Source: an optimization exercise on an open RTL-to-GDS flow (aim: small area and a short achievable clock period). Production flows keep margins and buffers that such runs may drop. Where RTL was checked, it was by simulation tests only, not by an equivalence proof against the original. The series may have gaps, and a smaller design here may also do less where the tests do not look. For runs 3 to 6, only the layout was checked, not whether the RTL still works. The flow treats the clock pin as an ideal source, which a real chip does not have.

File: flow/flow/run.sh
#!/bin/bash
set -euo pipefail
export REMOVE_ABC_BUFFERS=1
export BUFFER_PORTS_ARGS="-buffer_cell sky130_fd_sc_hd__buf_1"
SETUP_SLACK_MARGIN=4.5 bash standard.sh cts > flow_cts.log 2>&1
SETUP_SLACK_MARGIN=4.3 bash standard.sh > flow_rest.log 2>&1
File: flow/standard.sh
#!/bin/bash
# synth_recipe.tcl (not shown) runs the flow's synth.tcl, then flattens the netlist and writes it again
# the make line also repeats each setting of config.mk as NAME=value (left out here)
make -C /OpenROAD-flow-scripts/flow DESIGN_CONFIG=/design/flow/config.mk WORK_HOME=/design/flow/orfs CLKGATE_MAP_FILE= SYNTH_SCRIPT=/design/flow/synth_recipe.tcl "${@:-finish}"
File: flow/config.mk
export PLATFORM = sky130hd
export DESIGN_NAME = basic_pe_array_ws
export DESIGN_NICKNAME = basic_pe_array_ws
export VERILOG_FILES = /design/flow/design.v
export SDC_FILE = /design/flow/constraint.sdc
export NUM_CORES = 4
export LEC_CHECK = 0
export CAP_MARGIN = 20
export CORE_MARGIN = 2
export CORE_UTILIZATION = 70
export SLEW_MARGIN = 20
export SYNTH_HIERARCHICAL = 1
export SYNTH_MINIMUM_KEEP_SIZE = 0
File: flow/constraint.sdc
create_clock -name core_clock -period 9.0 [get_ports {clk}]
set_input_delay 1.8000 -clock core_clock [delete_from_list [all_inputs] [get_ports {clk}]]
set_output_delay 1.8000 -clock core_clock [all_outputs]
set_load 0.01 [all_outputs]
File: flow/design.v
module basic_pe_array_ws (clk, reset, a_vec, b_vec, c_vec);
parameter size=8, row=8, col=8;
input wire clk, reset;
input wire [row*size-1:0] a_vec;
input wire [row*col*size-1:0] b_vec;
output wire [col*row*(2*size+1)-1:0] c_vec;
wire [2*size:0] cw [0:row*col-1];
wire [2*size:0] cnw [0:row*col-1];
wire [size-1:0] aw [0:row*col-1];    
genvar r, c;
generate
  for (r = 0; r < row; r = r + 1) begin : gr
    reg [size-1:0] ah [0:col-2];
    always @(posedge clk) begin : sh
      integer i;
      for (i = 0; i < col-1; i = i + 1)
        if (reset) ah[i] <= 0;
        else ah[i] <= aw[row*r+i];
    end
    for (c = 0; c < col; c = c + 1) begin : gc
      wire [size-1:0] bw = b_vec[size*(row*col-1-(row*r+c)) +: size];
      if (c == 0) begin : ga
        assign aw[row*r+c] = a_vec[size*(row-1-r) +: size];
      end else begin : ga
        assign aw[row*r+c] = ah[c-1];
      end
      if (c == 0 && r == 0) begin : pe
        pe_ws_az u (.clk(clk), .reset(reset), .a(aw[row*r+c]), .b(bw), .s({(2*size+1){1'b0}}), .sn({(2*size+1){1'b1}}), .c(cw[row*r+c]), .cn(cnw[row*r+c]));
      end else if (c == 0) begin : pe
        pe_ws_as u (.clk(clk), .reset(reset), .a(aw[row*r+c]), .b(bw), .s(cw[row*(r-1)+c]), .sn(cnw[row*(r-1)+c]), .c(cw[row*r+c]), .cn(cnw[row*r+c]));
      end else if (r == 0) begin : pe
        pe_ws_rz u (.clk(clk), .reset(reset), .a(aw[row*r+c]), .b(bw), .s({(2*size+1){1'b0}}), .sn({(2*size+1){1'b1}}), .c(cw[row*r+c]), .cn(cnw[row*r+c]));
      end else begin : pe
        pe_ws_rs u (.clk(clk), .reset(reset), .a(aw[row*r+c]), .b(bw), .s(cw[row*(r-1)+c]), .sn(cnw[row*(r-1)+c]), .c(cw[row*r+c]), .cn(cnw[row*r+c]));
      end
      assign c_vec[(2*size+1)*(row*col-1-(row*r+c)) +: 2*size+1] = cw[row*r+c];
    end
  end
endgenerate
endmodule
module pe_ws_rz (clk, reset, a, b, s, sn, c, cn);
input wire clk, reset;
input wire [7:0] a, b;
input wire [16:0] s, sn;    
output wire [16:0] c, cn;
  wire pp0_0 = ~(a[0] & b[0]);
  wire pp0_1 = ~(a[0] & b[1]);
  wire pp0_2 = ~(a[0] & b[2]);
  wire pp0_3 = ~(a[0] & b[3]);
  wire pp0_4 = ~(a[0] & b[4]);
  wire pp0_5 = ~(a[0] & b[5]);
  wire pp0_6 = ~(a[0] & b[6]);
  wire pp0_7 = ~(a[0] & b[7]);
  wire pp1_0 = ~(a[1] & b[0]);
  wire pp1_1 = ~(a[1] & b[1]);
  wire pp1_2 = ~(a[1] & b[2]);
  wire pp1_3 = ~(a[1] & b[3]);
  wire pp1_4 = ~(a[1] & b[4]);
  wire pp1_5 = ~(a[1] & b[5]);
  wire pp1_6 = ~(a[1] & b[6]);
  wire pp1_7 = ~(a[1] & b[7]);
  wire pp2_0 = ~(a[2] & b[0]);
  wire pp2_1 = ~(a[2] & b[1]);
  wire pp2_2 = ~(a[2] & b[2]);
  wire pp2_3 = ~(a[2] & b[3]);
  wire pp2_4 = ~(a[2] & b[4]);
  wire pp2_5 = ~(a[2] & b[5]);
  wire pp2_6 = ~(a[2] & b[6]);
  wire pp2_7 = ~(a[2] & b[7]);
  wire pp3_0 = ~(a[3] & b[0]);
  wire pp3_1 = ~(a[3] & b[1]);
  wire pp3_2 = ~(a[3] & b[2]);
  wire pp3_3 = ~(a[3] & b[3]);
  wire pp3_4 = ~(a[3] & b[4]);
  wire pp3_5 = ~(a[3] & b[5]);
  wire pp3_6 = ~(a[3] & b[6]);
  wire pp3_7 = ~(a[3] & b[7]);
  wire pp4_0 = ~(a[4] & b[0]);
  wire pp4_1 = ~(a[4] & b[1]);
  wire pp4_2 = ~(a[4] & b[2]);
  wire pp4_3 = ~(a[4] & b[3]);
  wire pp4_4 = ~(a[4] & b[4]);
  wire pp4_5 = ~(a[4] & b[5]);
  wire pp4_6 = ~(a[4] & b[6]);
  wire pp4_7 = ~(a[4] & b[7]);
  wire pp5_0 = ~(a[5] & b[0]);
  wire pp5_1 = ~(a[5] & b[1]);
  wire pp5_2 = ~(a[5] & b[2]);
  wire pp5_3 = ~(a[5] & b[3]);
  wire pp5_4 = ~(a[5] & b[4]);
  wire pp5_5 = ~(a[5] & b[5]);
  wire pp5_6 = ~(a[5] & b[6]);
  wire pp5_7 = ~(a[5] & b[7]);
  wire pp6_0 = ~(a[6] & b[0]);
  wire pp6_1 = ~(a[6] & b[1]);
  wire pp6_2 = ~(a[6] & b[2]);
  wire pp6_3 = ~(a[6] & b[3]);
  wire pp6_4 = ~(a[6] & b[4]);
  wire pp6_5 = ~(a[6] & b[5]);
  wire pp6_6 = ~(a[6] & b[6]);
  wire pp6_7 = ~(a[6] & b[7]);
  wire pp7_0 = ~(a[7] & b[0]);
  wire pp7_1 = ~(a[7] & b[1]);
  wire pp7_2 = ~(a[7] & b[2]);
  wire pp7_3 = ~(a[7] & b[3]);
  wire pp7_4 = ~(a[7] & b[4]);
  wire pp7_5 = ~(a[7] & b[5]);
  wire pp7_6 = ~(a[7] & b[6]);
  wire pp7_7 = ~(a[7] & b[7]);
  wire w1, w2;
  xnor_ws h3 (.a(pp0_6), .b(pp1_5), .y(w1));
  or_ws o3 (.a(pp0_6), .b(pp1_5), .y(w2));
  wire w4, w5;
  fa_ws f6 (.a(pp0_7), .b(pp1_6), .ci(pp2_5), .s(w4), .co(w5));
  wire w7, w8;
  xnor_ws h9 (.a(pp3_4), .b(pp4_3), .y(w7));
  or_ws o9 (.a(pp3_4), .b(pp4_3), .y(w8));
  wire w10, w11;
  fa_ws f12 (.a(pp1_7), .b(pp2_6), .ci(pp3_5), .s(w10), .co(w11));
  wire w13, w14;
  xnor_ws h15 (.a(pp4_4), .b(pp5_3), .y(w13));
  or_ws o15 (.a(pp4_4), .b(pp5_3), .y(w14));
  wire w16, w17;
  fa_ws f18 (.a(pp2_7), .b(pp3_6), .ci(pp4_5), .s(w16), .co(w17));
  wire w19, w20;
  xnor_ws h21 (.a(pp0_4), .b(pp1_3), .y(w19));
  or_ws o21 (.a(pp0_4), .b(pp1_3), .y(w20));
  wire w22, w23;
  fa_ws f24 (.a(pp0_5), .b(pp1_4), .ci(pp2_3), .s(w22), .co(w23));
  wire w25, w26;
  xnor_ws h27 (.a(pp3_2), .b(pp4_1), .y(w25));
  or_ws o27 (.a(pp3_2), .b(pp4_1), .y(w26));
  wire w28, w29;
  fa_ws f30 (.a(pp2_4), .b(pp3_3), .ci(pp4_2), .s(w28), .co(w29));
  wire w31, w32;
  fa_ws f33 (.a(pp5_1), .b(pp6_0), .ci(w1), .s(w31), .co(w32));
  wire w34, w35;
  fa_ws f36 (.a(pp5_2), .b(pp6_1), .ci(pp7_0), .s(w34), .co(w35));
  wire w37, w38;
  fa_ws f39 (.a(w2), .b(w7), .ci(w34), .s(w37), .co(w38));
  wire w40, w41;
  fa_ws f42 (.a(pp6_2), .b(pp7_1), .ci(w8), .s(w40), .co(w41));
  wire w43, w44;
  fa_ws f45 (.a(w13), .b(w5), .ci(w10), .s(w43), .co(w44));
  wire w46, w47;
  fa_ws f48 (.a(pp5_4), .b(pp6_3), .ci(pp7_2), .s(w46), .co(w47));
  wire w49, w50;
  fa_ws f51 (.a(w14), .b(w11), .ci(w16), .s(w49), .co(w50));
  wire w52, w53;
  fa_ws f54 (.a(pp3_7), .b(pp4_6), .ci(pp5_5), .s(w52), .co(w53));
  wire w55, w56;
  fa_ws f57 (.a(pp6_4), .b(pp7_3), .ci(w17), .s(w55), .co(w56));
  wire w58, w59;
  fa_ws f60 (.a(pp4_7), .b(pp5_6), .ci(pp6_5), .s(w58), .co(w59));
  wire w61, w62;
  xnor_ws h63 (.a(pp0_3), .b(pp1_2), .y(w61));
  or_ws o63 (.a(pp0_3), .b(pp1_2), .y(w62));
  wire w64, w65;
  fa_ws f66 (.a(pp2_2), .b(pp3_1), .ci(pp4_0), .s(w64), .co(w65));
  wire w67, w68;
  fa_ws f69 (.a(pp5_0), .b(w20), .ci(w25), .s(w67), .co(w68));
  wire w70, w71;
  fa_ws f72 (.a(w26), .b(w23), .ci(w28), .s(w70), .co(w71));
  wire w73, w74;
  fa_ws f75 (.a(w29), .b(w4), .ci(w32), .s(w73), .co(w74));
  wire w76, w77;
  fa_ws f78 (.a(w35), .b(w40), .ci(w38), .s(w76), .co(w77));
  wire w79, w80;
  fa_ws f81 (.a(w46), .b(w41), .ci(w44), .s(w79), .co(w80));
  wire w82, w83;
  fa_ws f84 (.a(w47), .b(w52), .ci(w50), .s(w82), .co(w83));
  wire w85, w86;
  fa_ws f87 (.a(pp7_4), .b(w53), .ci(w58), .s(w85), .co(w86));
  wire w88, w89;
  fa_ws f90 (.a(pp5_7), .b(pp6_6), .ci(pp7_5), .s(w88), .co(w89));
  wire w91, w92;
  xnor_ws h93 (.a(pp0_2), .b(pp1_1), .y(w91));
  or_ws o93 (.a(pp0_2), .b(pp1_1), .y(w92));
  wire w94, w95;
  fa_ws f96 (.a(pp2_1), .b(pp3_0), .ci(w61), .s(w94), .co(w95));
  wire w97, w98;
  fa_ws f99 (.a(w62), .b(w19), .ci(w64), .s(w97), .co(w98));
  wire w100, w101;
  fa_ws f102 (.a(w65), .b(w22), .ci(w67), .s(w100), .co(w101));
  wire w103, w104;
  fa_ws f105 (.a(w68), .b(w31), .ci(w70), .s(w103), .co(w104));
  wire w106, w107;
  fa_ws f108 (.a(w71), .b(w37), .ci(w73), .s(w106), .co(w107));
  wire w109, w110;
  fa_ws f111 (.a(w43), .b(w74), .ci(w76), .s(w109), .co(w110));
  wire w112, w113;
  fa_ws f114 (.a(w49), .b(w77), .ci(w79), .s(w112), .co(w113));
  wire w115, w116;
  fa_ws f117 (.a(w55), .b(w80), .ci(w82), .s(w115), .co(w116));
  wire w118, w119;
  fa_ws f120 (.a(w56), .b(w85), .ci(w83), .s(w118), .co(w119));
  wire w121, w122;
  fa_ws f123 (.a(w59), .b(w88), .ci(w86), .s(w121), .co(w122));
  wire w124, w125;
  fa_ws f126 (.a(pp6_7), .b(pp7_6), .ci(w89), .s(w124), .co(w125));
  wire w127, w128;
  xnor_ws h129 (.a(pp0_1), .b(pp1_0), .y(w127));
  or_ws o129 (.a(pp0_1), .b(pp1_0), .y(w128));
  wire w130, w131;
  fa_ws f132 (.a(pp2_0), .b(w128), .ci(w91), .s(w130), .co(w131));
  wire w133, w134;
  fa_ws f135 (.a(w92), .b(w131), .ci(w94), .s(w133), .co(w134));
  wire w136, w137;
  fa_ws f138 (.a(w95), .b(w97), .ci(w134), .s(w136), .co(w137));
  wire [11:0] n0 = {1'b1, 1'b1, pp7_7, w124, w121, w116, w113, w110, w107, w104, w101, w98};
  wire [11:0] n1 = {1'b1, 1'b1, w125, w122, w119, w118, w115, w112, w109, w106, w103, w100};
  wire [11:0] sumn_g = n0 & n1;
  wire [11:0] sumn_p;
  xor_ws sumn_px0 (.a(n0[0]), .b(n1[0]), .y(sumn_p[0]));
  xor_ws sumn_px1 (.a(n0[1]), .b(n1[1]), .y(sumn_p[1]));
  xor_ws sumn_px2 (.a(n0[2]), .b(n1[2]), .y(sumn_p[2]));
  xor_ws sumn_px3 (.a(n0[3]), .b(n1[3]), .y(sumn_p[3]));
  xor_ws sumn_px4 (.a(n0[4]), .b(n1[4]), .y(sumn_p[4]));
  xor_ws sumn_px5 (.a(n0[5]), .b(n1[5]), .y(sumn_p[5]));
  xor_ws sumn_px6 (.a(n0[6]), .b(n1[6]), .y(sumn_p[6]));
  xor_ws sumn_px7 (.a(n0[7]), .b(n1[7]), .y(sumn_p[7]));
  xor_ws sumn_px8 (.a(n0[8]), .b(n1[8]), .y(sumn_p[8]));
  xor_ws sumn_px9 (.a(n0[9]), .b(n1[9]), .y(sumn_p[9]));
  xor_ws sumn_px10 (.a(n0[10]), .b(n1[10]), .y(sumn_p[10]));
  xor_ws sumn_px11 (.a(n0[11]), .b(n1[11]), .y(sumn_p[11]));
  wire sumn_G1 = sumn_g[0] | (sumn_p[0] & w137);
  wire sumn_P1 = sumn_p[0] & 1'b0;
  wire sumn_G2 = sumn_g[2] | (sumn_p[2] & sumn_g[1]);
  wire sumn_P2 = sumn_p[2] & sumn_p[1];
  wire sumn_G3 = sumn_g[4] | (sumn_p[4] & sumn_g[3]);
  wire sumn_P3 = sumn_p[4] & sumn_p[3];
  wire sumn_G4 = sumn_g[6] | (sumn_p[6] & sumn_g[5]);
  wire sumn_P4 = sumn_p[6] & sumn_p[5];
  wire sumn_G5 = sumn_g[8] | (sumn_p[8] & sumn_g[7]);
  wire sumn_P5 = sumn_p[8] & sumn_p[7];
  wire sumn_G6 = sumn_g[10] | (sumn_p[10] & sumn_g[9]);
  wire sumn_P6 = sumn_p[10] & sumn_p[9];
  wire sumn_G7 = sumn_G2 | (sumn_P2 & sumn_G1);
  wire sumn_P7 = sumn_P2 & sumn_P1;
  wire sumn_G8 = sumn_G4 | (sumn_P4 & sumn_G3);
  wire sumn_P8 = sumn_P4 & sumn_P3;
  wire sumn_G9 = sumn_G6 | (sumn_P6 & sumn_G5);
  wire sumn_P9 = sumn_P6 & sumn_P5;
  wire sumn_G10 = sumn_G8 | (sumn_P8 & sumn_G7);
  wire sumn_P10 = sumn_P8 & sumn_P7;
  wire sumn_G11 = sumn_G9 | (sumn_P9 & sumn_G10);
  wire sumn_P11 = sumn_P9 & sumn_P10;
  wire sumn_G12 = sumn_G3 | (sumn_P3 & sumn_G7);
  wire sumn_P12 = sumn_P3 & sumn_P7;
  wire sumn_G13 = sumn_G5 | (sumn_P5 & sumn_G10);
  wire sumn_P13 = sumn_P5 & sumn_P10;
  wire sumn_G14 = sumn_g[1] | (sumn_p[1] & sumn_G1);
  wire sumn_P14 = sumn_p[1] & sumn_P1;
  wire sumn_G15 = sumn_g[3] | (sumn_p[3] & sumn_G7);
  wire sumn_P15 = sumn_p[3] & sumn_P7;
  wire sumn_G16 = sumn_g[5] | (sumn_p[5] & sumn_G12);
  wire sumn_P16 = sumn_p[5] & sumn_P12;
  wire sumn_G17 = sumn_g[7] | (sumn_p[7] & sumn_G10);
  wire sumn_P17 = sumn_p[7] & sumn_P10;
  wire sumn_G18 = sumn_g[9] | (sumn_p[9] & sumn_G13);
  wire sumn_P18 = sumn_p[9] & sumn_P13;
  wire [11:0] sumn;
  xor_ws sumn_sx0 (.a(sumn_p[0]), .b(w137), .y(sumn[0]));
  xor_ws sumn_sx1 (.a(sumn_p[1]), .b(sumn_G1), .y(sumn[1]));
  xor_ws sumn_sx2 (.a(sumn_p[2]), .b(sumn_G14), .y(sumn[2]));
  xor_ws sumn_sx3 (.a(sumn_p[3]), .b(sumn_G7), .y(sumn[3]));
  xor_ws sumn_sx4 (.a(sumn_p[4]), .b(sumn_G15), .y(sumn[4]));
  xor_ws sumn_sx5 (.a(sumn_p[5]), .b(sumn_G12), .y(sumn[5]));
  xor_ws sumn_sx6 (.a(sumn_p[6]), .b(sumn_G16), .y(sumn[6]));
  xor_ws sumn_sx7 (.a(sumn_p[7]), .b(sumn_G10), .y(sumn[7]));
  xor_ws sumn_sx8 (.a(sumn_p[8]), .b(sumn_G17), .y(sumn[8]));
  xor_ws sumn_sx9 (.a(sumn_p[9]), .b(sumn_G13), .y(sumn[9]));
  xor_ws sumn_sx10 (.a(sumn_p[10]), .b(sumn_G18), .y(sumn[10]));
  xor_ws sumn_sx11 (.a(sumn_p[11]), .b(sumn_G11), .y(sumn[11]));
  wire [16:0] sum = {~sumn, ~w136, ~w133, ~w130, ~w127, ~pp0_0};
  reg [16:0] cr;
  always @(posedge clk) begin
    if (reset) cr <= 0;
    else cr <= sum;
  end
  assign c = cr;
  assign cn = ~cr;
endmodule
module pe_ws_rs (clk, reset, a, b, s, sn, c, cn);
input wire clk, reset;
input wire [7:0] a, b;
input wire [16:0] s, sn;    
output wire [16:0] c, cn;
  wire pp0_0 = ~(a[0] & b[0]);
  wire pp0_1 = ~(a[0] & b[1]);
  wire pp0_2 = ~(a[0] & b[2]);
  wire pp0_3 = ~(a[0] & b[3]);
  wire pp0_4 = ~(a[0] & b[4]);
  wire pp0_5 = ~(a[0] & b[5]);
  wire pp0_6 = ~(a[0] & b[6]);
  wire pp0_7 = ~(a[0] & b[7]);
  wire pp1_0 = ~(a[1] & b[0]);
  wire pp1_1 = ~(a[1] & b[1]);
  wire pp1_2 = ~(a[1] & b[2]);
  wire pp1_3 = ~(a[1] & b[3]);
  wire pp1_4 = ~(a[1] & b[4]);
  wire pp1_5 = ~(a[1] & b[5]);
  wire pp1_6 = ~(a[1] & b[6]);
  wire pp1_7 = ~(a[1] & b[7]);
  wire pp2_0 = ~(a[2] & b[0]);
  wire pp2_1 = ~(a[2] & b[1]);
  wire pp2_2 = ~(a[2] & b[2]);
  wire pp2_3 = ~(a[2] & b[3]);
  wire pp2_4 = ~(a[2] & b[4]);
  wire pp2_5 = ~(a[2] & b[5]);
  wire pp2_6 = ~(a[2] & b[6]);
  wire pp2_7 = ~(a[2] & b[7]);
  wire pp3_0 = ~(a[3] & b[0]);
  wire pp3_1 = ~(a[3] & b[1]);
  wire pp3_2 = ~(a[3] & b[2]);
  wire pp3_3 = ~(a[3] & b[3]);
  wire pp3_4 = ~(a[3] & b[4]);
  wire pp3_5 = ~(a[3] & b[5]);
  wire pp3_6 = ~(a[3] & b[6]);
  wire pp3_7 = ~(a[3] & b[7]);
  wire pp4_0 = ~(a[4] & b[0]);
  wire pp4_1 = ~(a[4] & b[1]);
  wire pp4_2 = ~(a[4] & b[2]);
  wire pp4_3 = ~(a[4] & b[3]);
  wire pp4_4 = ~(a[4] & b[4]);
  wire pp4_5 = ~(a[4] & b[5]);
  wire pp4_6 = ~(a[4] & b[6]);
  wire pp4_7 = ~(a[4] & b[7]);
  wire pp5_0 = ~(a[5] & b[0]);
  wire pp5_1 = ~(a[5] & b[1]);
  wire pp5_2 = ~(a[5] & b[2]);
  wire pp5_3 = ~(a[5] & b[3]);
  wire pp5_4 = ~(a[5] & b[4]);
  wire pp5_5 = ~(a[5] & b[5]);
  wire pp5_6 = ~(a[5] & b[6]);
  wire pp5_7 = ~(a[5] & b[7]);
  wire pp6_0 = ~(a[6] & b[0]);
  wire pp6_1 = ~(a[6] & b[1]);
  wire pp6_2 = ~(a[6] & b[2]);
  wire pp6_3 = ~(a[6] & b[3]);
  wire pp6_4 = ~(a[6] & b[4]);
  wire pp6_5 = ~(a[6] & b[5]);
  wire pp6_6 = ~(a[6] & b[6]);
  wire pp6_7 = ~(a[6] & b[7]);
  wire pp7_0 = ~(a[7] & b[0]);
  wire pp7_1 = ~(a[7] & b[1]);
  wire pp7_2 = ~(a[7] & b[2]);
  wire pp7_3 = ~(a[7] & b[3]);
  wire pp7_4 = ~(a[7] & b[4]);
  wire pp7_5 = ~(a[7] & b[5]);
  wire pp7_6 = ~(a[7] & b[6]);
  wire pp7_7 = ~(a[7] & b[7]);
  wire w1, w2;
  xnor_ws h3 (.a(sn[5]), .b(pp0_5), .y(w1));
  or_ws o3 (.a(sn[5]), .b(pp0_5), .y(w2));
  wire w4, w5;
  fa_ws f6 (.a(sn[6]), .b(pp0_6), .ci(pp1_5), .s(w4), .co(w5));
  wire w7, w8;
  xnor_ws h9 (.a(pp2_4), .b(pp3_3), .y(w7));
  or_ws o9 (.a(pp2_4), .b(pp3_3), .y(w8));
  wire w10, w11;
  fa_ws f12 (.a(sn[7]), .b(pp0_7), .ci(pp1_6), .s(w10), .co(w11));
  wire w13, w14;
  fa_ws f15 (.a(pp2_5), .b(pp3_4), .ci(pp4_3), .s(w13), .co(w14));
  wire w16, w17;
  xnor_ws h18 (.a(pp5_2), .b(pp6_1), .y(w16));
  or_ws o18 (.a(pp5_2), .b(pp6_1), .y(w17));
  wire w19, w20;
  fa_ws f21 (.a(sn[8]), .b(pp1_7), .ci(pp2_6), .s(w19), .co(w20));
  wire w22, w23;
  fa_ws f24 (.a(pp3_5), .b(pp4_4), .ci(pp5_3), .s(w22), .co(w23));
  wire w25, w26;
  xnor_ws h27 (.a(pp6_2), .b(pp7_1), .y(w25));
  or_ws o27 (.a(pp6_2), .b(pp7_1), .y(w26));
  wire w28, w29;
  fa_ws f30 (.a(sn[9]), .b(pp2_7), .ci(pp3_6), .s(w28), .co(w29));
  wire w31, w32;
  fa_ws f33 (.a(pp4_5), .b(pp5_4), .ci(pp6_3), .s(w31), .co(w32));
  wire w34, w35;
  fa_ws f36 (.a(sn[10]), .b(pp3_7), .ci(pp4_6), .s(w34), .co(w35));
  wire w37, w38;
  xnor_ws h39 (.a(sn[3]), .b(pp0_3), .y(w37));
  or_ws o39 (.a(sn[3]), .b(pp0_3), .y(w38));
  wire w40, w41;
  fa_ws f42 (.a(sn[4]), .b(pp0_4), .ci(pp1_3), .s(w40), .co(w41));
  wire w43, w44;
  xnor_ws h45 (.a(pp2_2), .b(pp3_1), .y(w43));
  or_ws o45 (.a(pp2_2), .b(pp3_1), .y(w44));
  wire w46, w47;
  fa_ws f48 (.a(pp1_4), .b(pp2_3), .ci(pp3_2), .s(w46), .co(w47));
  wire w49, w50;
  fa_ws f51 (.a(pp4_1), .b(pp5_0), .ci(w1), .s(w49), .co(w50));
  wire w52, w53;
  fa_ws f54 (.a(pp4_2), .b(pp5_1), .ci(pp6_0), .s(w52), .co(w53));
  wire w55, w56;
  fa_ws f57 (.a(w2), .b(w7), .ci(w4), .s(w55), .co(w56));
  wire w58, w59;
  fa_ws f60 (.a(pp7_0), .b(w8), .ci(w16), .s(w58), .co(w59));
  wire w61, w62;
  fa_ws f63 (.a(w5), .b(w10), .ci(w13), .s(w61), .co(w62));
  wire w64, w65;
  fa_ws f66 (.a(w17), .b(w25), .ci(w11), .s(w64), .co(w65));
  wire w67, w68;
  fa_ws f69 (.a(w14), .b(w19), .ci(w22), .s(w67), .co(w68));
  wire w70, w71;
  fa_ws f72 (.a(pp7_2), .b(w26), .ci(w20), .s(w70), .co(w71));
  wire w73, w74;
  fa_ws f75 (.a(w23), .b(w28), .ci(w31), .s(w73), .co(w74));
  wire w76, w77;
  fa_ws f78 (.a(pp5_5), .b(pp6_4), .ci(pp7_3), .s(w76), .co(w77));
  wire w79, w80;
  fa_ws f81 (.a(w29), .b(w32), .ci(w34), .s(w79), .co(w80));
  wire w82, w83;
  fa_ws f84 (.a(sn[11]), .b(pp4_7), .ci(pp5_6), .s(w82), .co(w83));
  wire w85, w86;
  fa_ws f87 (.a(pp6_5), .b(pp7_4), .ci(w35), .s(w85), .co(w86));
  wire w88, w89;
  fa_ws f90 (.a(sn[12]), .b(pp5_7), .ci(pp6_6), .s(w88), .co(w89));
  wire w91, w92;
  xnor_ws h93 (.a(sn[2]), .b(pp0_2), .y(w91));
  or_ws o93 (.a(sn[2]), .b(pp0_2), .y(w92));
  wire w94, w95;
  fa_ws f96 (.a(pp1_2), .b(pp2_1), .ci(pp3_0), .s(w94), .co(w95));
  wire w97, w98;
  fa_ws f99 (.a(pp4_0), .b(w38), .ci(w43), .s(w97), .co(w98));
  wire w100, w101;
  fa_ws f102 (.a(w44), .b(w41), .ci(w46), .s(w100), .co(w101));
  wire w103, w104;
  fa_ws f105 (.a(w47), .b(w52), .ci(w50), .s(w103), .co(w104));
  wire w106, w107;
  fa_ws f108 (.a(w53), .b(w58), .ci(w56), .s(w106), .co(w107));
  wire w109, w110;
  fa_ws f111 (.a(w59), .b(w62), .ci(w64), .s(w109), .co(w110));
  wire w112, w113;
  fa_ws f114 (.a(w65), .b(w68), .ci(w70), .s(w112), .co(w113));
  wire w115, w116;
  fa_ws f117 (.a(w76), .b(w71), .ci(w74), .s(w115), .co(w116));
  wire w118, w119;
  fa_ws f120 (.a(w77), .b(w82), .ci(w80), .s(w118), .co(w119));
  wire w121, w122;
  fa_ws f123 (.a(pp7_5), .b(w83), .ci(w88), .s(w121), .co(w122));
  wire w124, w125;
  fa_ws f126 (.a(sn[13]), .b(pp6_7), .ci(pp7_6), .s(w124), .co(w125));
  wire w127, w128;
  xnor_ws h129 (.a(sn[1]), .b(pp0_1), .y(w127));
  or_ws o129 (.a(sn[1]), .b(pp0_1), .y(w128));
  wire w130, w131;
  fa_ws f132 (.a(pp1_1), .b(pp2_0), .ci(w91), .s(w130), .co(w131));
  wire w133, w134;
  fa_ws f135 (.a(w92), .b(w37), .ci(w94), .s(w133), .co(w134));
  wire w136, w137;
  fa_ws f138 (.a(w95), .b(w40), .ci(w97), .s(w136), .co(w137));
  wire w139, w140;
  fa_ws f141 (.a(w98), .b(w49), .ci(w100), .s(w139), .co(w140));
  wire w142, w143;
  fa_ws f144 (.a(w101), .b(w55), .ci(w103), .s(w142), .co(w143));
  wire w145, w146;
  fa_ws f147 (.a(w61), .b(w104), .ci(w106), .s(w145), .co(w146));
  wire w148, w149;
  fa_ws f150 (.a(w67), .b(w107), .ci(w109), .s(w148), .co(w149));
  wire w151, w152;
  fa_ws f153 (.a(w73), .b(w110), .ci(w112), .s(w151), .co(w152));
  wire w154, w155;
  fa_ws f156 (.a(w79), .b(w113), .ci(w115), .s(w154), .co(w155));
  wire w157, w158;
  fa_ws f159 (.a(w85), .b(w116), .ci(w118), .s(w157), .co(w158));
  wire w160, w161;
  fa_ws f162 (.a(w86), .b(w121), .ci(w119), .s(w160), .co(w161));
  wire w163, w164;
  fa_ws f165 (.a(w89), .b(w124), .ci(w122), .s(w163), .co(w164));
  wire w166, w167;
  fa_ws f168 (.a(sn[14]), .b(pp7_7), .ci(w125), .s(w166), .co(w167));
  wire w169, w170;
  xnor_ws h171 (.a(sn[0]), .b(pp0_0), .y(w169));
  or_ws o171 (.a(sn[0]), .b(pp0_0), .y(w170));
  wire w172, w173;
  fa_ws f174 (.a(pp1_0), .b(w170), .ci(w127), .s(w172), .co(w173));
  wire w175, w176;
  fa_ws f177 (.a(w128), .b(w173), .ci(w130), .s(w175), .co(w176));
  wire w178, w179;
  fa_ws f180 (.a(w131), .b(w133), .ci(w176), .s(w178), .co(w179));
  wire [12:0] n0 = {sn[16], sn[15], w166, w163, w158, w155, w152, w149, w146, w143, w140, w137, w134};
  wire [12:0] n1 = {1'b1, w167, w164, w161, w160, w157, w154, w151, w148, w145, w142, w139, w136};
  wire [12:0] sumn_g = n0 & n1;
  wire [12:0] sumn_p;
  xor_ws sumn_px0 (.a(n0[0]), .b(n1[0]), .y(sumn_p[0]));
  xor_ws sumn_px1 (.a(n0[1]), .b(n1[1]), .y(sumn_p[1]));
  xor_ws sumn_px2 (.a(n0[2]), .b(n1[2]), .y(sumn_p[2]));
  xor_ws sumn_px3 (.a(n0[3]), .b(n1[3]), .y(sumn_p[3]));
  xor_ws sumn_px4 (.a(n0[4]), .b(n1[4]), .y(sumn_p[4]));
  xor_ws sumn_px5 (.a(n0[5]), .b(n1[5]), .y(sumn_p[5]));
  xor_ws sumn_px6 (.a(n0[6]), .b(n1[6]), .y(sumn_p[6]));
  xor_ws sumn_px7 (.a(n0[7]), .b(n1[7]), .y(sumn_p[7]));
  xor_ws sumn_px8 (.a(n0[8]), .b(n1[8]), .y(sumn_p[8]));
  xor_ws sumn_px9 (.a(n0[9]), .b(n1[9]), .y(sumn_p[9]));
  xor_ws sumn_px10 (.a(n0[10]), .b(n1[10]), .y(sumn_p[10]));
  xor_ws sumn_px11 (.a(n0[11]), .b(n1[11]), .y(sumn_p[11]));
  xor_ws sumn_px12 (.a(n0[12]), .b(n1[12]), .y(sumn_p[12]));
  wire sumn_G1 = sumn_g[0] | (sumn_p[0] & w179);
  wire sumn_P1 = sumn_p[0] & 1'b0;
  wire sumn_G2 = sumn_g[2] | (sumn_p[2] & sumn_g[1]);
  wire sumn_P2 = sumn_p[2] & sumn_p[1];
  wire sumn_G3 = sumn_g[4] | (sumn_p[4] & sumn_g[3]);
  wire sumn_P3 = sumn_p[4] & sumn_p[3];
  wire sumn_G4 = sumn_g[6] | (sumn_p[6] & sumn_g[5]);
  wire sumn_P4 = sumn_p[6] & sumn_p[5];
  wire sumn_G5 = sumn_g[8] | (sumn_p[8] & sumn_g[7]);
  wire sumn_P5 = sumn_p[8] & sumn_p[7];
  wire sumn_G6 = sumn_g[10] | (sumn_p[10] & sumn_g[9]);
  wire sumn_P6 = sumn_p[10] & sumn_p[9];
  wire sumn_G7 = sumn_G2 | (sumn_P2 & sumn_G1);
  wire sumn_P7 = sumn_P2 & sumn_P1;
  wire sumn_G8 = sumn_G4 | (sumn_P4 & sumn_G3);
  wire sumn_P8 = sumn_P4 & sumn_P3;
  wire sumn_G9 = sumn_G6 | (sumn_P6 & sumn_G5);
  wire sumn_P9 = sumn_P6 & sumn_P5;
  wire sumn_G10 = sumn_G8 | (sumn_P8 & sumn_G7);
  wire sumn_P10 = sumn_P8 & sumn_P7;
  wire sumn_G11 = sumn_G9 | (sumn_P9 & sumn_G10);
  wire sumn_P11 = sumn_P9 & sumn_P10;
  wire sumn_G12 = sumn_G3 | (sumn_P3 & sumn_G7);
  wire sumn_P12 = sumn_P3 & sumn_P7;
  wire sumn_G13 = sumn_G5 | (sumn_P5 & sumn_G10);
  wire sumn_P13 = sumn_P5 & sumn_P10;
  wire sumn_G14 = sumn_g[1] | (sumn_p[1] & sumn_G1);
  wire sumn_P14 = sumn_p[1] & sumn_P1;
  wire sumn_G15 = sumn_g[3] | (sumn_p[3] & sumn_G7);
  wire sumn_P15 = sumn_p[3] & sumn_P7;
  wire sumn_G16 = sumn_g[5] | (sumn_p[5] & sumn_G12);
  wire sumn_P16 = sumn_p[5] & sumn_P12;
  wire sumn_G17 = sumn_g[7] | (sumn_p[7] & sumn_G10);
  wire sumn_P17 = sumn_p[7] & sumn_P10;
  wire sumn_G18 = sumn_g[9] | (sumn_p[9] & sumn_G13);
  wire sumn_P18 = sumn_p[9] & sumn_P13;
  wire sumn_G19 = sumn_g[11] | (sumn_p[11] & sumn_G11);
  wire sumn_P19 = sumn_p[11] & sumn_P11;
  wire [12:0] sumn;
  xor_ws sumn_sx0 (.a(sumn_p[0]), .b(w179), .y(sumn[0]));
  xor_ws sumn_sx1 (.a(sumn_p[1]), .b(sumn_G1), .y(sumn[1]));
  xor_ws sumn_sx2 (.a(sumn_p[2]), .b(sumn_G14), .y(sumn[2]));
  xor_ws sumn_sx3 (.a(sumn_p[3]), .b(sumn_G7), .y(sumn[3]));
  xor_ws sumn_sx4 (.a(sumn_p[4]), .b(sumn_G15), .y(sumn[4]));
  xor_ws sumn_sx5 (.a(sumn_p[5]), .b(sumn_G12), .y(sumn[5]));
  xor_ws sumn_sx6 (.a(sumn_p[6]), .b(sumn_G16), .y(sumn[6]));
  xor_ws sumn_sx7 (.a(sumn_p[7]), .b(sumn_G10), .y(sumn[7]));
  xor_ws sumn_sx8 (.a(sumn_p[8]), .b(sumn_G17), .y(sumn[8]));
  xor_ws sumn_sx9 (.a(sumn_p[9]), .b(sumn_G13), .y(sumn[9]));
  xor_ws sumn_sx10 (.a(sumn_p[10]), .b(sumn_G18), .y(sumn[10]));
  xor_ws sumn_sx11 (.a(sumn_p[11]), .b(sumn_G11), .y(sumn[11]));
  xor_ws sumn_sx12 (.a(sumn_p[12]), .b(sumn_G19), .y(sumn[12]));
  wire [16:0] sum = {~sumn, ~w178, ~w175, ~w172, ~w169};
  reg [16:0] cr;
  always @(posedge clk) begin
    if (reset) cr <= 0;
    else cr <= sum;
  end
  assign c = cr;
  assign cn = ~cr;
endmodule
module pe_ws_az (clk, reset, a, b, s, sn, c, cn);
input wire clk, reset;
input wire [7:0] a, b;
input wire [16:0] s, sn;    
output wire [16:0] c, cn;
  wire pp0_0 = ~(a[0] & b[0]);
  wire pp0_1 = ~(a[0] & b[1]);
  wire pp0_2 = ~(a[0] & b[2]);
  wire pp0_3 = ~(a[0] & b[3]);
  wire pp0_4 = ~(a[0] & b[4]);
  wire pp0_5 = ~(a[0] & b[5]);
  wire pp0_6 = ~(a[0] & b[6]);
  wire pp0_7 = ~(a[0] & b[7]);
  wire pp1_0 = ~(a[1] & b[0]);
  wire pp1_1 = ~(a[1] & b[1]);
  wire pp1_2 = ~(a[1] & b[2]);
  wire pp1_3 = ~(a[1] & b[3]);
  wire pp1_4 = ~(a[1] & b[4]);
  wire pp1_5 = ~(a[1] & b[5]);
  wire pp1_6 = ~(a[1] & b[6]);
  wire pp1_7 = ~(a[1] & b[7]);
  wire pp2_0 = ~(a[2] & b[0]);
  wire pp2_1 = ~(a[2] & b[1]);
  wire pp2_2 = ~(a[2] & b[2]);
  wire pp2_3 = ~(a[2] & b[3]);
  wire pp2_4 = ~(a[2] & b[4]);
  wire pp2_5 = ~(a[2] & b[5]);
  wire pp2_6 = ~(a[2] & b[6]);
  wire pp2_7 = ~(a[2] & b[7]);
  wire pp3_0 = ~(a[3] & b[0]);
  wire pp3_1 = ~(a[3] & b[1]);
  wire pp3_2 = ~(a[3] & b[2]);
  wire pp3_3 = ~(a[3] & b[3]);
  wire pp3_4 = ~(a[3] & b[4]);
  wire pp3_5 = ~(a[3] & b[5]);
  wire pp3_6 = ~(a[3] & b[6]);
  wire pp3_7 = ~(a[3] & b[7]);
  wire pp4_0 = ~(a[4] & b[0]);
  wire pp4_1 = ~(a[4] & b[1]);
  wire pp4_2 = ~(a[4] & b[2]);
  wire pp4_3 = ~(a[4] & b[3]);
  wire pp4_4 = ~(a[4] & b[4]);
  wire pp4_5 = ~(a[4] & b[5]);
  wire pp4_6 = ~(a[4] & b[6]);
  wire pp4_7 = ~(a[4] & b[7]);
  wire pp5_0 = ~(a[5] & b[0]);
  wire pp5_1 = ~(a[5] & b[1]);
  wire pp5_2 = ~(a[5] & b[2]);
  wire pp5_3 = ~(a[5] & b[3]);
  wire pp5_4 = ~(a[5] & b[4]);
  wire pp5_5 = ~(a[5] & b[5]);
  wire pp5_6 = ~(a[5] & b[6]);
  wire pp5_7 = ~(a[5] & b[7]);
  wire pp6_0 = ~(a[6] & b[0]);
  wire pp6_1 = ~(a[6] & b[1]);
  wire pp6_2 = ~(a[6] & b[2]);
  wire pp6_3 = ~(a[6] & b[3]);
  wire pp6_4 = ~(a[6] & b[4]);
  wire pp6_5 = ~(a[6] & b[5]);
  wire pp6_6 = ~(a[6] & b[6]);
  wire pp6_7 = ~(a[6] & b[7]);
  wire pp7_0 = ~(a[7] & b[0]);
  wire pp7_1 = ~(a[7] & b[1]);
  wire pp7_2 = ~(a[7] & b[2]);
  wire pp7_3 = ~(a[7] & b[3]);
  wire pp7_4 = ~(a[7] & b[4]);
  wire pp7_5 = ~(a[7] & b[5]);
  wire pp7_6 = ~(a[7] & b[6]);
  wire pp7_7 = ~(a[7] & b[7]);
  wire w1, w2;
  xnor_ws h3 (.a(pp0_6), .b(pp1_5), .y(w1));
  or_ws o3 (.a(pp0_6), .b(pp1_5), .y(w2));
  wire w4, w5;
  fa_ws f6 (.a(pp0_7), .b(pp1_6), .ci(pp2_5), .s(w4), .co(w5));
  wire w7, w8;
  xnor_ws h9 (.a(pp3_4), .b(pp4_3), .y(w7));
  or_ws o9 (.a(pp3_4), .b(pp4_3), .y(w8));
  wire w10, w11;
  fa_ws f12 (.a(pp1_7), .b(pp2_6), .ci(pp3_5), .s(w10), .co(w11));
  wire w13, w14;
  xnor_ws h15 (.a(pp4_4), .b(pp5_3), .y(w13));
  or_ws o15 (.a(pp4_4), .b(pp5_3), .y(w14));
  wire w16, w17;
  fa_ws f18 (.a(pp2_7), .b(pp3_6), .ci(pp4_5), .s(w16), .co(w17));
  wire w19, w20;
  xnor_ws h21 (.a(pp0_4), .b(pp1_3), .y(w19));
  or_ws o21 (.a(pp0_4), .b(pp1_3), .y(w20));
  wire w22, w23;
  fa_ws f24 (.a(pp0_5), .b(pp1_4), .ci(pp2_3), .s(w22), .co(w23));
  wire w25, w26;
  xnor_ws h27 (.a(pp3_2), .b(pp4_1), .y(w25));
  or_ws o27 (.a(pp3_2), .b(pp4_1), .y(w26));
  wire w28, w29;
  fa_ws f30 (.a(pp2_4), .b(pp3_3), .ci(pp4_2), .s(w28), .co(w29));
  wire w31, w32;
  fa_ws f33 (.a(pp5_1), .b(pp6_0), .ci(w1), .s(w31), .co(w32));
  wire w34, w35;
  fa_ws f36 (.a(pp5_2), .b(pp6_1), .ci(pp7_0), .s(w34), .co(w35));
  wire w37, w38;
  fa_ws f39 (.a(w2), .b(w7), .ci(w34), .s(w37), .co(w38));
  wire w40, w41;
  fa_ws f42 (.a(pp6_2), .b(pp7_1), .ci(w8), .s(w40), .co(w41));
  wire w43, w44;
  fa_ws f45 (.a(w13), .b(w5), .ci(w10), .s(w43), .co(w44));
  wire w46, w47;
  fa_ws f48 (.a(pp5_4), .b(pp6_3), .ci(pp7_2), .s(w46), .co(w47));
  wire w49, w50;
  fa_ws f51 (.a(w14), .b(w11), .ci(w16), .s(w49), .co(w50));
  wire w52, w53;
  fa_ws f54 (.a(pp3_7), .b(pp4_6), .ci(pp5_5), .s(w52), .co(w53));
  wire w55, w56;
  fa_ws f57 (.a(pp6_4), .b(pp7_3), .ci(w17), .s(w55), .co(w56));
  wire w58, w59;
  fa_ws f60 (.a(pp4_7), .b(pp5_6), .ci(pp6_5), .s(w58), .co(w59));
  wire w61, w62;
  xnor_ws h63 (.a(pp0_3), .b(pp1_2), .y(w61));
  or_ws o63 (.a(pp0_3), .b(pp1_2), .y(w62));
  wire w64, w65;
  fa_ws f66 (.a(pp2_2), .b(pp3_1), .ci(pp4_0), .s(w64), .co(w65));
  wire w67, w68;
  fa_ws f69 (.a(pp5_0), .b(w20), .ci(w25), .s(w67), .co(w68));
  wire w70, w71;
  fa_ws f72 (.a(w26), .b(w23), .ci(w28), .s(w70), .co(w71));
  wire w73, w74;
  fa_ws f75 (.a(w29), .b(w4), .ci(w32), .s(w73), .co(w74));
  wire w76, w77;
  fa_ws f78 (.a(w35), .b(w40), .ci(w38), .s(w76), .co(w77));
  wire w79, w80;
  fa_ws f81 (.a(w46), .b(w41), .ci(w44), .s(w79), .co(w80));
  wire w82, w83;
  fa_ws f84 (.a(w47), .b(w52), .ci(w50), .s(w82), .co(w83));
  wire w85, w86;
  fa_ws f87 (.a(pp7_4), .b(w53), .ci(w58), .s(w85), .co(w86));
  wire w88, w89;
  fa_ws f90 (.a(pp5_7), .b(pp6_6), .ci(pp7_5), .s(w88), .co(w89));
  wire w91, w92;
  xnor_ws h93 (.a(pp0_2), .b(pp1_1), .y(w91));
  or_ws o93 (.a(pp0_2), .b(pp1_1), .y(w92));
  wire w94, w95;
  fa_ws f96 (.a(pp2_1), .b(pp3_0), .ci(w61), .s(w94), .co(w95));
  wire w97, w98;
  fa_ws f99 (.a(w62), .b(w19), .ci(w64), .s(w97), .co(w98));
  wire w100, w101;
  fa_ws f102 (.a(w65), .b(w22), .ci(w67), .s(w100), .co(w101));
  wire w103, w104;
  fa_ws f105 (.a(w68), .b(w31), .ci(w70), .s(w103), .co(w104));
  wire w106, w107;
  fa_ws f108 (.a(w71), .b(w37), .ci(w73), .s(w106), .co(w107));
  wire w109, w110;
  fa_ws f111 (.a(w43), .b(w74), .ci(w76), .s(w109), .co(w110));
  wire w112, w113;
  fa_ws f114 (.a(w49), .b(w77), .ci(w79), .s(w112), .co(w113));
  wire w115, w116;
  fa_ws f117 (.a(w55), .b(w80), .ci(w82), .s(w115), .co(w116));
  wire w118, w119;
  fa_ws f120 (.a(w56), .b(w85), .ci(w83), .s(w118), .co(w119));
  wire w121, w122;
  fa_ws f123 (.a(w59), .b(w88), .ci(w86), .s(w121), .co(w122));
  wire w124, w125;
  fa_ws f126 (.a(pp6_7), .b(pp7_6), .ci(w89), .s(w124), .co(w125));
  wire w127, w128;
  xnor_ws h129 (.a(pp0_1), .b(pp1_0), .y(w127));
  or_ws o129 (.a(pp0_1), .b(pp1_0), .y(w128));
  wire w130, w131;
  fa_ws f132 (.a(pp2_0), .b(w128), .ci(w91), .s(w130), .co(w131));
  wire w133, w134;
  fa_ws f135 (.a(w92), .b(w131), .ci(w94), .s(w133), .co(w134));
  wire w136, w137;
  fa_ws f138 (.a(w95), .b(w97), .ci(w134), .s(w136), .co(w137));
  wire [11:0] n0 = {1'b1, 1'b1, pp7_7, w124, w121, w116, w113, w110, w107, w104, w101, w98};
  wire [11:0] n1 = {1'b1, 1'b1, w125, w122, w119, w118, w115, w112, w109, w106, w103, w100};
  wire [11:0] sumn_g = n0 & n1;
  wire [11:0] sumn_p;
  xor_ws sumn_px0 (.a(n0[0]), .b(n1[0]), .y(sumn_p[0]));
  xor_ws sumn_px1 (.a(n0[1]), .b(n1[1]), .y(sumn_p[1]));
  xor_ws sumn_px2 (.a(n0[2]), .b(n1[2]), .y(sumn_p[2]));
  xor_ws sumn_px3 (.a(n0[3]), .b(n1[3]), .y(sumn_p[3]));
  xor_ws sumn_px4 (.a(n0[4]), .b(n1[4]), .y(sumn_p[4]));
  xor_ws sumn_px5 (.a(n0[5]), .b(n1[5]), .y(sumn_p[5]));
  xor_ws sumn_px6 (.a(n0[6]), .b(n1[6]), .y(sumn_p[6]));
  xor_ws sumn_px7 (.a(n0[7]), .b(n1[7]), .y(sumn_p[7]));
  xor_ws sumn_px8 (.a(n0[8]), .b(n1[8]), .y(sumn_p[8]));
  xor_ws sumn_px9 (.a(n0[9]), .b(n1[9]), .y(sumn_p[9]));
  xor_ws sumn_px10 (.a(n0[10]), .b(n1[10]), .y(sumn_p[10]));
  xor_ws sumn_px11 (.a(n0[11]), .b(n1[11]), .y(sumn_p[11]));
  wire sumn_G1 = sumn_g[0] | (sumn_p[0] & w137);
  wire sumn_P1 = sumn_p[0] & 1'b0;
  wire sumn_G2 = sumn_g[2] | (sumn_p[2] & sumn_g[1]);
  wire sumn_P2 = sumn_p[2] & sumn_p[1];
  wire sumn_G3 = sumn_g[4] | (sumn_p[4] & sumn_g[3]);
  wire sumn_P3 = sumn_p[4] & sumn_p[3];
  wire sumn_G4 = sumn_g[6] | (sumn_p[6] & sumn_g[5]);
  wire sumn_P4 = sumn_p[6] & sumn_p[5];
  wire sumn_G5 = sumn_g[8] | (sumn_p[8] & sumn_g[7]);
  wire sumn_P5 = sumn_p[8] & sumn_p[7];
  wire sumn_G6 = sumn_g[10] | (sumn_p[10] & sumn_g[9]);
  wire sumn_P6 = sumn_p[10] & sumn_p[9];
  wire sumn_G7 = sumn_G2 | (sumn_P2 & sumn_G1);
  wire sumn_P7 = sumn_P2 & sumn_P1;
  wire sumn_G8 = sumn_G4 | (sumn_P4 & sumn_G3);
  wire sumn_P8 = sumn_P4 & sumn_P3;
  wire sumn_G9 = sumn_G6 | (sumn_P6 & sumn_G5);
  wire sumn_P9 = sumn_P6 & sumn_P5;
  wire sumn_G10 = sumn_G8 | (sumn_P8 & sumn_G7);
  wire sumn_P10 = sumn_P8 & sumn_P7;
  wire sumn_G11 = sumn_G9 | (sumn_P9 & sumn_G10);
  wire sumn_P11 = sumn_P9 & sumn_P10;
  wire sumn_G12 = sumn_G3 | (sumn_P3 & sumn_G7);
  wire sumn_P12 = sumn_P3 & sumn_P7;
  wire sumn_G13 = sumn_G5 | (sumn_P5 & sumn_G10);
  wire sumn_P13 = sumn_P5 & sumn_P10;
  wire sumn_G14 = sumn_g[1] | (sumn_p[1] & sumn_G1);
  wire sumn_P14 = sumn_p[1] & sumn_P1;
  wire sumn_G15 = sumn_g[3] | (sumn_p[3] & sumn_G7);
  wire sumn_P15 = sumn_p[3] & sumn_P7;
  wire sumn_G16 = sumn_g[5] | (sumn_p[5] & sumn_G12);
  wire sumn_P16 = sumn_p[5] & sumn_P12;
  wire sumn_G17 = sumn_g[7] | (sumn_p[7] & sumn_G10);
  wire sumn_P17 = sumn_p[7] & sumn_P10;
  wire sumn_G18 = sumn_g[9] | (sumn_p[9] & sumn_G13);
  wire sumn_P18 = sumn_p[9] & sumn_P13;
  wire [11:0] sumn;
  xor_ws sumn_sx0 (.a(sumn_p[0]), .b(w137), .y(sumn[0]));
  xor_ws sumn_sx1 (.a(sumn_p[1]), .b(sumn_G1), .y(sumn[1]));
  xor_ws sumn_sx2 (.a(sumn_p[2]), .b(sumn_G14), .y(sumn[2]));
  xor_ws sumn_sx3 (.a(sumn_p[3]), .b(sumn_G7), .y(sumn[3]));
  xor_ws sumn_sx4 (.a(sumn_p[4]), .b(sumn_G15), .y(sumn[4]));
  xor_ws sumn_sx5 (.a(sumn_p[5]), .b(sumn_G12), .y(sumn[5]));
  xor_ws sumn_sx6 (.a(sumn_p[6]), .b(sumn_G16), .y(sumn[6]));
  xor_ws sumn_sx7 (.a(sumn_p[7]), .b(sumn_G10), .y(sumn[7]));
  xor_ws sumn_sx8 (.a(sumn_p[8]), .b(sumn_G17), .y(sumn[8]));
  xor_ws sumn_sx9 (.a(sumn_p[9]), .b(sumn_G13), .y(sumn[9]));
  xor_ws sumn_sx10 (.a(sumn_p[10]), .b(sumn_G18), .y(sumn[10]));
  xor_ws sumn_sx11 (.a(sumn_p[11]), .b(sumn_G11), .y(sumn[11]));
  wire [16:0] sum = {~sumn, ~w136, ~w133, ~w130, ~w127, ~pp0_0};
  reg [16:0] cr;
  always @(posedge clk) begin
    if (reset) cr <= 0;
    else cr <= sum;
  end
  assign c = cr;
  assign cn = ~cr;
endmodule
module pe_ws_as (clk, reset, a, b, s, sn, c, cn);
input wire clk, reset;
input wire [7:0] a, b;
input wire [16:0] s, sn;    
output wire [16:0] c, cn;
  wire pp0_0 = ~(a[0] & b[0]);
  wire pp0_1 = ~(a[0] & b[1]);
  wire pp0_2 = ~(a[0] & b[2]);
  wire pp0_3 = ~(a[0] & b[3]);
  wire pp0_4 = ~(a[0] & b[4]);
  wire pp0_5 = ~(a[0] & b[5]);
  wire pp0_6 = ~(a[0] & b[6]);
  wire pp0_7 = ~(a[0] & b[7]);
  wire pp1_0 = ~(a[1] & b[0]);
  wire pp1_1 = ~(a[1] & b[1]);
  wire pp1_2 = ~(a[1] & b[2]);
  wire pp1_3 = ~(a[1] & b[3]);
  wire pp1_4 = ~(a[1] & b[4]);
  wire pp1_5 = ~(a[1] & b[5]);
  wire pp1_6 = ~(a[1] & b[6]);
  wire pp1_7 = ~(a[1] & b[7]);
  wire pp2_0 = ~(a[2] & b[0]);
  wire pp2_1 = ~(a[2] & b[1]);
  wire pp2_2 = ~(a[2] & b[2]);
  wire pp2_3 = ~(a[2] & b[3]);
  wire pp2_4 = ~(a[2] & b[4]);
  wire pp2_5 = ~(a[2] & b[5]);
  wire pp2_6 = ~(a[2] & b[6]);
  wire pp2_7 = ~(a[2] & b[7]);
  wire pp3_0 = ~(a[3] & b[0]);
  wire pp3_1 = ~(a[3] & b[1]);
  wire pp3_2 = ~(a[3] & b[2]);
  wire pp3_3 = ~(a[3] & b[3]);
  wire pp3_4 = ~(a[3] & b[4]);
  wire pp3_5 = ~(a[3] & b[5]);
  wire pp3_6 = ~(a[3] & b[6]);
  wire pp3_7 = ~(a[3] & b[7]);
  wire pp4_0 = ~(a[4] & b[0]);
  wire pp4_1 = ~(a[4] & b[1]);
  wire pp4_2 = ~(a[4] & b[2]);
  wire pp4_3 = ~(a[4] & b[3]);
  wire pp4_4 = ~(a[4] & b[4]);
  wire pp4_5 = ~(a[4] & b[5]);
  wire pp4_6 = ~(a[4] & b[6]);
  wire pp4_7 = ~(a[4] & b[7]);
  wire pp5_0 = ~(a[5] & b[0]);
  wire pp5_1 = ~(a[5] & b[1]);
  wire pp5_2 = ~(a[5] & b[2]);
  wire pp5_3 = ~(a[5] & b[3]);
  wire pp5_4 = ~(a[5] & b[4]);
  wire pp5_5 = ~(a[5] & b[5]);
  wire pp5_6 = ~(a[5] & b[6]);
  wire pp5_7 = ~(a[5] & b[7]);
  wire pp6_0 = ~(a[6] & b[0]);
  wire pp6_1 = ~(a[6] & b[1]);
  wire pp6_2 = ~(a[6] & b[2]);
  wire pp6_3 = ~(a[6] & b[3]);
  wire pp6_4 = ~(a[6] & b[4]);
  wire pp6_5 = ~(a[6] & b[5]);
  wire pp6_6 = ~(a[6] & b[6]);
  wire pp6_7 = ~(a[6] & b[7]);
  wire pp7_0 = ~(a[7] & b[0]);
  wire pp7_1 = ~(a[7] & b[1]);
  wire pp7_2 = ~(a[7] & b[2]);
  wire pp7_3 = ~(a[7] & b[3]);
  wire pp7_4 = ~(a[7] & b[4]);
  wire pp7_5 = ~(a[7] & b[5]);
  wire pp7_6 = ~(a[7] & b[6]);
  wire pp7_7 = ~(a[7] & b[7]);
  wire w1, w2;
  xnor_ws h3 (.a(sn[5]), .b(pp0_5), .y(w1));
  or_ws o3 (.a(sn[5]), .b(pp0_5), .y(w2));
  wire w4, w5;
  fa_ws f6 (.a(sn[6]), .b(pp0_6), .ci(pp1_5), .s(w4), .co(w5));
  wire w7, w8;
  xnor_ws h9 (.a(pp2_4), .b(pp3_3), .y(w7));
  or_ws o9 (.a(pp2_4), .b(pp3_3), .y(w8));
  wire w10, w11;
  fa_ws f12 (.a(sn[7]), .b(pp0_7), .ci(pp1_6), .s(w10), .co(w11));
  wire w13, w14;
  fa_ws f15 (.a(pp2_5), .b(pp3_4), .ci(pp4_3), .s(w13), .co(w14));
  wire w16, w17;
  xnor_ws h18 (.a(pp5_2), .b(pp6_1), .y(w16));
  or_ws o18 (.a(pp5_2), .b(pp6_1), .y(w17));
  wire w19, w20;
  fa_ws f21 (.a(sn[8]), .b(pp1_7), .ci(pp2_6), .s(w19), .co(w20));
  wire w22, w23;
  fa_ws f24 (.a(pp3_5), .b(pp4_4), .ci(pp5_3), .s(w22), .co(w23));
  wire w25, w26;
  xnor_ws h27 (.a(pp6_2), .b(pp7_1), .y(w25));
  or_ws o27 (.a(pp6_2), .b(pp7_1), .y(w26));
  wire w28, w29;
  fa_ws f30 (.a(sn[9]), .b(pp2_7), .ci(pp3_6), .s(w28), .co(w29));
  wire w31, w32;
  fa_ws f33 (.a(pp4_5), .b(pp5_4), .ci(pp6_3), .s(w31), .co(w32));
  wire w34, w35;
  fa_ws f36 (.a(sn[10]), .b(pp3_7), .ci(pp4_6), .s(w34), .co(w35));
  wire w37, w38;
  xnor_ws h39 (.a(sn[3]), .b(pp0_3), .y(w37));
  or_ws o39 (.a(sn[3]), .b(pp0_3), .y(w38));
  wire w40, w41;
  fa_ws f42 (.a(sn[4]), .b(pp0_4), .ci(pp1_3), .s(w40), .co(w41));
  wire w43, w44;
  xnor_ws h45 (.a(pp2_2), .b(pp3_1), .y(w43));
  or_ws o45 (.a(pp2_2), .b(pp3_1), .y(w44));
  wire w46, w47;
  fa_ws f48 (.a(pp1_4), .b(pp2_3), .ci(pp3_2), .s(w46), .co(w47));
  wire w49, w50;
  fa_ws f51 (.a(pp4_1), .b(pp5_0), .ci(w1), .s(w49), .co(w50));
  wire w52, w53;
  fa_ws f54 (.a(pp4_2), .b(pp5_1), .ci(pp6_0), .s(w52), .co(w53));
  wire w55, w56;
  fa_ws f57 (.a(w2), .b(w7), .ci(w4), .s(w55), .co(w56));
  wire w58, w59;
  fa_ws f60 (.a(pp7_0), .b(w8), .ci(w16), .s(w58), .co(w59));
  wire w61, w62;
  fa_ws f63 (.a(w5), .b(w10), .ci(w13), .s(w61), .co(w62));
  wire w64, w65;
  fa_ws f66 (.a(w17), .b(w25), .ci(w11), .s(w64), .co(w65));
  wire w67, w68;
  fa_ws f69 (.a(w14), .b(w19), .ci(w22), .s(w67), .co(w68));
  wire w70, w71;
  fa_ws f72 (.a(pp7_2), .b(w26), .ci(w20), .s(w70), .co(w71));
  wire w73, w74;
  fa_ws f75 (.a(w23), .b(w28), .ci(w31), .s(w73), .co(w74));
  wire w76, w77;
  fa_ws f78 (.a(pp5_5), .b(pp6_4), .ci(pp7_3), .s(w76), .co(w77));
  wire w79, w80;
  fa_ws f81 (.a(w29), .b(w32), .ci(w34), .s(w79), .co(w80));
  wire w82, w83;
  fa_ws f84 (.a(sn[11]), .b(pp4_7), .ci(pp5_6), .s(w82), .co(w83));
  wire w85, w86;
  fa_ws f87 (.a(pp6_5), .b(pp7_4), .ci(w35), .s(w85), .co(w86));
  wire w88, w89;
  fa_ws f90 (.a(sn[12]), .b(pp5_7), .ci(pp6_6), .s(w88), .co(w89));
  wire w91, w92;
  xnor_ws h93 (.a(sn[2]), .b(pp0_2), .y(w91));
  or_ws o93 (.a(sn[2]), .b(pp0_2), .y(w92));
  wire w94, w95;
  fa_ws f96 (.a(pp1_2), .b(pp2_1), .ci(pp3_0), .s(w94), .co(w95));
  wire w97, w98;
  fa_ws f99 (.a(pp4_0), .b(w38), .ci(w43), .s(w97), .co(w98));
  wire w100, w101;
  fa_ws f102 (.a(w44), .b(w41), .ci(w46), .s(w100), .co(w101));
  wire w103, w104;
  fa_ws f105 (.a(w47), .b(w52), .ci(w50), .s(w103), .co(w104));
  wire w106, w107;
  fa_ws f108 (.a(w53), .b(w58), .ci(w56), .s(w106), .co(w107));
  wire w109, w110;
  fa_ws f111 (.a(w59), .b(w62), .ci(w64), .s(w109), .co(w110));
  wire w112, w113;
  fa_ws f114 (.a(w65), .b(w68), .ci(w70), .s(w112), .co(w113));
  wire w115, w116;
  fa_ws f117 (.a(w76), .b(w71), .ci(w74), .s(w115), .co(w116));
  wire w118, w119;
  fa_ws f120 (.a(w77), .b(w82), .ci(w80), .s(w118), .co(w119));
  wire w121, w122;
  fa_ws f123 (.a(pp7_5), .b(w83), .ci(w88), .s(w121), .co(w122));
  wire w124, w125;
  fa_ws f126 (.a(sn[13]), .b(pp6_7), .ci(pp7_6), .s(w124), .co(w125));
  wire w127, w128;
  xnor_ws h129 (.a(sn[1]), .b(pp0_1), .y(w127));
  or_ws o129 (.a(sn[1]), .b(pp0_1), .y(w128));
  wire w130, w131;
  fa_ws f132 (.a(pp1_1), .b(pp2_0), .ci(w91), .s(w130), .co(w131));
  wire w133, w134;
  fa_ws f135 (.a(w92), .b(w37), .ci(w94), .s(w133), .co(w134));
  wire w136, w137;
  fa_ws f138 (.a(w95), .b(w40), .ci(w97), .s(w136), .co(w137));
  wire w139, w140;
  fa_ws f141 (.a(w98), .b(w49), .ci(w100), .s(w139), .co(w140));
  wire w142, w143;
  fa_ws f144 (.a(w101), .b(w55), .ci(w103), .s(w142), .co(w143));
  wire w145, w146;
  fa_ws f147 (.a(w61), .b(w104), .ci(w106), .s(w145), .co(w146));
  wire w148, w149;
  fa_ws f150 (.a(w67), .b(w107), .ci(w109), .s(w148), .co(w149));
  wire w151, w152;
  fa_ws f153 (.a(w73), .b(w110), .ci(w112), .s(w151), .co(w152));
  wire w154, w155;
  fa_ws f156 (.a(w79), .b(w113), .ci(w115), .s(w154), .co(w155));
  wire w157, w158;
  fa_ws f159 (.a(w85), .b(w116), .ci(w118), .s(w157), .co(w158));
  wire w160, w161;
  fa_ws f162 (.a(w86), .b(w121), .ci(w119), .s(w160), .co(w161));
  wire w163, w164;
  fa_ws f165 (.a(w89), .b(w124), .ci(w122), .s(w163), .co(w164));
  wire w166, w167;
  fa_ws f168 (.a(sn[14]), .b(pp7_7), .ci(w125), .s(w166), .co(w167));
  wire w169, w170;
  xnor_ws h171 (.a(sn[0]), .b(pp0_0), .y(w169));
  or_ws o171 (.a(sn[0]), .b(pp0_0), .y(w170));
  wire w172, w173;
  fa_ws f174 (.a(pp1_0), .b(w170), .ci(w127), .s(w172), .co(w173));
  wire w175, w176;
  fa_ws f177 (.a(w128), .b(w173), .ci(w130), .s(w175), .co(w176));
  wire w178, w179;
  fa_ws f180 (.a(w131), .b(w133), .ci(w176), .s(w178), .co(w179));
  wire [12:0] n0 = {sn[16], sn[15], w166, w163, w158, w155, w152, w149, w146, w143, w140, w137, w134};
  wire [12:0] n1 = {1'b1, w167, w164, w161, w160, w157, w154, w151, w148, w145, w142, w139, w136};
  wire [12:0] sumn_g = n0 & n1;
  wire [12:0] sumn_p;
  xor_ws sumn_px0 (.a(n0[0]), .b(n1[0]), .y(sumn_p[0]));
  xor_ws sumn_px1 (.a(n0[1]), .b(n1[1]), .y(sumn_p[1]));
  xor_ws sumn_px2 (.a(n0[2]), .b(n1[2]), .y(sumn_p[2]));
  xor_ws sumn_px3 (.a(n0[3]), .b(n1[3]), .y(sumn_p[3]));
  xor_ws sumn_px4 (.a(n0[4]), .b(n1[4]), .y(sumn_p[4]));
  xor_ws sumn_px5 (.a(n0[5]), .b(n1[5]), .y(sumn_p[5]));
  xor_ws sumn_px6 (.a(n0[6]), .b(n1[6]), .y(sumn_p[6]));
  xor_ws sumn_px7 (.a(n0[7]), .b(n1[7]), .y(sumn_p[7]));
  xor_ws sumn_px8 (.a(n0[8]), .b(n1[8]), .y(sumn_p[8]));
  xor_ws sumn_px9 (.a(n0[9]), .b(n1[9]), .y(sumn_p[9]));
  xor_ws sumn_px10 (.a(n0[10]), .b(n1[10]), .y(sumn_p[10]));
  xor_ws sumn_px11 (.a(n0[11]), .b(n1[11]), .y(sumn_p[11]));
  xor_ws sumn_px12 (.a(n0[12]), .b(n1[12]), .y(sumn_p[12]));
  wire sumn_G1 = sumn_g[0] | (sumn_p[0] & w179);
  wire sumn_P1 = sumn_p[0] & 1'b0;
  wire sumn_G2 = sumn_g[2] | (sumn_p[2] & sumn_g[1]);
  wire sumn_P2 = sumn_p[2] & sumn_p[1];
  wire sumn_G3 = sumn_g[4] | (sumn_p[4] & sumn_g[3]);
  wire sumn_P3 = sumn_p[4] & sumn_p[3];
  wire sumn_G4 = sumn_g[6] | (sumn_p[6] & sumn_g[5]);
  wire sumn_P4 = sumn_p[6] & sumn_p[5];
  wire sumn_G5 = sumn_g[8] | (sumn_p[8] & sumn_g[7]);
  wire sumn_P5 = sumn_p[8] & sumn_p[7];
  wire sumn_G6 = sumn_g[10] | (sumn_p[10] & sumn_g[9]);
  wire sumn_P6 = sumn_p[10] & sumn_p[9];
  wire sumn_G7 = sumn_G2 | (sumn_P2 & sumn_G1);
  wire sumn_P7 = sumn_P2 & sumn_P1;
  wire sumn_G8 = sumn_G4 | (sumn_P4 & sumn_G3);
  wire sumn_P8 = sumn_P4 & sumn_P3;
  wire sumn_G9 = sumn_G6 | (sumn_P6 & sumn_G5);
  wire sumn_P9 = sumn_P6 & sumn_P5;
  wire sumn_G10 = sumn_G8 | (sumn_P8 & sumn_G7);
  wire sumn_P10 = sumn_P8 & sumn_P7;
  wire sumn_G11 = sumn_G9 | (sumn_P9 & sumn_G10);
  wire sumn_P11 = sumn_P9 & sumn_P10;
  wire sumn_G12 = sumn_G3 | (sumn_P3 & sumn_G7);
  wire sumn_P12 = sumn_P3 & sumn_P7;
  wire sumn_G13 = sumn_G5 | (sumn_P5 & sumn_G10);
  wire sumn_P13 = sumn_P5 & sumn_P10;
  wire sumn_G14 = sumn_g[1] | (sumn_p[1] & sumn_G1);
  wire sumn_P14 = sumn_p[1] & sumn_P1;
  wire sumn_G15 = sumn_g[3] | (sumn_p[3] & sumn_G7);
  wire sumn_P15 = sumn_p[3] & sumn_P7;
  wire sumn_G16 = sumn_g[5] | (sumn_p[5] & sumn_G12);
  wire sumn_P16 = sumn_p[5] & sumn_P12;
  wire sumn_G17 = sumn_g[7] | (sumn_p[7] & sumn_G10);
  wire sumn_P17 = sumn_p[7] & sumn_P10;
  wire sumn_G18 = sumn_g[9] | (sumn_p[9] & sumn_G13);
  wire sumn_P18 = sumn_p[9] & sumn_P13;
  wire sumn_G19 = sumn_g[11] | (sumn_p[11] & sumn_G11);
  wire sumn_P19 = sumn_p[11] & sumn_P11;
  wire [12:0] sumn;
  xor_ws sumn_sx0 (.a(sumn_p[0]), .b(w179), .y(sumn[0]));
  xor_ws sumn_sx1 (.a(sumn_p[1]), .b(sumn_G1), .y(sumn[1]));
  xor_ws sumn_sx2 (.a(sumn_p[2]), .b(sumn_G14), .y(sumn[2]));
  xor_ws sumn_sx3 (.a(sumn_p[3]), .b(sumn_G7), .y(sumn[3]));
  xor_ws sumn_sx4 (.a(sumn_p[4]), .b(sumn_G15), .y(sumn[4]));
  xor_ws sumn_sx5 (.a(sumn_p[5]), .b(sumn_G12), .y(sumn[5]));
  xor_ws sumn_sx6 (.a(sumn_p[6]), .b(sumn_G16), .y(sumn[6]));
  xor_ws sumn_sx7 (.a(sumn_p[7]), .b(sumn_G10), .y(sumn[7]));
  xor_ws sumn_sx8 (.a(sumn_p[8]), .b(sumn_G17), .y(sumn[8]));
  xor_ws sumn_sx9 (.a(sumn_p[9]), .b(sumn_G13), .y(sumn[9]));
  xor_ws sumn_sx10 (.a(sumn_p[10]), .b(sumn_G18), .y(sumn[10]));
  xor_ws sumn_sx11 (.a(sumn_p[11]), .b(sumn_G11), .y(sumn[11]));
  xor_ws sumn_sx12 (.a(sumn_p[12]), .b(sumn_G19), .y(sumn[12]));
  wire [16:0] sum = {~sumn, ~w178, ~w175, ~w172, ~w169};
  reg [16:0] cr;
  always @(posedge clk) begin
    if (reset) cr <= 0;
    else cr <= sum;
  end
  assign c = cr;
  assign cn = ~cr;
endmodule
module fa_ws (a, b, ci, s, co);
input wire a, b, ci;
output wire s, co;
assign s = a ^ b ^ ci;
assign co = (a & b) | (ci & (a ^ b));
endmodule
module ha_ws (a, b, s, co);
input wire a, b;
output wire s, co;
assign s = a ^ b;
assign co = a & b;
endmodule
module xnor_ws (a, b, y);
input wire a, b;
output wire y;
assign y = ~(a ^ b);
endmodule
module xor_ws (a, b, y);
input wire a, b;
output wire y;
assign y = a ^ b;
endmodule
module or_ws (a, b, y);
input wire a, b;
output wire y;
assign y = a | b;
endmodule
==> impl_results.md, run 1 <==
* CP Capture Type: flop
* Commonest non-fill, non-tap cells in the layout: nand2_1, fa_1, dfxtp_1
* Endpoint of the worst register-to-register path: gr[3].gc[3].genblk2.genblk1.pe.u.cr[13]$_SDFF_PP0_
* Initial antenna violation count at 231
* Vias in the first global route at about 130k
* Final period utilization at 0.525
* Fraction of area in multi-input gates at 0.701
* CTS Hold Buffers Added at 0
* M3 GR Usage at 0.193
* Die X at 489 um
* Final std cells w/o fill at 21600
* Most frequent CP cell: fa_1
* Top class by area: multi-input gates
* Worst Skew at between 0.03 and 0.04 ns
* Setup bufs post-CTS at ~140
* Minimum clock period at 4.72 ns
* Clk latency of the worst-skew pair at just under 0.9 ns
* Met1 wire length at 181 mm
* Avg Inst Size Synth at 9.50 sq um
* ClkCell Share at 0.0342
* Min-Delay Endpoint: gr[1].gc[0].genblk2.pe.u.cr[0]$_SDFF_PP0_
* Clock transition at the registers of the reported paths at 0.06 ns
* I/O pins at roughly 1700
* Post-route setup slack at about 4.3 ns
* Slew headroom at 0.183
* RSZ-0062 raised after global routing: true
* Critical hold path startpoint: gr[0].gc[0].pe.u.cr[0]$_SDFF_PP0_
* Rows at 177
* Worst path bufs/invs at 1
* NonClk Buf Share at 0.0515
* GP Congestion at 1.07
* Root Driver: clkbuf_16
* Num sequential at approximately 1500
* Fill count at 15800
* Flop2flop setup slack at about 4.7 ns
* Antenna Nets Post-Route at 0
* Netlist area before placement at 164000 sq um
* Worst r2r src: gr[3].ah[2][4]$_SDFF_PP0_
* Hold Slack at 0.580 ns
* Final instance area at 183000 sq um
* Status: complete, no violations
* Top reg by flops: gr.gc.genblk2.genblk1.pe.u.cr
* Reg area at roughly 30000 sq um
* Core area at 233000 sq um
* Crit path launch: b_vec[291]
* Worst EP arrival at ~5.4 ns
* Inverters at 1080
* Max reg flops at 952
* Resize count post-CTS at 1200
* Signal buffers at 1880
* Initial Utilization at 0.705
* IO buf count at 1665
* Total gr overflow at 0
* Max frequency at 212 MHz
* N_diodes at 135
* Tap cell count at 3132
* DR top layer: met5
* Vias at 126000
* DRC errors left at 0
* Final setup TNS at 0 ns
* Pre-CTS setup slack at 3.04 ns
* Multi-input gate count at around 14000
* Layout cells sized above 1 at 0.123
* Crit-path slowest cell: fa_1
* Hold/Removal Path Class: flop to flop
* Worst-Margin Slew at 1.22 ns
* Endpoints failing setup at 0
* Clock buffer count from CTS at 180
* Max Cap Viol at 0
* CP max stage delay at roughly 0.64 ns
* Worst setup path category: primary input to flop
* Clock buffer count at 239
* Iter 0 DRT Violations at roughly 11000
* Utilization after layout at 0.785
* Sequential share of cell area at 0.168
* Clock Sinks at roughly 1500
* Worst-path cell chain: buf_4 > nand2_1 > fa_1 > fa_1 > fa_1 > fa_1 > xor2_2 > and3_4 > o2bb2ai_1 > a41oi_2 > a31oi_1 > xor2_1 > nor2_1
* Largest net degree at the start of global routing at 200
* CTS tree: built
* Top flop regs: gr.gc.genblk2.genblk1.pe.u.cr x952, gr.ah x448, gr.gc.genblk2.pe.u.cr x119
* Post-DP Area at 170000 sq um
* Worst setup SP type: primary input
* Placed cells at around 21000
* Dpl hpwl at 427 mm
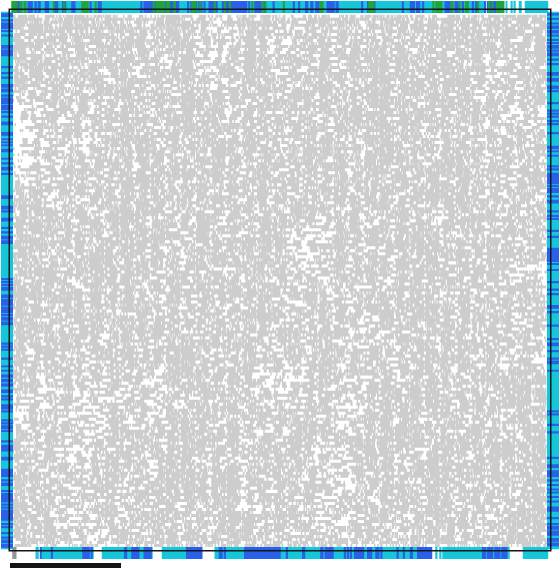
Fig. 1. Pin placement (run 1).
The bar under the picture is 100 um long. Pins as bars across the die edge, other pins in grey.
| colour | port | pins | direction | edge |
|---|---|---|---|---|
| green | a_vec | 64 | input | top |
| blue | b_vec | 512 | input | 143 left, 134 bottom, 122 top, 113 right |
| cyan | c_vec | 1088 | output | 323 top, 307 bottom, 244 right, 214 left |

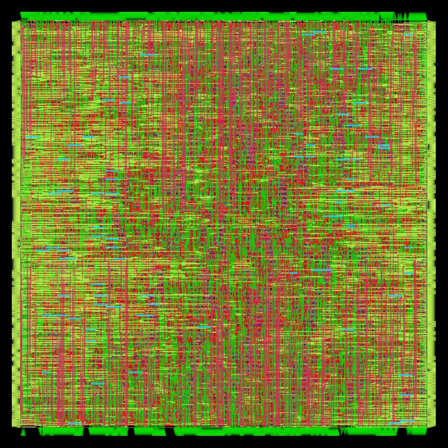
Fig. 2. The routed nets (run 1).
Met3 Wirelength: 71.8 mm
routed wire length: 526 mm
Total Routing Usage GR: 0.440
WL met2: 217 mm

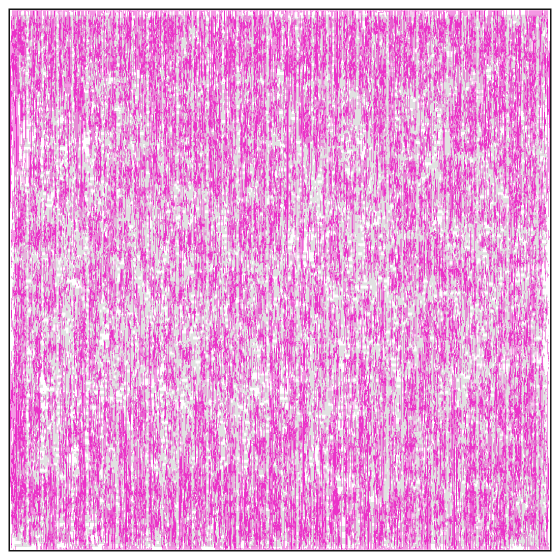
Fig. 3. M2 wires (run 1).
nets with wire on the layer: 19293
wire length on this layer: 217 mm

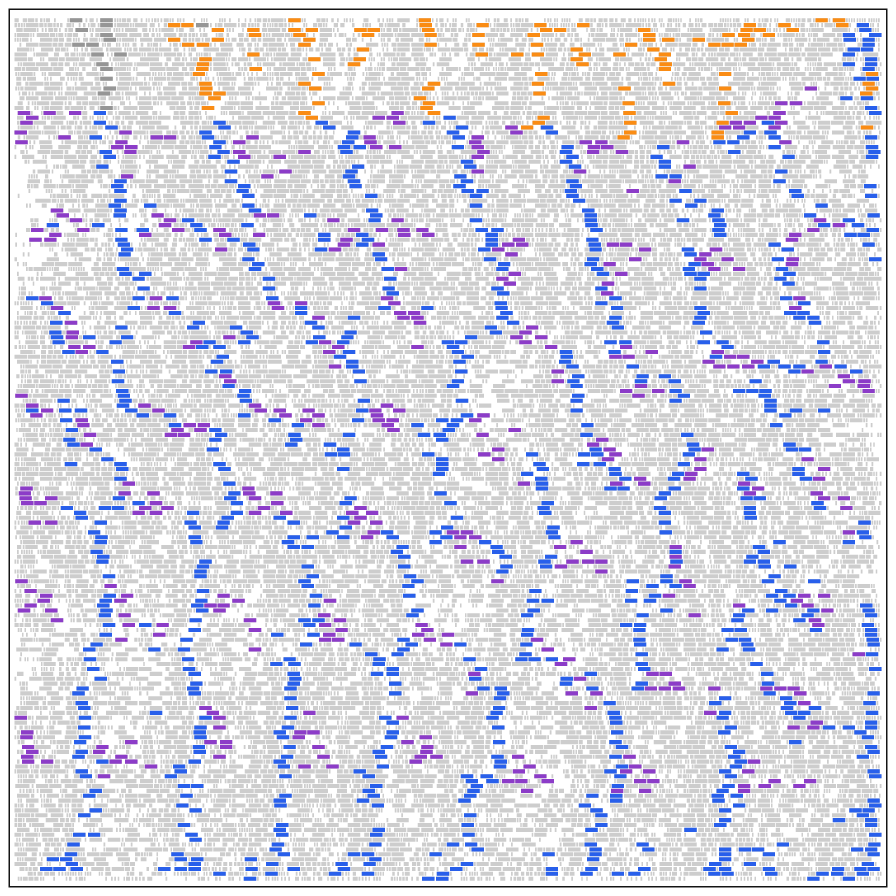
Fig. 4. Sequential cells grouped by signal name (run 1).
| colour | signal | flops | where |
|---|---|---|---|
| purple | gr.ah | 448 | all over the die |
| blue | gr.gc.genblk2.genblk1.pe.u.cr | 952 | all over the die |
| orange | gr.gc.genblk2.pe.u.cr | 119 | a band across the top |
not coloured: 17

==> run 2, diff against run 1 <==
==> flow/flow/run.sh (replaced) <==
#!/bin/bash
set -euo pipefail
export REMOVE_ABC_BUFFERS=1
export BUFFER_PORTS_ARGS="-buffer_cell sky130_fd_sc_hd__buf_1"
SETUP_SLACK_MARGIN=4.5 bash standard.sh cts > flow_cts.log 2>&1
SETUP_SLACK_MARGIN=4.5 bash standard.sh > flow_rest.log 2>&1
--- a/flow/config.mk
+++ b/flow/config.mk
@@ -7,7 +7,7 @@
 export LEC_CHECK = 0
 export CAP_MARGIN = 20
 export CORE_MARGIN = 2
-export CORE_UTILIZATION = 70
+export CORE_UTILIZATION = 60
 export SLEW_MARGIN = 20
 export SYNTH_HIERARCHICAL = 1
 export SYNTH_MINIMUM_KEEP_SIZE = 0
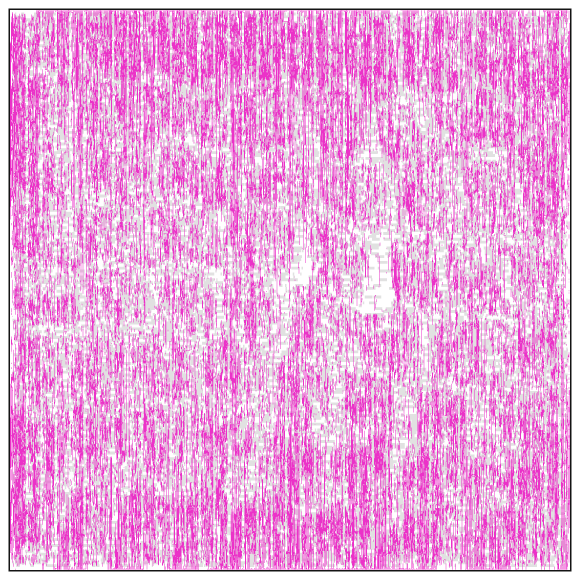
Fig. 5. M2 wires (run 2).
wire length on this layer: 222 mm
share of all routed wire: 42%
nets with wire on the layer: 19131
main direction: vertical
longest straight run: 214 um

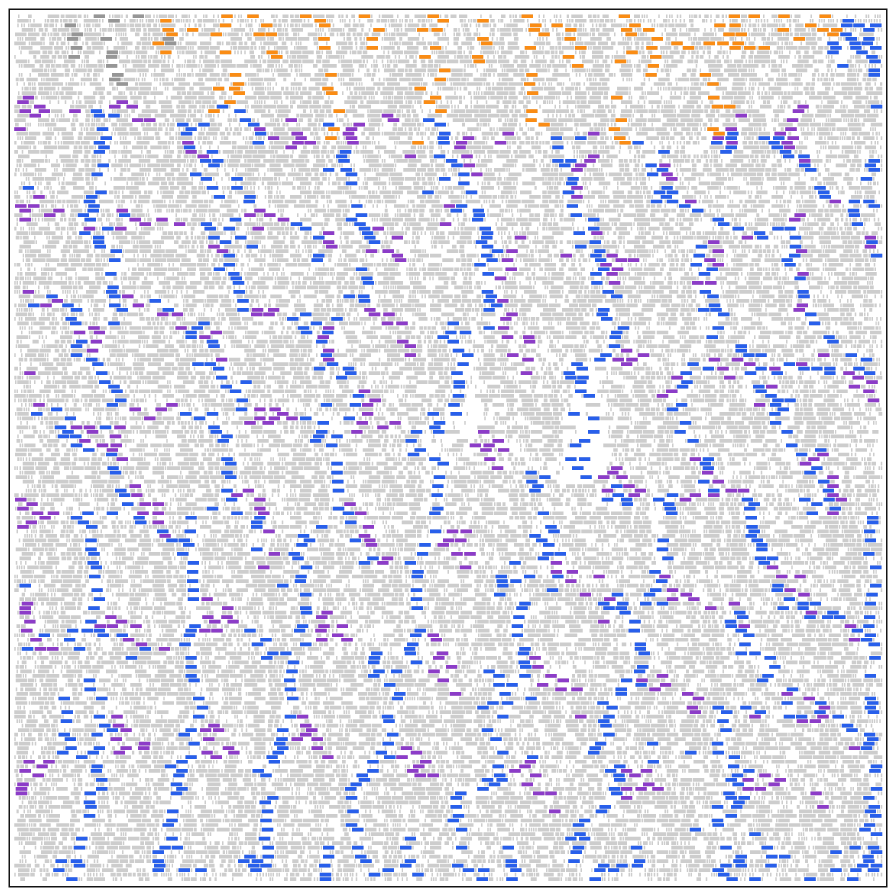
Fig. 6. Sequential cells grouped by signal name (run 2).
| colour | signal | flops |
|---|---|---|
| purple | gr.ah | 448 |
| blue | gr.gc.genblk2.genblk1.pe.u.cr | 952 |
| orange | gr.gc.genblk2.pe.u.cr | 119 |

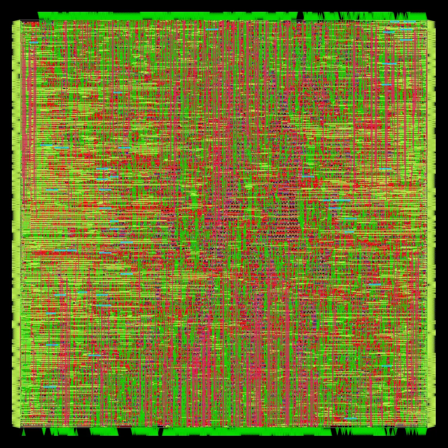
Fig. 7. The routed nets (run 2).
WL/cell: 23.7 um
routed wire length: 526 mm
Vias: 123000
met1 wire length: 198 mm

==> run 2 against run 1 <==
  * Synthesized cell count unchanged
  * Final area up 4.2%
  * Worst hold slack worse by 0.013 ns
  * Clock skew up 0.016 ns
  * Largest cell class unchanged
  * Wire length about the same
  * Critical endpoint is now gr[7].gc[1].genblk2.genblk1.pe.u.cr[14]$_SDFF_PP0_
  * Via count down 1.8%
  * Flip-flop and latch count unchanged
==> impl_results.md, run 2 <==
* Avg Inst Size Synth at 9.50 sq um (unchanged)
* Minimum clock period at 4.64 ns (-0.0823 ns)
* RSZ-0062 raised after global routing: true
* Fill count at 21600 (+37%)
* Met3 Wirelength at 60.5 mm (-16%)
* Top class by area: multi-input gates
* CP Capture Type: flop
* DR top layer: met5
* Initial antenna violation count at 186 (-19%)
* Fraction of area in multi-input gates at 0.694 (-0.00614)
* WL met2 at 222 mm (+2.3%)
* Worst setup path end: gr[7].gc[1].genblk2.genblk1.pe.u.cr[14]$_SDFF_PP0_
* Die X at 527 um (+7.9%)
* Hold Slack at 0.567 ns (-0.0127 ns)
* Worst r2r src: gr[7].ah[0][0]$_SDFF_PP0_
* Commonest non-fill, non-tap cells in the layout: nand2_1, fa_1, dfxtp_1
* Worst setup SP type: primary input
* Worst path bufs/invs at 1 (unchanged)
* ClkCell Share at 0.0342 (about the same)
* NonClk Buf Share at 0.0636 (+0.0121)
* Clock transition at the registers of the reported paths at 0.06 ns (about the same)
* Syn-to-layout area delta at 15.9%
* Multi-input gate count at 13500 (unchanged)
* N_diodes at 114 (-16%)
* IO buf count at 1665 (unchanged)
* Pre-CTS setup slack at 3.00 ns (-0.0427 ns)
* Clock buffer count at 248 (+3.8%)
* DRC errors left at 0 (unchanged)
* Top reg by flops: gr.gc.genblk2.genblk1.pe.u.cr
* Sequential share of cell area at 0.161 (-0.00684)
* Flop2flop setup slack at 4.64 ns (-0.10 ns)
* Crit path launch: b_vec[54]
* Tap cell count at 3589 (+15%)
* CTS Hold Buffers Added at 0 (unchanged)
* Root Driver: clkbuf_16
* Status: complete, no violations
* Worst path top cell family by delay: adder cells
* Post-DP Area at 171000 sq um (+0.34%)
* Reg area at 30700 sq um (unchanged)
* Rows at 192 (+8.5%)
* Setup bufs post-CTS at 112 (-21%)
* Iter 0 DRT Violations at 9045 (-15%)
* Clock Sinks at 1536 (unchanged)
* Final std cells w/o fill at 22200 (+2.9%)
* I/O pins at 1666 (unchanged)
* Hold/Removal Path Class: flop to flop
* Num sequential at 1536 (unchanged)
* CP max stage delay at 0.64 ns (about the same)
* M3 GR Usage at 0.139 (-0.0531)
* Min-Delay Endpoint: gr[7].gc[7].genblk2.genblk1.pe.u.cr[0]$_SDFF_PP0_
* Signal buffers at 2044 (+8.7%)
* Placed cells at 21400 (+2.2%)
* Endpoints failing setup at 0 (unchanged)
* Worst path required time at slightly below 10 ns
* Worst EP arrival at 5.38 ns (-0.05 ns)
* Vias in the first global route at 122000 (-3.9%)
* Final period utilization at 0.516 (-0.00914)
* Ys Warns at 27
* Final instance area at 191000 sq um (+4.2%)
* Worst setup path category: primary input to flop
* Inverters at 1080 (unchanged)
* Worst-Margin Slew at 1.14 ns (-0.0831 ns)
* Max reg flops at 952 (unchanged)
* Crit-path slowest cell: fa_1
* Antenna Nets Post-Route at 0 (unchanged)
* Top flop regs: gr.gc.genblk2.genblk1.pe.u.cr x952, gr.ah x448, gr.gc.genblk2.pe.u.cr x119
* Utilization after layout at 0.698 (-0.0870)
* Crit Path Max Fanout at 5
* Total gr overflow at 0 (unchanged)
* Max Cap Viol at 0 (unchanged)
* Dpl hpwl at 428 mm (+0.26%)
* Worst-path cell chain: buf_12 > nand2_1 > fa_1 > fa_1 > fa_1 > fa_1 > xor2_1 > a41oi_2 > o21bai_1 > xor2_1 > nor2_1
* Max frequency at 215 MHz (+1.8%)
* CTS tree: built
* Worst Skew at 0.0466 ns (+0.0155 ns)
* Layout cells sized above 1 at 0.182 (+0.0589)
* Clock buffer count from CTS at 192 (+6.7%)
* Resize count post-CTS at 973 (-19%)
* Core area at 273000 sq um (+17%)
* Slew headroom at 0.239 (+0.0556)
* Endpoint of the worst register-to-register path: gr[7].gc[1].genblk2.genblk1.pe.u.cr[14]$_SDFF_PP0_
* GP Congestion at 1.09 (+2.7%)
* Post-route setup slack at 4.36 ns (+0.0823 ns)
* Total Routing Usage GR at 0.370 (-0.0698)
* Most frequent CP cell: fa_1
* Largest net degree at the start of global routing at 195 (-2.5%)
* Initial Utilization at 0.602 (-0.104)
* Netlist area before placement at 164000 sq um (unchanged)
==> run 3, diff against run 2 <==
--- a/flow/design.v
+++ b/flow/design.v
@@ -273,13 +273,13 @@
   xor_ws sumn_sx10 (.a(sumn_p[10]), .b(sumn_G18), .y(sumn[10]));
   xor_ws sumn_sx11 (.a(sumn_p[11]), .b(sumn_G11), .y(sumn[11]));
   wire [16:0] sum = {~sumn, ~w136, ~w133, ~w130, ~w127, ~pp0_0};
-  reg [16:0] cr;
+  reg [15:0] cr;
   always @(posedge clk) begin
     if (reset) cr <= 0;
-    else cr <= sum;
+    else cr <= sum[15:0];
   end
-  assign c = cr;
-  assign cn = ~cr;
+  assign c = {1'b0, cr};
+  assign cn = ~c;
 endmodule
 module pe_ws_rs (clk, reset, a, b, s, sn, c, cn);
 input wire clk, reset;
@@ -792,13 +792,13 @@
   xor_ws sumn_sx10 (.a(sumn_p[10]), .b(sumn_G18), .y(sumn[10]));
   xor_ws sumn_sx11 (.a(sumn_p[11]), .b(sumn_G11), .y(sumn[11]));
   wire [16:0] sum = {~sumn, ~w136, ~w133, ~w130, ~w127, ~pp0_0};
-  reg [16:0] cr;
+  reg [15:0] cr;
   always @(posedge clk) begin
     if (reset) cr <= 0;
-    else cr <= sum;
+    else cr <= sum[15:0];
   end
-  assign c = cr;
-  assign cn = ~cr;
+  assign c = {1'b0, cr};
+  assign cn = ~c;
 endmodule
 module pe_ws_as (clk, reset, a, b, s, sn, c, cn);
 input wire clk, reset;
==> flow/flow/run.sh (replaced) <==
#!/bin/bash
set -euo pipefail
export REMOVE_ABC_BUFFERS=1
export BUFFER_PORTS_ARGS="-buffer_cell sky130_fd_sc_hd__buf_1"
SETUP_SLACK_MARGIN=4.5 bash standard.sh cts > flow_cts.log 2>&1
SETUP_SLACK_MARGIN=4.3 bash standard.sh > flow_rest.log 2>&1
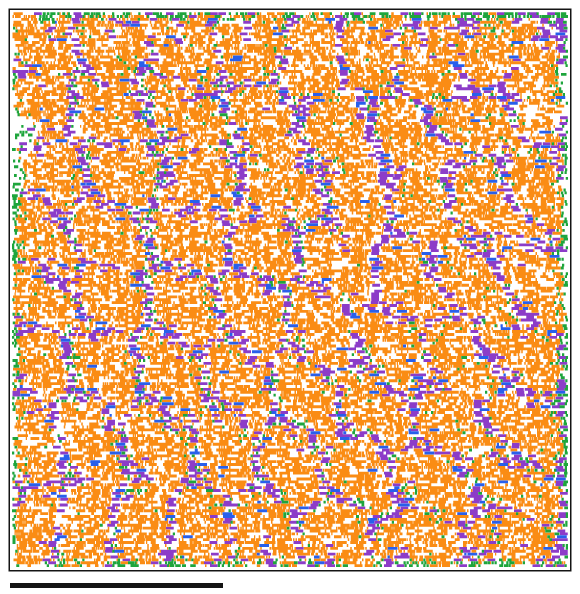
Fig. 8. Placed cells, one colour a class (run 3).
The bar under the picture is 200 um long.
| colour | class | cells |
|---|---|---|
| purple | registers | 1528 |
| green | remaining buffers and delay cells | 1808 |
| orange | remaining logic cells | 14560 |
| blue | clock drivers and dummy loads | 337 |

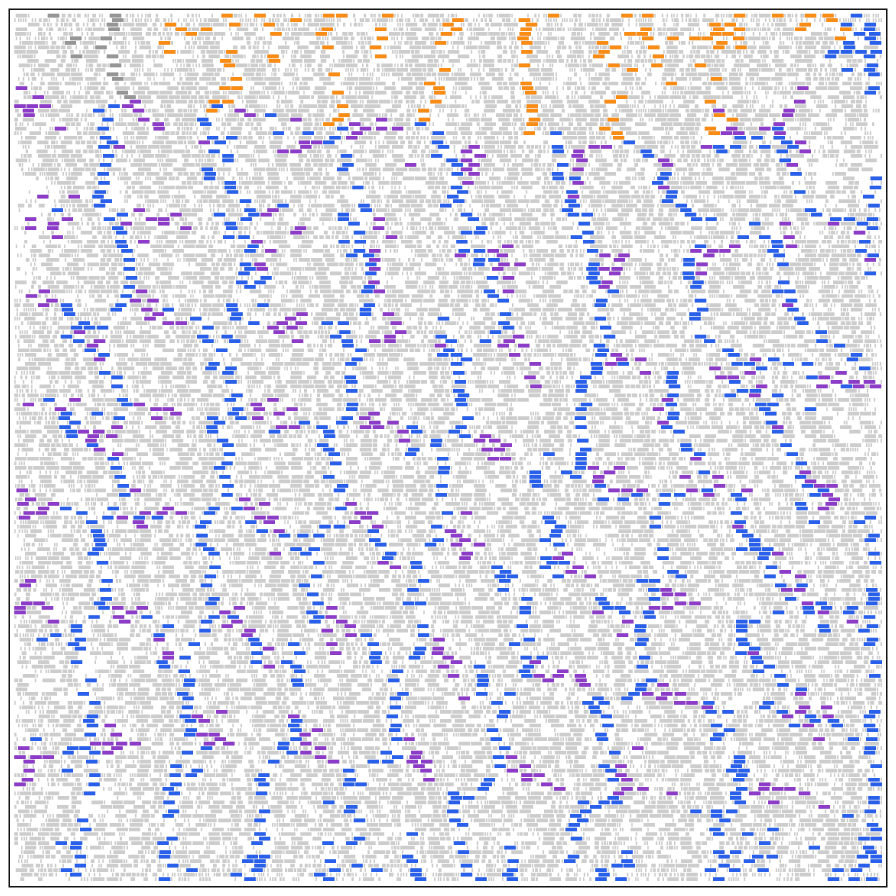
Fig. 9. Sequential cells grouped by signal name (run 3).
| colour | signal | flops |
|---|---|---|
| purple | gr.ah | 448 |
| blue | gr.gc.genblk2.genblk1.pe.u.cr | 945 |
| orange | gr.gc.genblk2.pe.u.cr | 119 |
not coloured: 16

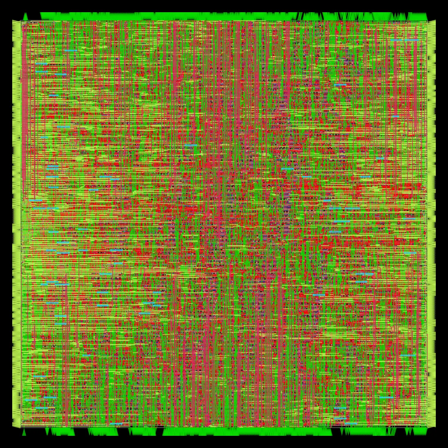
Fig. 10. The routed nets (run 3).
WL/cell: 23.7 um
WL met2: 216 mm
routed wire length: 521 mm
met1 wire length: 199 mm

==> run 3 against run 2 <==
  * Cell count decreased by 1.3%
  * Core utilization decreased by 3.2 points
  * Flip-flop and latch count decreased by 8
  * Sequential share of layout area increased by 0.70 points
  * Die area decreased by 0.13%
  * Highest routed layer unchanged
==> impl_results.md, run 3 <==
* Top class by area: multi-input gates
* Hold/Removal Path Class: flop to flop
* Multi-input gate count at 13500 (-0.24%)
* Final hold vios at 0
* Max Cap Viol at 0 (unchanged)
* Endpoints failing setup at 0 (unchanged)
* Final std cells w/o fill at 21900 (-1.3%)
* Minimum clock period at 4.62 ns (-0.0209 ns)
* Worst EP arrival at 5.36 ns (-0.02 ns)
* Avg Inst Size Synth at 9.49 sq um (about the same)
* Setup bufs post-CTS at 103 (-8.0%)
* Crit path launch: b_vec[197]
* Clock buffer count at 260 (+4.8%)
* Worst Skew at 0.0329 ns (-0.0137 ns)
* Worst-Margin Slew at 1.03 ns (-0.104 ns)
* Commonest non-fill, non-tap cells in the layout: nand2_1, fa_1, dfxtp_1
* Layout cells sized above 1 at 0.111 (-0.0702)
* Vias at 121000 (-1.7%)
* Tap cell count at 3589 (unchanged)
* Fill count at 22900 (+6.2%)
* Final period utilization at 0.513 (-0.00232)
* Inverters at 1072 (-0.74%)
* Core area at 273000 sq um (about the same)
* Initial antenna violation count at 230 (+24%)
* Worst setup path end: gr[4].gc[7].genblk2.genblk1.pe.u.cr[13]$_SDFF_PP0_
* Rows at 192 (unchanged)
* Max frequency at 216 MHz (+0.45%)
* Post-route setup slack at 4.38 ns (+0.0209 ns)
* Placed cells at 21400 (-0.24%)
* Reg area at 30600 sq um (-0.52%)
* Worst path required time at 9.74 ns (about the same)
* Met3 Wirelength at 62.5 mm (+3.3%)
* Num sequential at 1528 (-0.52%)
* Worst r2r src: gr[2].gc[2].genblk2.genblk1.pe.u.cr[8]$_SDFF_PP0_
* N_diodes at 125 (+9.6%)
* DR top layer: met5
* Sequential share of cell area at 0.168 (+0.00696)
* Final instance area at 182000 sq um (-4.6%)
* CTS Hold Buffers Added at 0 (unchanged)
* Worst r2r path cells at 12
* Post-DP Area at 170000 sq um (-0.24%)
* ClkCell Share at 0.0362 (+0.00200)
* Flop2flop setup slack at 4.73 ns (+0.09 ns)
* Worst-path cell chain: buf_2 > nand2_1 > fa_1 > fa_1 > fa_1 > fa_2 > xor2_2 > buf_4 > inv_1 > o2bb2ai_2 > a41oi_2 > buf_4 > a31oi_1 > xor2_1 > nor2_1
* Top flop regs: gr.gc.genblk2.genblk1.pe.u.cr x945, gr.ah x448, gr.gc.genblk2.pe.u.cr x119
* Clock Sinks at 1528 (-0.52%)
* Initial Utilization at 0.601 (about the same)
* Netlist area before placement at 164000 sq um (-0.13%)
* GP Congestion at 1.07 (-2.5%)
* Clock transition at the registers of the reported paths at 0.06 ns (about the same)
* RSZ-0062 raised after global routing: true
* Ys Warns at 27 (unchanged)
* Clock buffer count from CTS at 190 (-1.0%)
* Syn-to-layout area delta at 10.7%
* I/O pins at 1666 (unchanged)
* Die X at 527 um (about the same)
* DRC errors left at 0 (unchanged)
* Status: complete, no violations
* Pre-CTS setup slack at 2.99 ns (-0.00721 ns)
* Utilization after layout at 0.666 (-0.0317)
* IO buf count at 1657 (-0.48%)
* Endpoint of the worst register-to-register path: gr[3].gc[2].genblk2.genblk1.pe.u.cr[14]$_SDFF_PP0_
* Root Driver: clkbuf_16
* Fraction of area in multi-input gates at 0.700 (+0.00512)
* Crit Path Max Fanout at 8 (+3)
* Signal buffers at 1808 (-12%)
* CP max stage delay at 0.61 ns (-0.03 ns)
* Largest net degree at the start of global routing at 178 (-8.7%)
* Crit-path slowest cell: fa_2
* Hold Slack at 0.552 ns (-0.0156 ns)
* Max reg flops at 945 (-0.74%)
* Dpl hpwl at 433 mm (+1.1%)
* Total gr overflow at 0 (unchanged)
* Antenna Nets Post-Route at 0 (unchanged)
* M3 GR Usage at 0.150 (+0.0105)
* GRT met1 Usage at 0.469
* First drt pass iteration count at 6
* Resize count post-CTS at 976 (+0.31%)
* NonClk Buf Share at 0.0473 (-0.0163)
* CTS tree: built
* Vias in the first global route at 122000 (-0.083%)
* Min-Delay Endpoint: gr[0].gc[7].genblk2.genblk1.pe.u.cr[0]$_SDFF_PP0_
* Most frequent CP cell: fa_1
* CP Capture Type: flop
* Worst path top cell family by delay: adder cells
==> run 4, diff against run 3 <==
==> flow/flow/run.sh (replaced) <==
#!/bin/bash
set -euo pipefail
export REMOVE_ABC_BUFFERS=1
export BUFFER_PORTS_ARGS="-buffer_cell sky130_fd_sc_hd__buf_1"
SETUP_SLACK_MARGIN=4.7 bash standard.sh cts > flow_cts.log 2>&1
SETUP_SLACK_MARGIN=4.3 bash standard.sh > flow_rest.log 2>&1
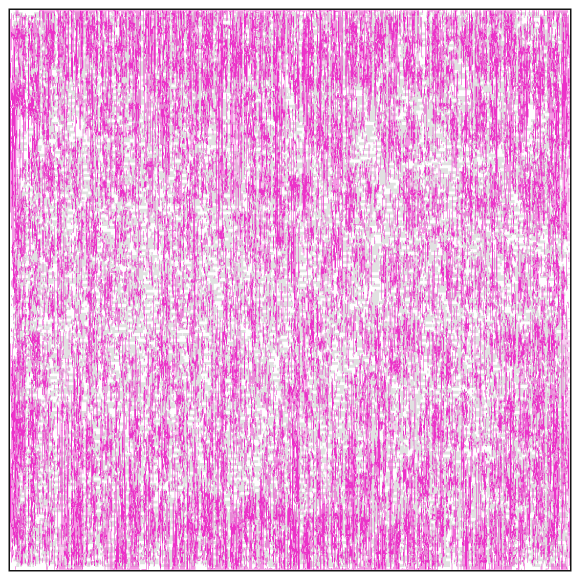
Fig. 11. M2 wires (run 4).
share of all routed wire: 42%
nets with wire on the layer: 19041

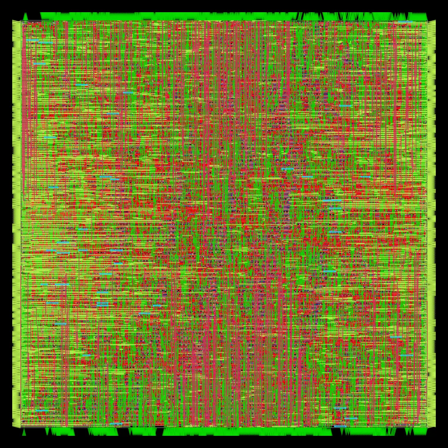
Fig. 12. The routed nets (run 4).
Vias: 123000
WL/cell: 23.9 um
met1 wire length: 201 mm
DR top layer: met5

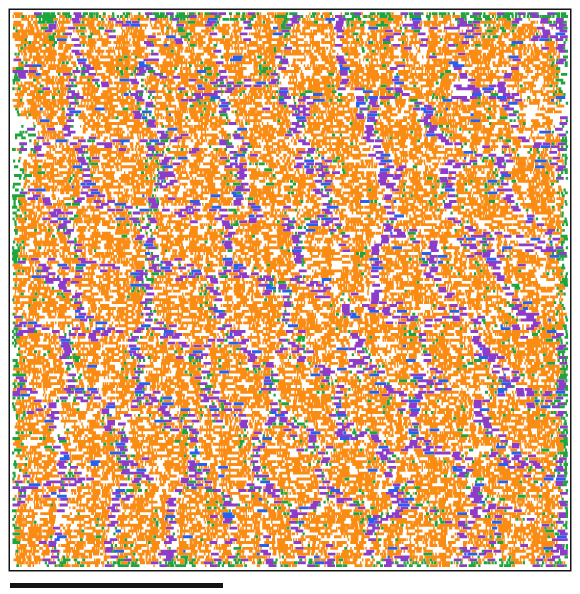
Fig. 13. Placed cells, one colour a class (run 4).
The bar under the picture is 200 um long.
| colour | class | cells |
|---|---|---|
| green | remaining buffers and delay cells | 2075 |
| blue | clock drivers and dummy loads | 337 |
| purple | registers | 1528 |
| orange | remaining logic cells | 14560 |

==> run 4 against run 3 <==
  * Wire length rose by 1.8%
  * Synthesized cell count stayed put
  * Critical path type unchanged
  * Highest routed layer unchanged
  * Global-route usage increased by 0.80 points
  * Sequential share of layout area down 0.66 points
  * Die area unchanged
==> impl_results.md, run 4 <==
* Crit-path slowest cell: xor2_1
* Final period utilization at 0.516 (+0.00243)
* RSZ-0062 raised after global routing: false
* Setup bufs post-CTS at 398 (+290%)
* Fill count at 21800 (-4.7%)
* Reg area at 30600 sq um (unchanged)
* Fraction of area in multi-input gates at 0.688 (-0.0112)
* Largest net degree at the start of global routing at 178 (unchanged)
* Post-route setup slack at 4.36 ns (-0.0219 ns)
* CP Capture Type: flop
* Worst path required time at 9.73 ns (about the same)
* Dpl hpwl at 433 mm (unchanged)
* CTS Hold Buffers Added at 0 (unchanged)
* Most frequent CP cell: fa_1
* Utilization after layout at 0.693 (+0.0270)
* Initial antenna violation count at 176 (-23%)
* CTS tree: built
* Resize count post-CTS at 2745 (+180%)
* DRC errors left at 0 (unchanged)
* Final instance area at 189000 sq um (+4.1%)
* Crit path launch: b_vec[46]
* Root Driver: clkbuf_16
* Hold/Removal Path Class: flop to flop
* I/O pins at 1666 (unchanged)
* Inverters at 1072 (unchanged)
* GP Congestion at 1.07 (unchanged)
* Hold Slack at 0.547 ns (-0.00499 ns)
* Final std cells w/o fill at 22200 (+1.1%)
* Sequential share of cell area at 0.162 (-0.00656)
* Total gr overflow at 0 (unchanged)
* Post-DP Area at 170000 sq um (unchanged)
* Syn-to-layout area delta at 15.2%
* Top flop regs: gr.gc.genblk2.genblk1.pe.u.cr x945, gr.ah x448, gr.gc.genblk2.pe.u.cr x119
* Worst Skew at 0.0282 ns (-0.00470 ns)
* Avg Inst Size Synth at 9.49 sq um (unchanged)
* Fin. max-slew vios at 0
* Max reg flops at 945 (unchanged)
* Max frequency at 215 MHz (-0.47%)
* CP max stage delay at 0.85 ns (+0.24 ns)
* M3 GR Usage at 0.152 (+0.00171)
* Worst r2r path cells at 12 (unchanged)
* Iter 0 DRT Violations at 9227
* Die X at 527 um (unchanged)
* IO buf count at 1657 (unchanged)
* Endpoints failing setup at 0 (unchanged)
* N_diodes at 97 (-22%)
* Placed cells at 21400 (unchanged)
* Endpoint of the worst register-to-register path: gr[3].gc[2].genblk2.genblk1.pe.u.cr[13]$_SDFF_PP0_
* Clock transition at the registers of the reported paths at 0.06 ns (about the same)
* Commonest non-fill, non-tap cells in the layout: nand2_1, fa_1, dfxtp_1
* Signal buffers at 2075 (+15%)
* Worst path top cell family by delay: adder cells
* Worst-path cell chain: buf_6 > nand2_1 > fa_1 > fa_1 > fa_1 > fa_1 > xor2_1 > xor2_1 > nor2_1
* Ys Warns at 27 (unchanged)
* Initial Utilization at 0.601 (unchanged)
* Flop2flop setup slack at 4.76 ns (+0.03 ns)
* Core area at 273000 sq um (unchanged)
* Vias in the first global route at 126000 (+3.0%)
* Levels on crit path at 9
* Worst-Margin Slew at 1.01 ns (-0.0195 ns)
* ClkCell Share at 0.0348 (-0.00141)
* Num sequential at 1528 (unchanged)
* Clock buffer count at 260 (unchanged)
* NonClk Buf Share at 0.0688 (+0.0215)
* Multi-input gate count at 13500 (unchanged)
* Clock buffer count from CTS at 190 (unchanged)
* Final hold vios at 0 (unchanged)
* Max Cap Viol at 0 (unchanged)
* Top class by area: multi-input gates
* Met3 Wirelength at 62.4 mm (-0.25%)
* Crit Path Max Fanout at 8 (unchanged)
* Clock Sinks at 1528 (unchanged)
* Antenna Nets Post-Route at 0 (unchanged)
* First drt pass iteration count at 6 (unchanged)
* Minimum clock period at 4.64 ns (+0.0219 ns)
* Routed wire length at 530 mm (+1.8%)
* Pre-CTS setup slack at 2.99 ns (unchanged)
* DIE HEIGHT at 527 um
* Tap cell count at 3589 (unchanged)
* GRT met1 Usage at 0.472 (+0.00313)
* WL met2 at 221 mm (+2.3%)
* Rows at 192 (unchanged)
* Min-Delay Endpoint: gr[0].gc[7].genblk2.genblk1.pe.u.cr[0]$_SDFF_PP0_
* Worst EP arrival at 5.37 ns (about the same)
* Worst setup path end: gr[7].gc[2].genblk2.genblk1.pe.u.cr[7]$_SDFF_PP0_
* Worst r2r src: gr[2].gc[2].genblk2.genblk1.pe.u.cr[7]$_SDFF_PP0_
* Netlist area before placement at 164000 sq um (unchanged)
* Status: complete, no violations
* Layout cells sized above 1 at 0.169 (+0.0576)
==> run 5, diff against run 4 <==
==> flow/flow/run.sh (replaced) <==
#!/bin/bash
set -euo pipefail
export REMOVE_ABC_BUFFERS=1
export BUFFER_PORTS_ARGS="-buffer_cell sky130_fd_sc_hd__buf_1"
SETUP_SLACK_MARGIN=4.3 bash standard.sh cts > flow_cts.log 2>&1
SETUP_SLACK_MARGIN=4.3 bash standard.sh > flow_rest.log 2>&1
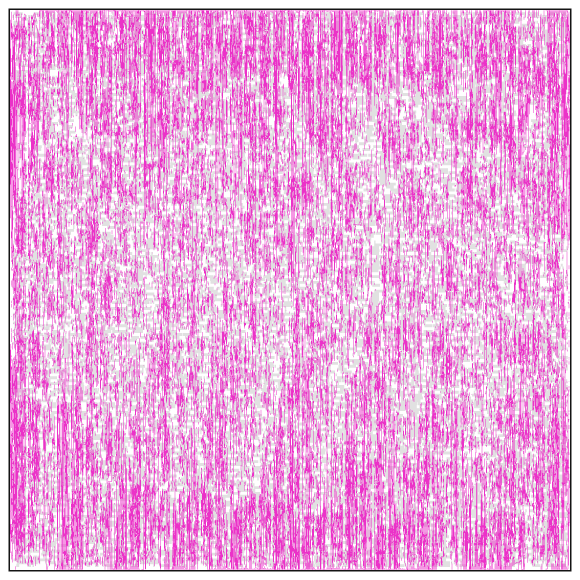
Fig. 14. M2 wires (run 5).
nets with wire on the layer: 18631
wire length on this layer: 217 mm
main direction: vertical
longest straight run: 257 um

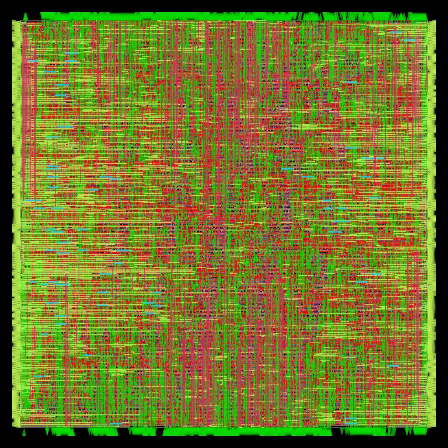
Fig. 15. The routed nets (run 5).
WL met2: 217 mm
Met3 Wirelength: 61.4 mm

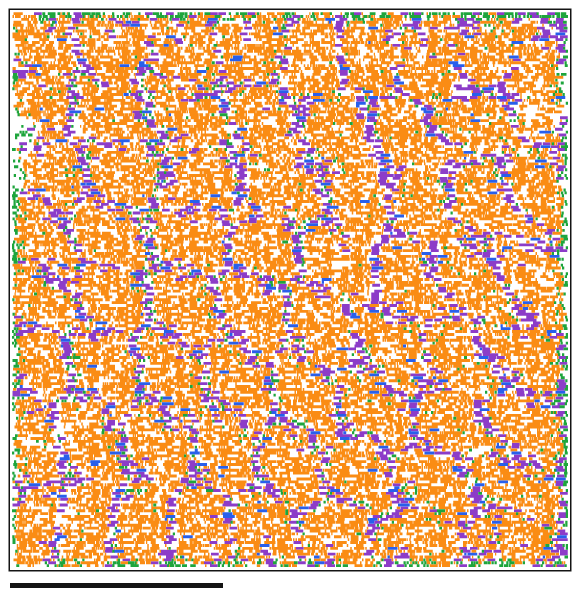
Fig. 16. Placed cells, one colour a class (run 5).
The bar under the picture is 200 um long.
| colour | class | cells |
|---|---|---|
| orange | remaining logic cells | 14560 |
| blue | clock drivers and dummy loads | 337 |
| purple | registers | 1528 |
| green | remaining buffers and delay cells | 1770 |

==> run 5 against run 4 <==
  * Cell count fell by 1.3%
  * Critical path type unchanged
  * Global-route usage is 1.0 points lower
  * Via count decreased by 1.2%
  * Highest routed layer unchanged
==> impl_results.md, run 5 <==
* Status: complete, no violations
* CP max stage delay at 0.57 ns (-0.28 ns)
* Minimum clock period at 4.68 ns (+0.0390 ns)
* Endpoints failing setup at 0 (unchanged)
* Most frequent CP cell: fa_1
* Resize count post-CTS at 433 (-84%)
* Dpl hpwl at 433 mm (unchanged)
* Min-Delay Endpoint: gr[0].gc[7].genblk2.genblk1.pe.u.cr[0]$_SDFF_PP0_
* Max Cap Viol at 0 (unchanged)
* Top class by area: multi-input gates
* I/O pins at 1666 (unchanged)
* Fraction of area in multi-input gates at 0.702 (+0.0135)
* Num sequential at 1528 (unchanged)
* Final instance area at 182000 sq um (-3.6%)
* Clock buffer count at 260 (unchanged)
* Worst-path cell chain: buf_2 > nand2_1 > fa_1 > fa_1 > fa_1 > fa_2 > xor2_4 > a32o_2 > o2bb2ai_1 > a41oi_2 > o21bai_1 > xor2_1 > nor2_1
* Max reg flops at 945 (unchanged)
* Vias at 121000 (-1.2%)
* Clock buffer count from CTS at 190 (unchanged)
* Placed cells at 21400 (unchanged)
* Max frequency at 214 MHz (-0.83%)
* Final hold vios at 0 (unchanged)
* M3 GR Usage at 0.151 (-0.000715)
* Commonest non-fill, non-tap cells in the layout: nand2_1, fa_1, dfxtp_1
* DIE HEIGHT at 527 um (unchanged)
* Met1 wire length at 200 mm (-0.71%)
* IO buf count at 1657 (unchanged)
* Iter 0 DRT Violations at 8966 (-2.8%)
* Final std cells w/o fill at 21900 (-1.3%)
* Utilization after layout at 0.668 (-0.0248)
* Antenna Nets Post-Route at 0 (unchanged)
* Setup bufs post-CTS at 8 (-98%)
* Hold Slack at 0.551 ns (+0.00400 ns)
* NonClk Buf Share at 0.0459 (-0.0229)
* Clock transition at the registers of the reported paths at 0.06 ns (about the same)
* Worst r2r path cells at 13 (+1)
* Top flop regs: gr.gc.genblk2.genblk1.pe.u.cr x945, gr.ah x448, gr.gc.genblk2.pe.u.cr x119
* GRT met1 Usage at 0.467 (-0.00530)
* First drt pass iteration count at 6 (unchanged)
* N_diodes at 123 (+27%)
==> run 6, diff against run 5 <==
==> flow/flow/run.sh (replaced) <==
#!/bin/bash
set -euo pipefail
export REMOVE_ABC_BUFFERS=1
export BUFFER_PORTS_ARGS="-buffer_cell sky130_fd_sc_hd__buf_1"
SETUP_SLACK_MARGIN=4.5 bash standard.sh cts > flow_cts.log 2>&1
SETUP_SLACK_MARGIN=4.1 bash standard.sh > flow_rest.log 2>&1
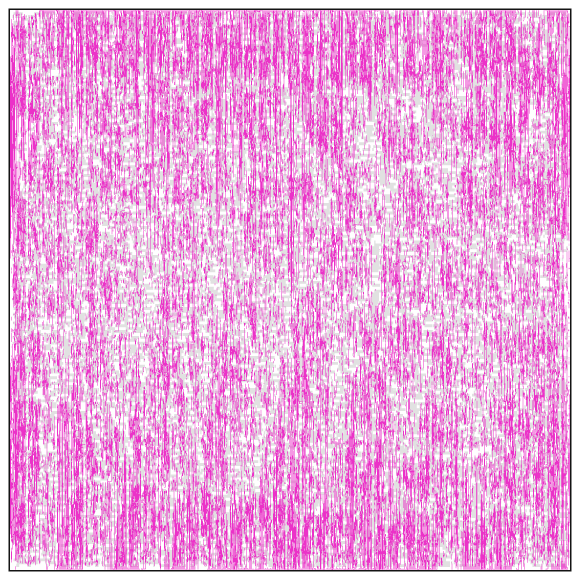
Fig. 17. M2 wires (run 6).
wire length on this layer: 215 mm
longest straight run: 256 um
nets with wire on the layer: 18576
main direction: vertical

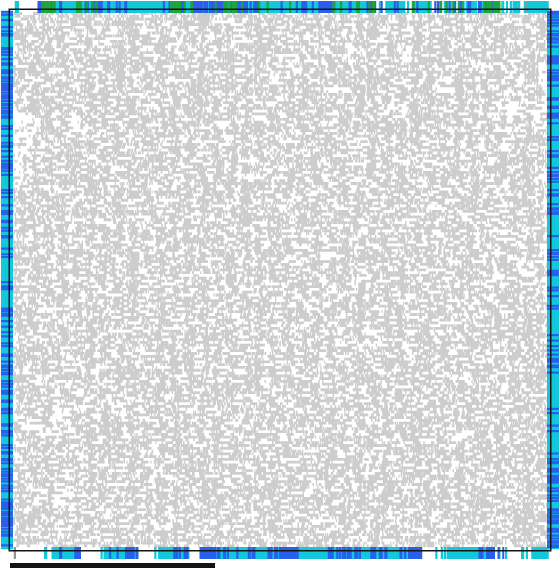
Fig. 18. Pin placement (run 6).
The bar under the picture is 200 um long. Pins as bars across the die edge, other pins in grey.
| colour | port | pins | direction | edge |
|---|---|---|---|---|
| cyan | c_vec | 1088 | output | 298 top, 284 bottom, 266 right, 240 left |
| blue | b_vec | 512 | input | 146 left, 126 bottom, 120 right, 120 top |
| green | a_vec | 64 | input | top |

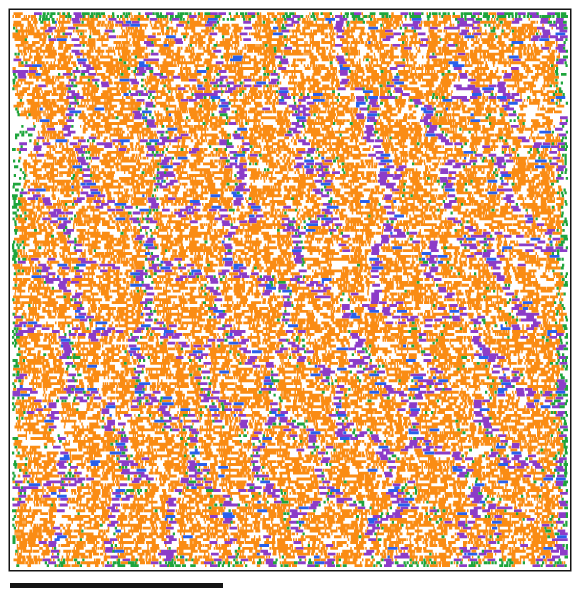
Fig. 19. Placed cells, one colour a class (run 6).
The bar under the picture is 200 um long.
| colour | class | cells |
|---|---|---|
| green | remaining buffers and delay cells | 1779 |
| blue | clock drivers and dummy loads | 337 |
| purple | registers | 1528 |
| orange | remaining logic cells | 14560 |

==> run 6 against run 5 <==
  * Fmax barely moved
  * Worst hold slack improved by 0.0027 ns
  * First-iteration DRC count rose by 5.3%
  * Synthesized area did not move
  * Flip-flop and latch count did not move
  * Global-route usage rose by 0.23 points
  * Core utilization fell by 0.70 points
  * Setup slack got worse by 0.0034 ns
  * Critical endpoint is now gr[7].gc[7].genblk2.genblk1.pe.u.cr[13]$_SDFF_PP0_
  * Highest routed layer unchanged
==> impl_results.md, run 6 <==
* Top class by area: multi-input gates
* Worst-path cell chain: buf_2 > nand2_1 > fa_1 > fa_1 > fa_1 > fa_1 > xor2_2 > and3_1 > o2bb2ai_1 > a41oi_2 > buf_4 > a31oi_1 > xor2_1 > nor2_1
* Status: complete, no violations
* Worst r2r path cells at 12 (-1)
* Final hold vios at 0 (unchanged)
* First drt pass iteration count at 6 (unchanged)
* Placed cells at 21400 (unchanged)
* CP max stage delay at 0.59 ns (+0.02 ns)
* Resize count post-CTS at 976 (+130%)
* Min-Delay Endpoint: gr[0].gc[7].genblk2.genblk1.pe.u.cr[0]$_SDFF_PP0_
* Num sequential at 1528 (unchanged)
* GRT met1 Usage at 0.469 (+0.00217)
* Met3 Wirelength at 61.6 mm (+0.30%)
* Fraction of area in multi-input gates at 0.699 (-0.00267)
* Max Cap Viol at 0 (unchanged)
* Iter 0 DRT Violations at 9441 (+5.3%)
* Max frequency at 214 MHz (about the same)
* CTS Hold Buffers Added at 0
* M3 GR Usage at 0.150 (-0.000992)
* N_diodes at 126 (+2.4%)
* Hold Slack at 0.553 ns (+0.00269 ns)
* NonClk Buf Share at 0.0459 (-0.0000585)
* Initial antenna violation count at roughly 230
* Antenna Nets Post-Route at 0 (unchanged)
* Most frequent CP cell: fa_1
* Commonest non-fill, non-tap cells in the layout: nand2_1, fa_1, dfxtp_1
* Endpoints failing setup at 0 (unchanged)
* Met1 wire length at 200 mm (about the same)
* Minimum clock period at 4.68 ns (+0.00337 ns)
* Flop2flop setup slack at 4.70 ns
* Final instance area at 180000 sq um (-1.1%)
* IO buf count at 1657 (unchanged)
* Setup bufs post-CTS at 103 (+95)
* Dpl hpwl at 433 mm (unchanged)
* Top flop regs: gr.gc.genblk2.genblk1.pe.u.cr x945, gr.ah x448, gr.gc.genblk2.pe.u.cr x119
* Clock buffer count at 260 (unchanged)
==> run 7, diff against run 6 <==
--- a/flow/design.v
+++ b/flow/design.v
@@ -273,13 +273,13 @@
   xor_ws sumn_sx10 (.a(sumn_p[10]), .b(sumn_G18), .y(sumn[10]));
   xor_ws sumn_sx11 (.a(sumn_p[11]), .b(sumn_G11), .y(sumn[11]));
   wire [16:0] sum = {~sumn, ~w136, ~w133, ~w130, ~w127, ~pp0_0};
-  reg [15:0] cr;
+  reg [16:0] cr;
   always @(posedge clk) begin
     if (reset) cr <= 0;
-    else cr <= sum[15:0];
+    else cr <= sum;
   end
-  assign c = {1'b0, cr};
-  assign cn = ~c;
+  assign c = cr;
+  assign cn = ~cr;
 endmodule
 module pe_ws_rs (clk, reset, a, b, s, sn, c, cn);
 input wire clk, reset;
@@ -792,13 +792,13 @@
   xor_ws sumn_sx10 (.a(sumn_p[10]), .b(sumn_G18), .y(sumn[10]));
   xor_ws sumn_sx11 (.a(sumn_p[11]), .b(sumn_G11), .y(sumn[11]));
   wire [16:0] sum = {~sumn, ~w136, ~w133, ~w130, ~w127, ~pp0_0};
-  reg [15:0] cr;
+  reg [16:0] cr;
   always @(posedge clk) begin
     if (reset) cr <= 0;
-    else cr <= sum[15:0];
+    else cr <= sum;
   end
-  assign c = {1'b0, cr};
-  assign cn = ~c;
+  assign c = cr;
+  assign cn = ~cr;
 endmodule
 module pe_ws_as (clk, reset, a, b, s, sn, c, cn);
 input wire clk, reset;
==> flow/flow/run.sh (replaced) <==
#!/bin/bash
set -euo pipefail
export REMOVE_ABC_BUFFERS=1
export BUFFER_PORTS_ARGS="-buffer_cell sky130_fd_sc_hd__buf_1"
SETUP_SLACK_MARGIN=4.5 bash standard.sh cts > flow_cts.log 2>&1
SETUP_SLACK_MARGIN=4.3 bash standard.sh > flow_rest.log 2>&1
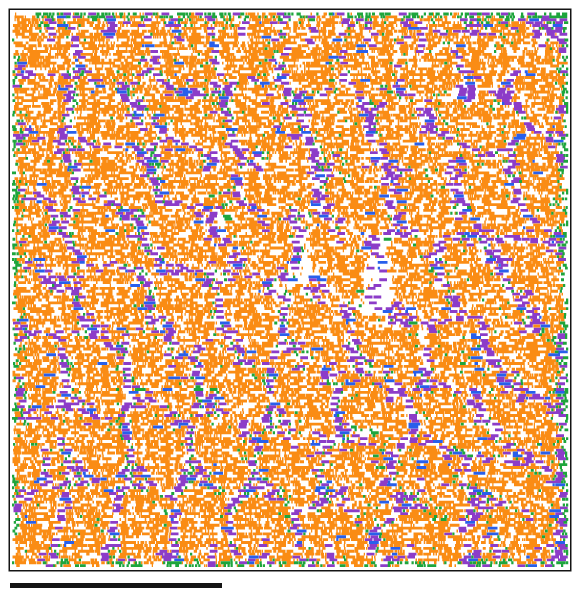
Fig. 20. Placed cells, one colour a class (run 7).
The bar under the picture is 200 um long.
| colour | class | cells |
|---|---|---|
| orange | remaining logic cells | 14600 |
| purple | registers | 1536 |
| green | remaining buffers and delay cells | 1816 |
| blue | clock drivers and dummy loads | 346 |

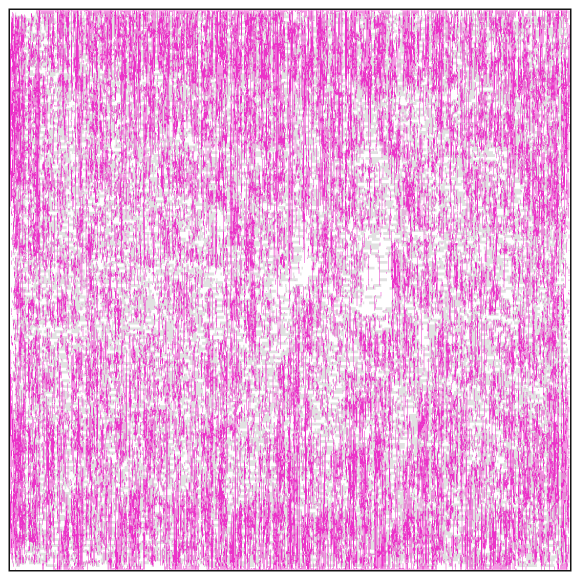
Fig. 21. M2 wires (run 7).
nets with wire on the layer: 18764
wire length on this layer: 215 mm
longest straight run: 195 um

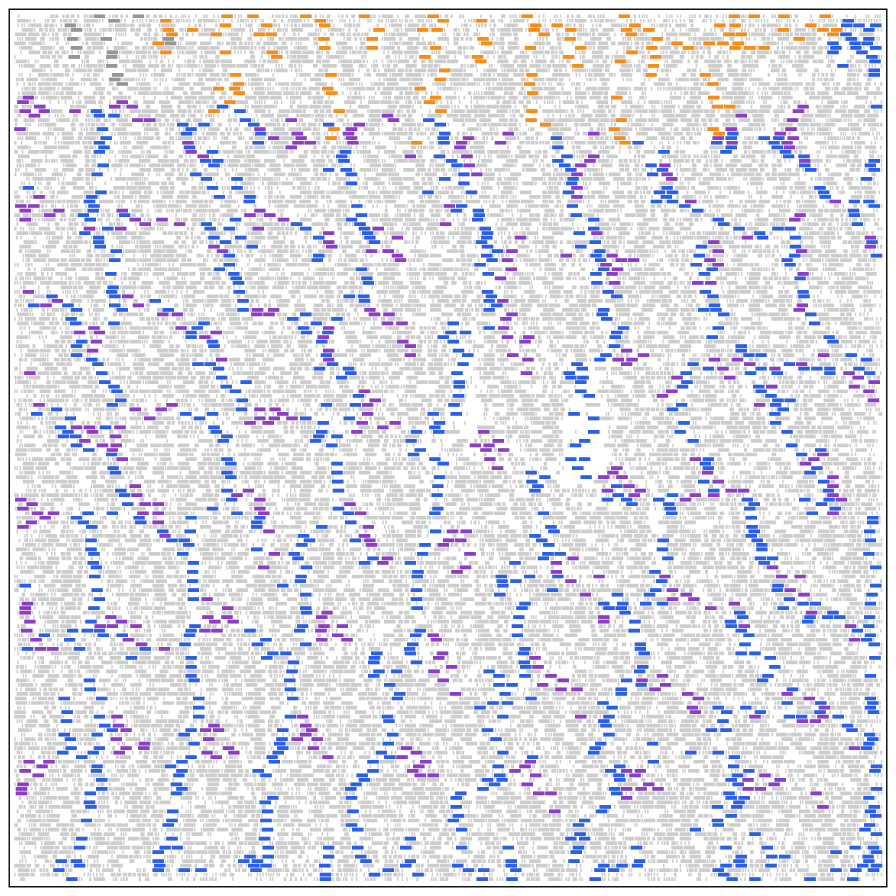
Fig. 22. Sequential cells grouped by signal name (run 7).
| colour | signal | flops |
|---|---|---|
| purple | gr.ah | 448 |
| blue | gr.gc.genblk2.genblk1.pe.u.cr | 952 |
| orange | gr.gc.genblk2.pe.u.cr | 119 |
not coloured: 17

==> run 7 against run 6 <==
  * Flip-flop and latch count is 8 higher
  * Via count increased by 0.43%
  * First-iteration DRC count decreased by 2.7%
  * Final area up 0.73%
  * Non-clock buffer count increased by 37
  * Core utilization grew 0.42 points
  * Critical endpoint is now gr[2].gc[1].genblk2.genblk1.pe.u.cr[13]$_SDFF_PP0_
==> impl_results.md, run 7 <==
* Status: complete, no violations
* Worst path bufs/invs at 2
* M3 GR Usage at 0.139 (-0.0105)
* Resize count post-CTS at 973 (-0.31%)
* H-tree Lvls at 4
* Met3 Wirelength at 59.6 mm (-3.2%)
* Total gr overflow at 0
* RSZ-0062 raised after global routing: true
* Flop2flop setup slack at 4.75 ns (+0.05 ns)
* GP Congestion at 1.09
* Fin. max-slew vios at 0
* Hold path cells at 3
* Worst setup SP type: primary input
* Slew headroom at 0.237
* Root Driver: clkbuf_16
* Max frequency at 216 MHz (+1.1%)
* Fill count at between 20000 and 25000
* Most frequent CP cell: fa_1
* Most common cell after layout, fill and taps aside: nand2_1
* Vias in the first global route at 122000
* Hold Slack at 0.566 ns (+0.0130 ns)
* DR top layer: met5
* Endpoint of the worst register-to-register path: gr[0].gc[6].genblk2.genblk1.pe.u.cr[13]$_SDFF_PP0_
* Utilization after layout at 0.665
* Final instance area at 182000 sq um (+0.73%)
* Worst r2r path cells at 13 (+1)
* Rows at 192
* First-pass GRT wire length at 771 mm
* Worst r2r src: gr[0].ah[5][3]$_SDFF_PP0_
* Largest net degree at the start of global routing at 195
* Num sequential at 1536 (+0.52%)
* Crit-path slowest cell: fa_1
* Commonest non-fill, non-tap cells in the layout: nand2_1, fa_1, dfxtp_1
* Clk latency of the worst-skew pair at ~0.9 ns
* Setup bufs post-CTS at 112 (+8.7%)
* Core area at 273000 sq um
* Top reg by flops: gr.gc.genblk2.genblk1.pe.u.cr
* GRT met1 Usage at 0.464 (-0.00444)
* Endpoints failing setup at 0 (unchanged)
* Post-route setup slack at 4.37 ns
* CTS Hold Buffers Added at 0 (unchanged)
* Initial antenna violation count at 220 (-5.2%)
* Met1 wire length at 197 mm (-1.2%)
* First drt pass iteration count at 6 (unchanged)
* Dpl hpwl at 428 mm (-1.1%)
* Final setup TNS at 0 ns
* Max Cap Viol at 0 (unchanged)
* Fraction of area in multi-input gates at 0.699 (about the same)
* WL/cell at 23.4 um
* Final hold vios at 0 (unchanged)
* Avg Inst Size Synth at 9.50 sq um
* Worst Skew at 0.0493 ns
* Iter 0 DRT Violations at 9187 (-2.7%)
* IO buf count at 1665 (+0.48%)
* Worst setup path category: primary input to flop
* DRC errors left at 0
* Worst-Margin Slew at 1.14 ns
* Clock buffer depth at 4
* Mapped Cells at about 17000
* WL met2 at 215 mm
* Post-DP Area at roughly 170000 sq um
* Placed cells at 21400 (+0.24%)
* Ys Warns at 27
* Netlist area before placement at 164000 sq um
* Worst path top cell family by delay: adder cells
* NonClk Buf Share at 0.0474 (+0.00153)
* Top class by area: multi-input gates
* Levels on crit path at 14
* Critical hold path startpoint: gr[6].gc[7].genblk2.genblk1.pe.u.cr[0]$_SDFF_PP0_
* Syn-to-layout area delta at 10.6%
* ClkCell Share at 0.0358
* Initial Utilization at 0.602
* Clock transition at the registers of the reported paths at 0.05 ns
* Crit path launch: b_vec[375]
* Min-Delay Endpoint: gr[7].gc[7].genblk2.genblk1.pe.u.cr[0]$_SDFF_PP0_
* CP max stage delay at 0.57 ns (-0.02 ns)
* Vias per std cell at 5.53
* N_diodes at 133 (+5.6%)
* Clock buffer count at 248 (-4.6%)
* Layout cells sized above 1 at 0.108
* CP Capture Type: flop
* Top flop regs: gr.gc.genblk2.genblk1.pe.u.cr x952, gr.ah x448, gr.gc.genblk2.pe.u.cr x119
* Footprint of the multi-input gates at 127000 sq um
* DIE HEIGHT at 527 um
* Antenna Nets Post-Route at 0 (unchanged)
* Worst-path cell chain: buf_2 > nand2_1 > fa_1 > fa_1 > fa_1 > fa_1 > xor2_2 > a32o_1 > o2bb2ai_1 > a41oi_2 > buf_4 > a31oi_1 > xor2_1 > nor2_1
* Minimum clock period at 4.63 ns (-0.0523 ns)
* Max reg flops at 952

[what the ideal ports hide]
No port has a modelled driver above. Below, the same layouts with a new extraction and two added sets of constraints. Step 1 (the two cells are an assumption about what drives the block):
set clk [get_ports {clk}]
set_driving_cell -lib_cell sky130_fd_sc_hd__clkbuf_16 $clk
set_driving_cell -lib_cell sky130_fd_sc_hd__buf_2 [delete_from_list [all_inputs] $clk]
Step 2 times the ports against the registers' clock, not the clock port: input delays grow and output delays shrink by t, the midpoint of the rising clock arrivals with the driver on. Slacks: ideal / step 1 / step 2; pairs: ideal / step 1.
run | t (ns) | slack for setup (ns) | worst register clock-pin slew, ns | worst slew at a driven data input, ns
run 1 | 0.972 | 4.277 / 4.197 / 3.225 | 0.07 / 0.07 | 0.32
run 2 | 0.989 | 4.360 / 4.358 / 3.369 | 0.07 / 0.07 | 0.31
run 3 | 0.996 | 4.380 / 4.244 / 3.248 | 0.07 / 0.07 | 0.33
run 4 | 0.995 | 4.359 / 4.372 / 3.377 | 0.07 / 0.07 | 0.37
run 5 | 0.990 | 4.320 / 4.165 / 3.174 | 0.07 / 0.07 | 0.35
run 6 | 0.998 | 4.316 / 4.248 / 3.250 | 0.07 / 0.07 | 0.34
run 7 | 0.987 | 4.369 / 4.239 / 3.252 | 0.07 / 0.07 | 0.29
After both steps every run listed still meets setup and hold. For run 5, which loses most, drivers alone change the setup slack by -0.155 ns; drivers and shift together by -1.146 ns.
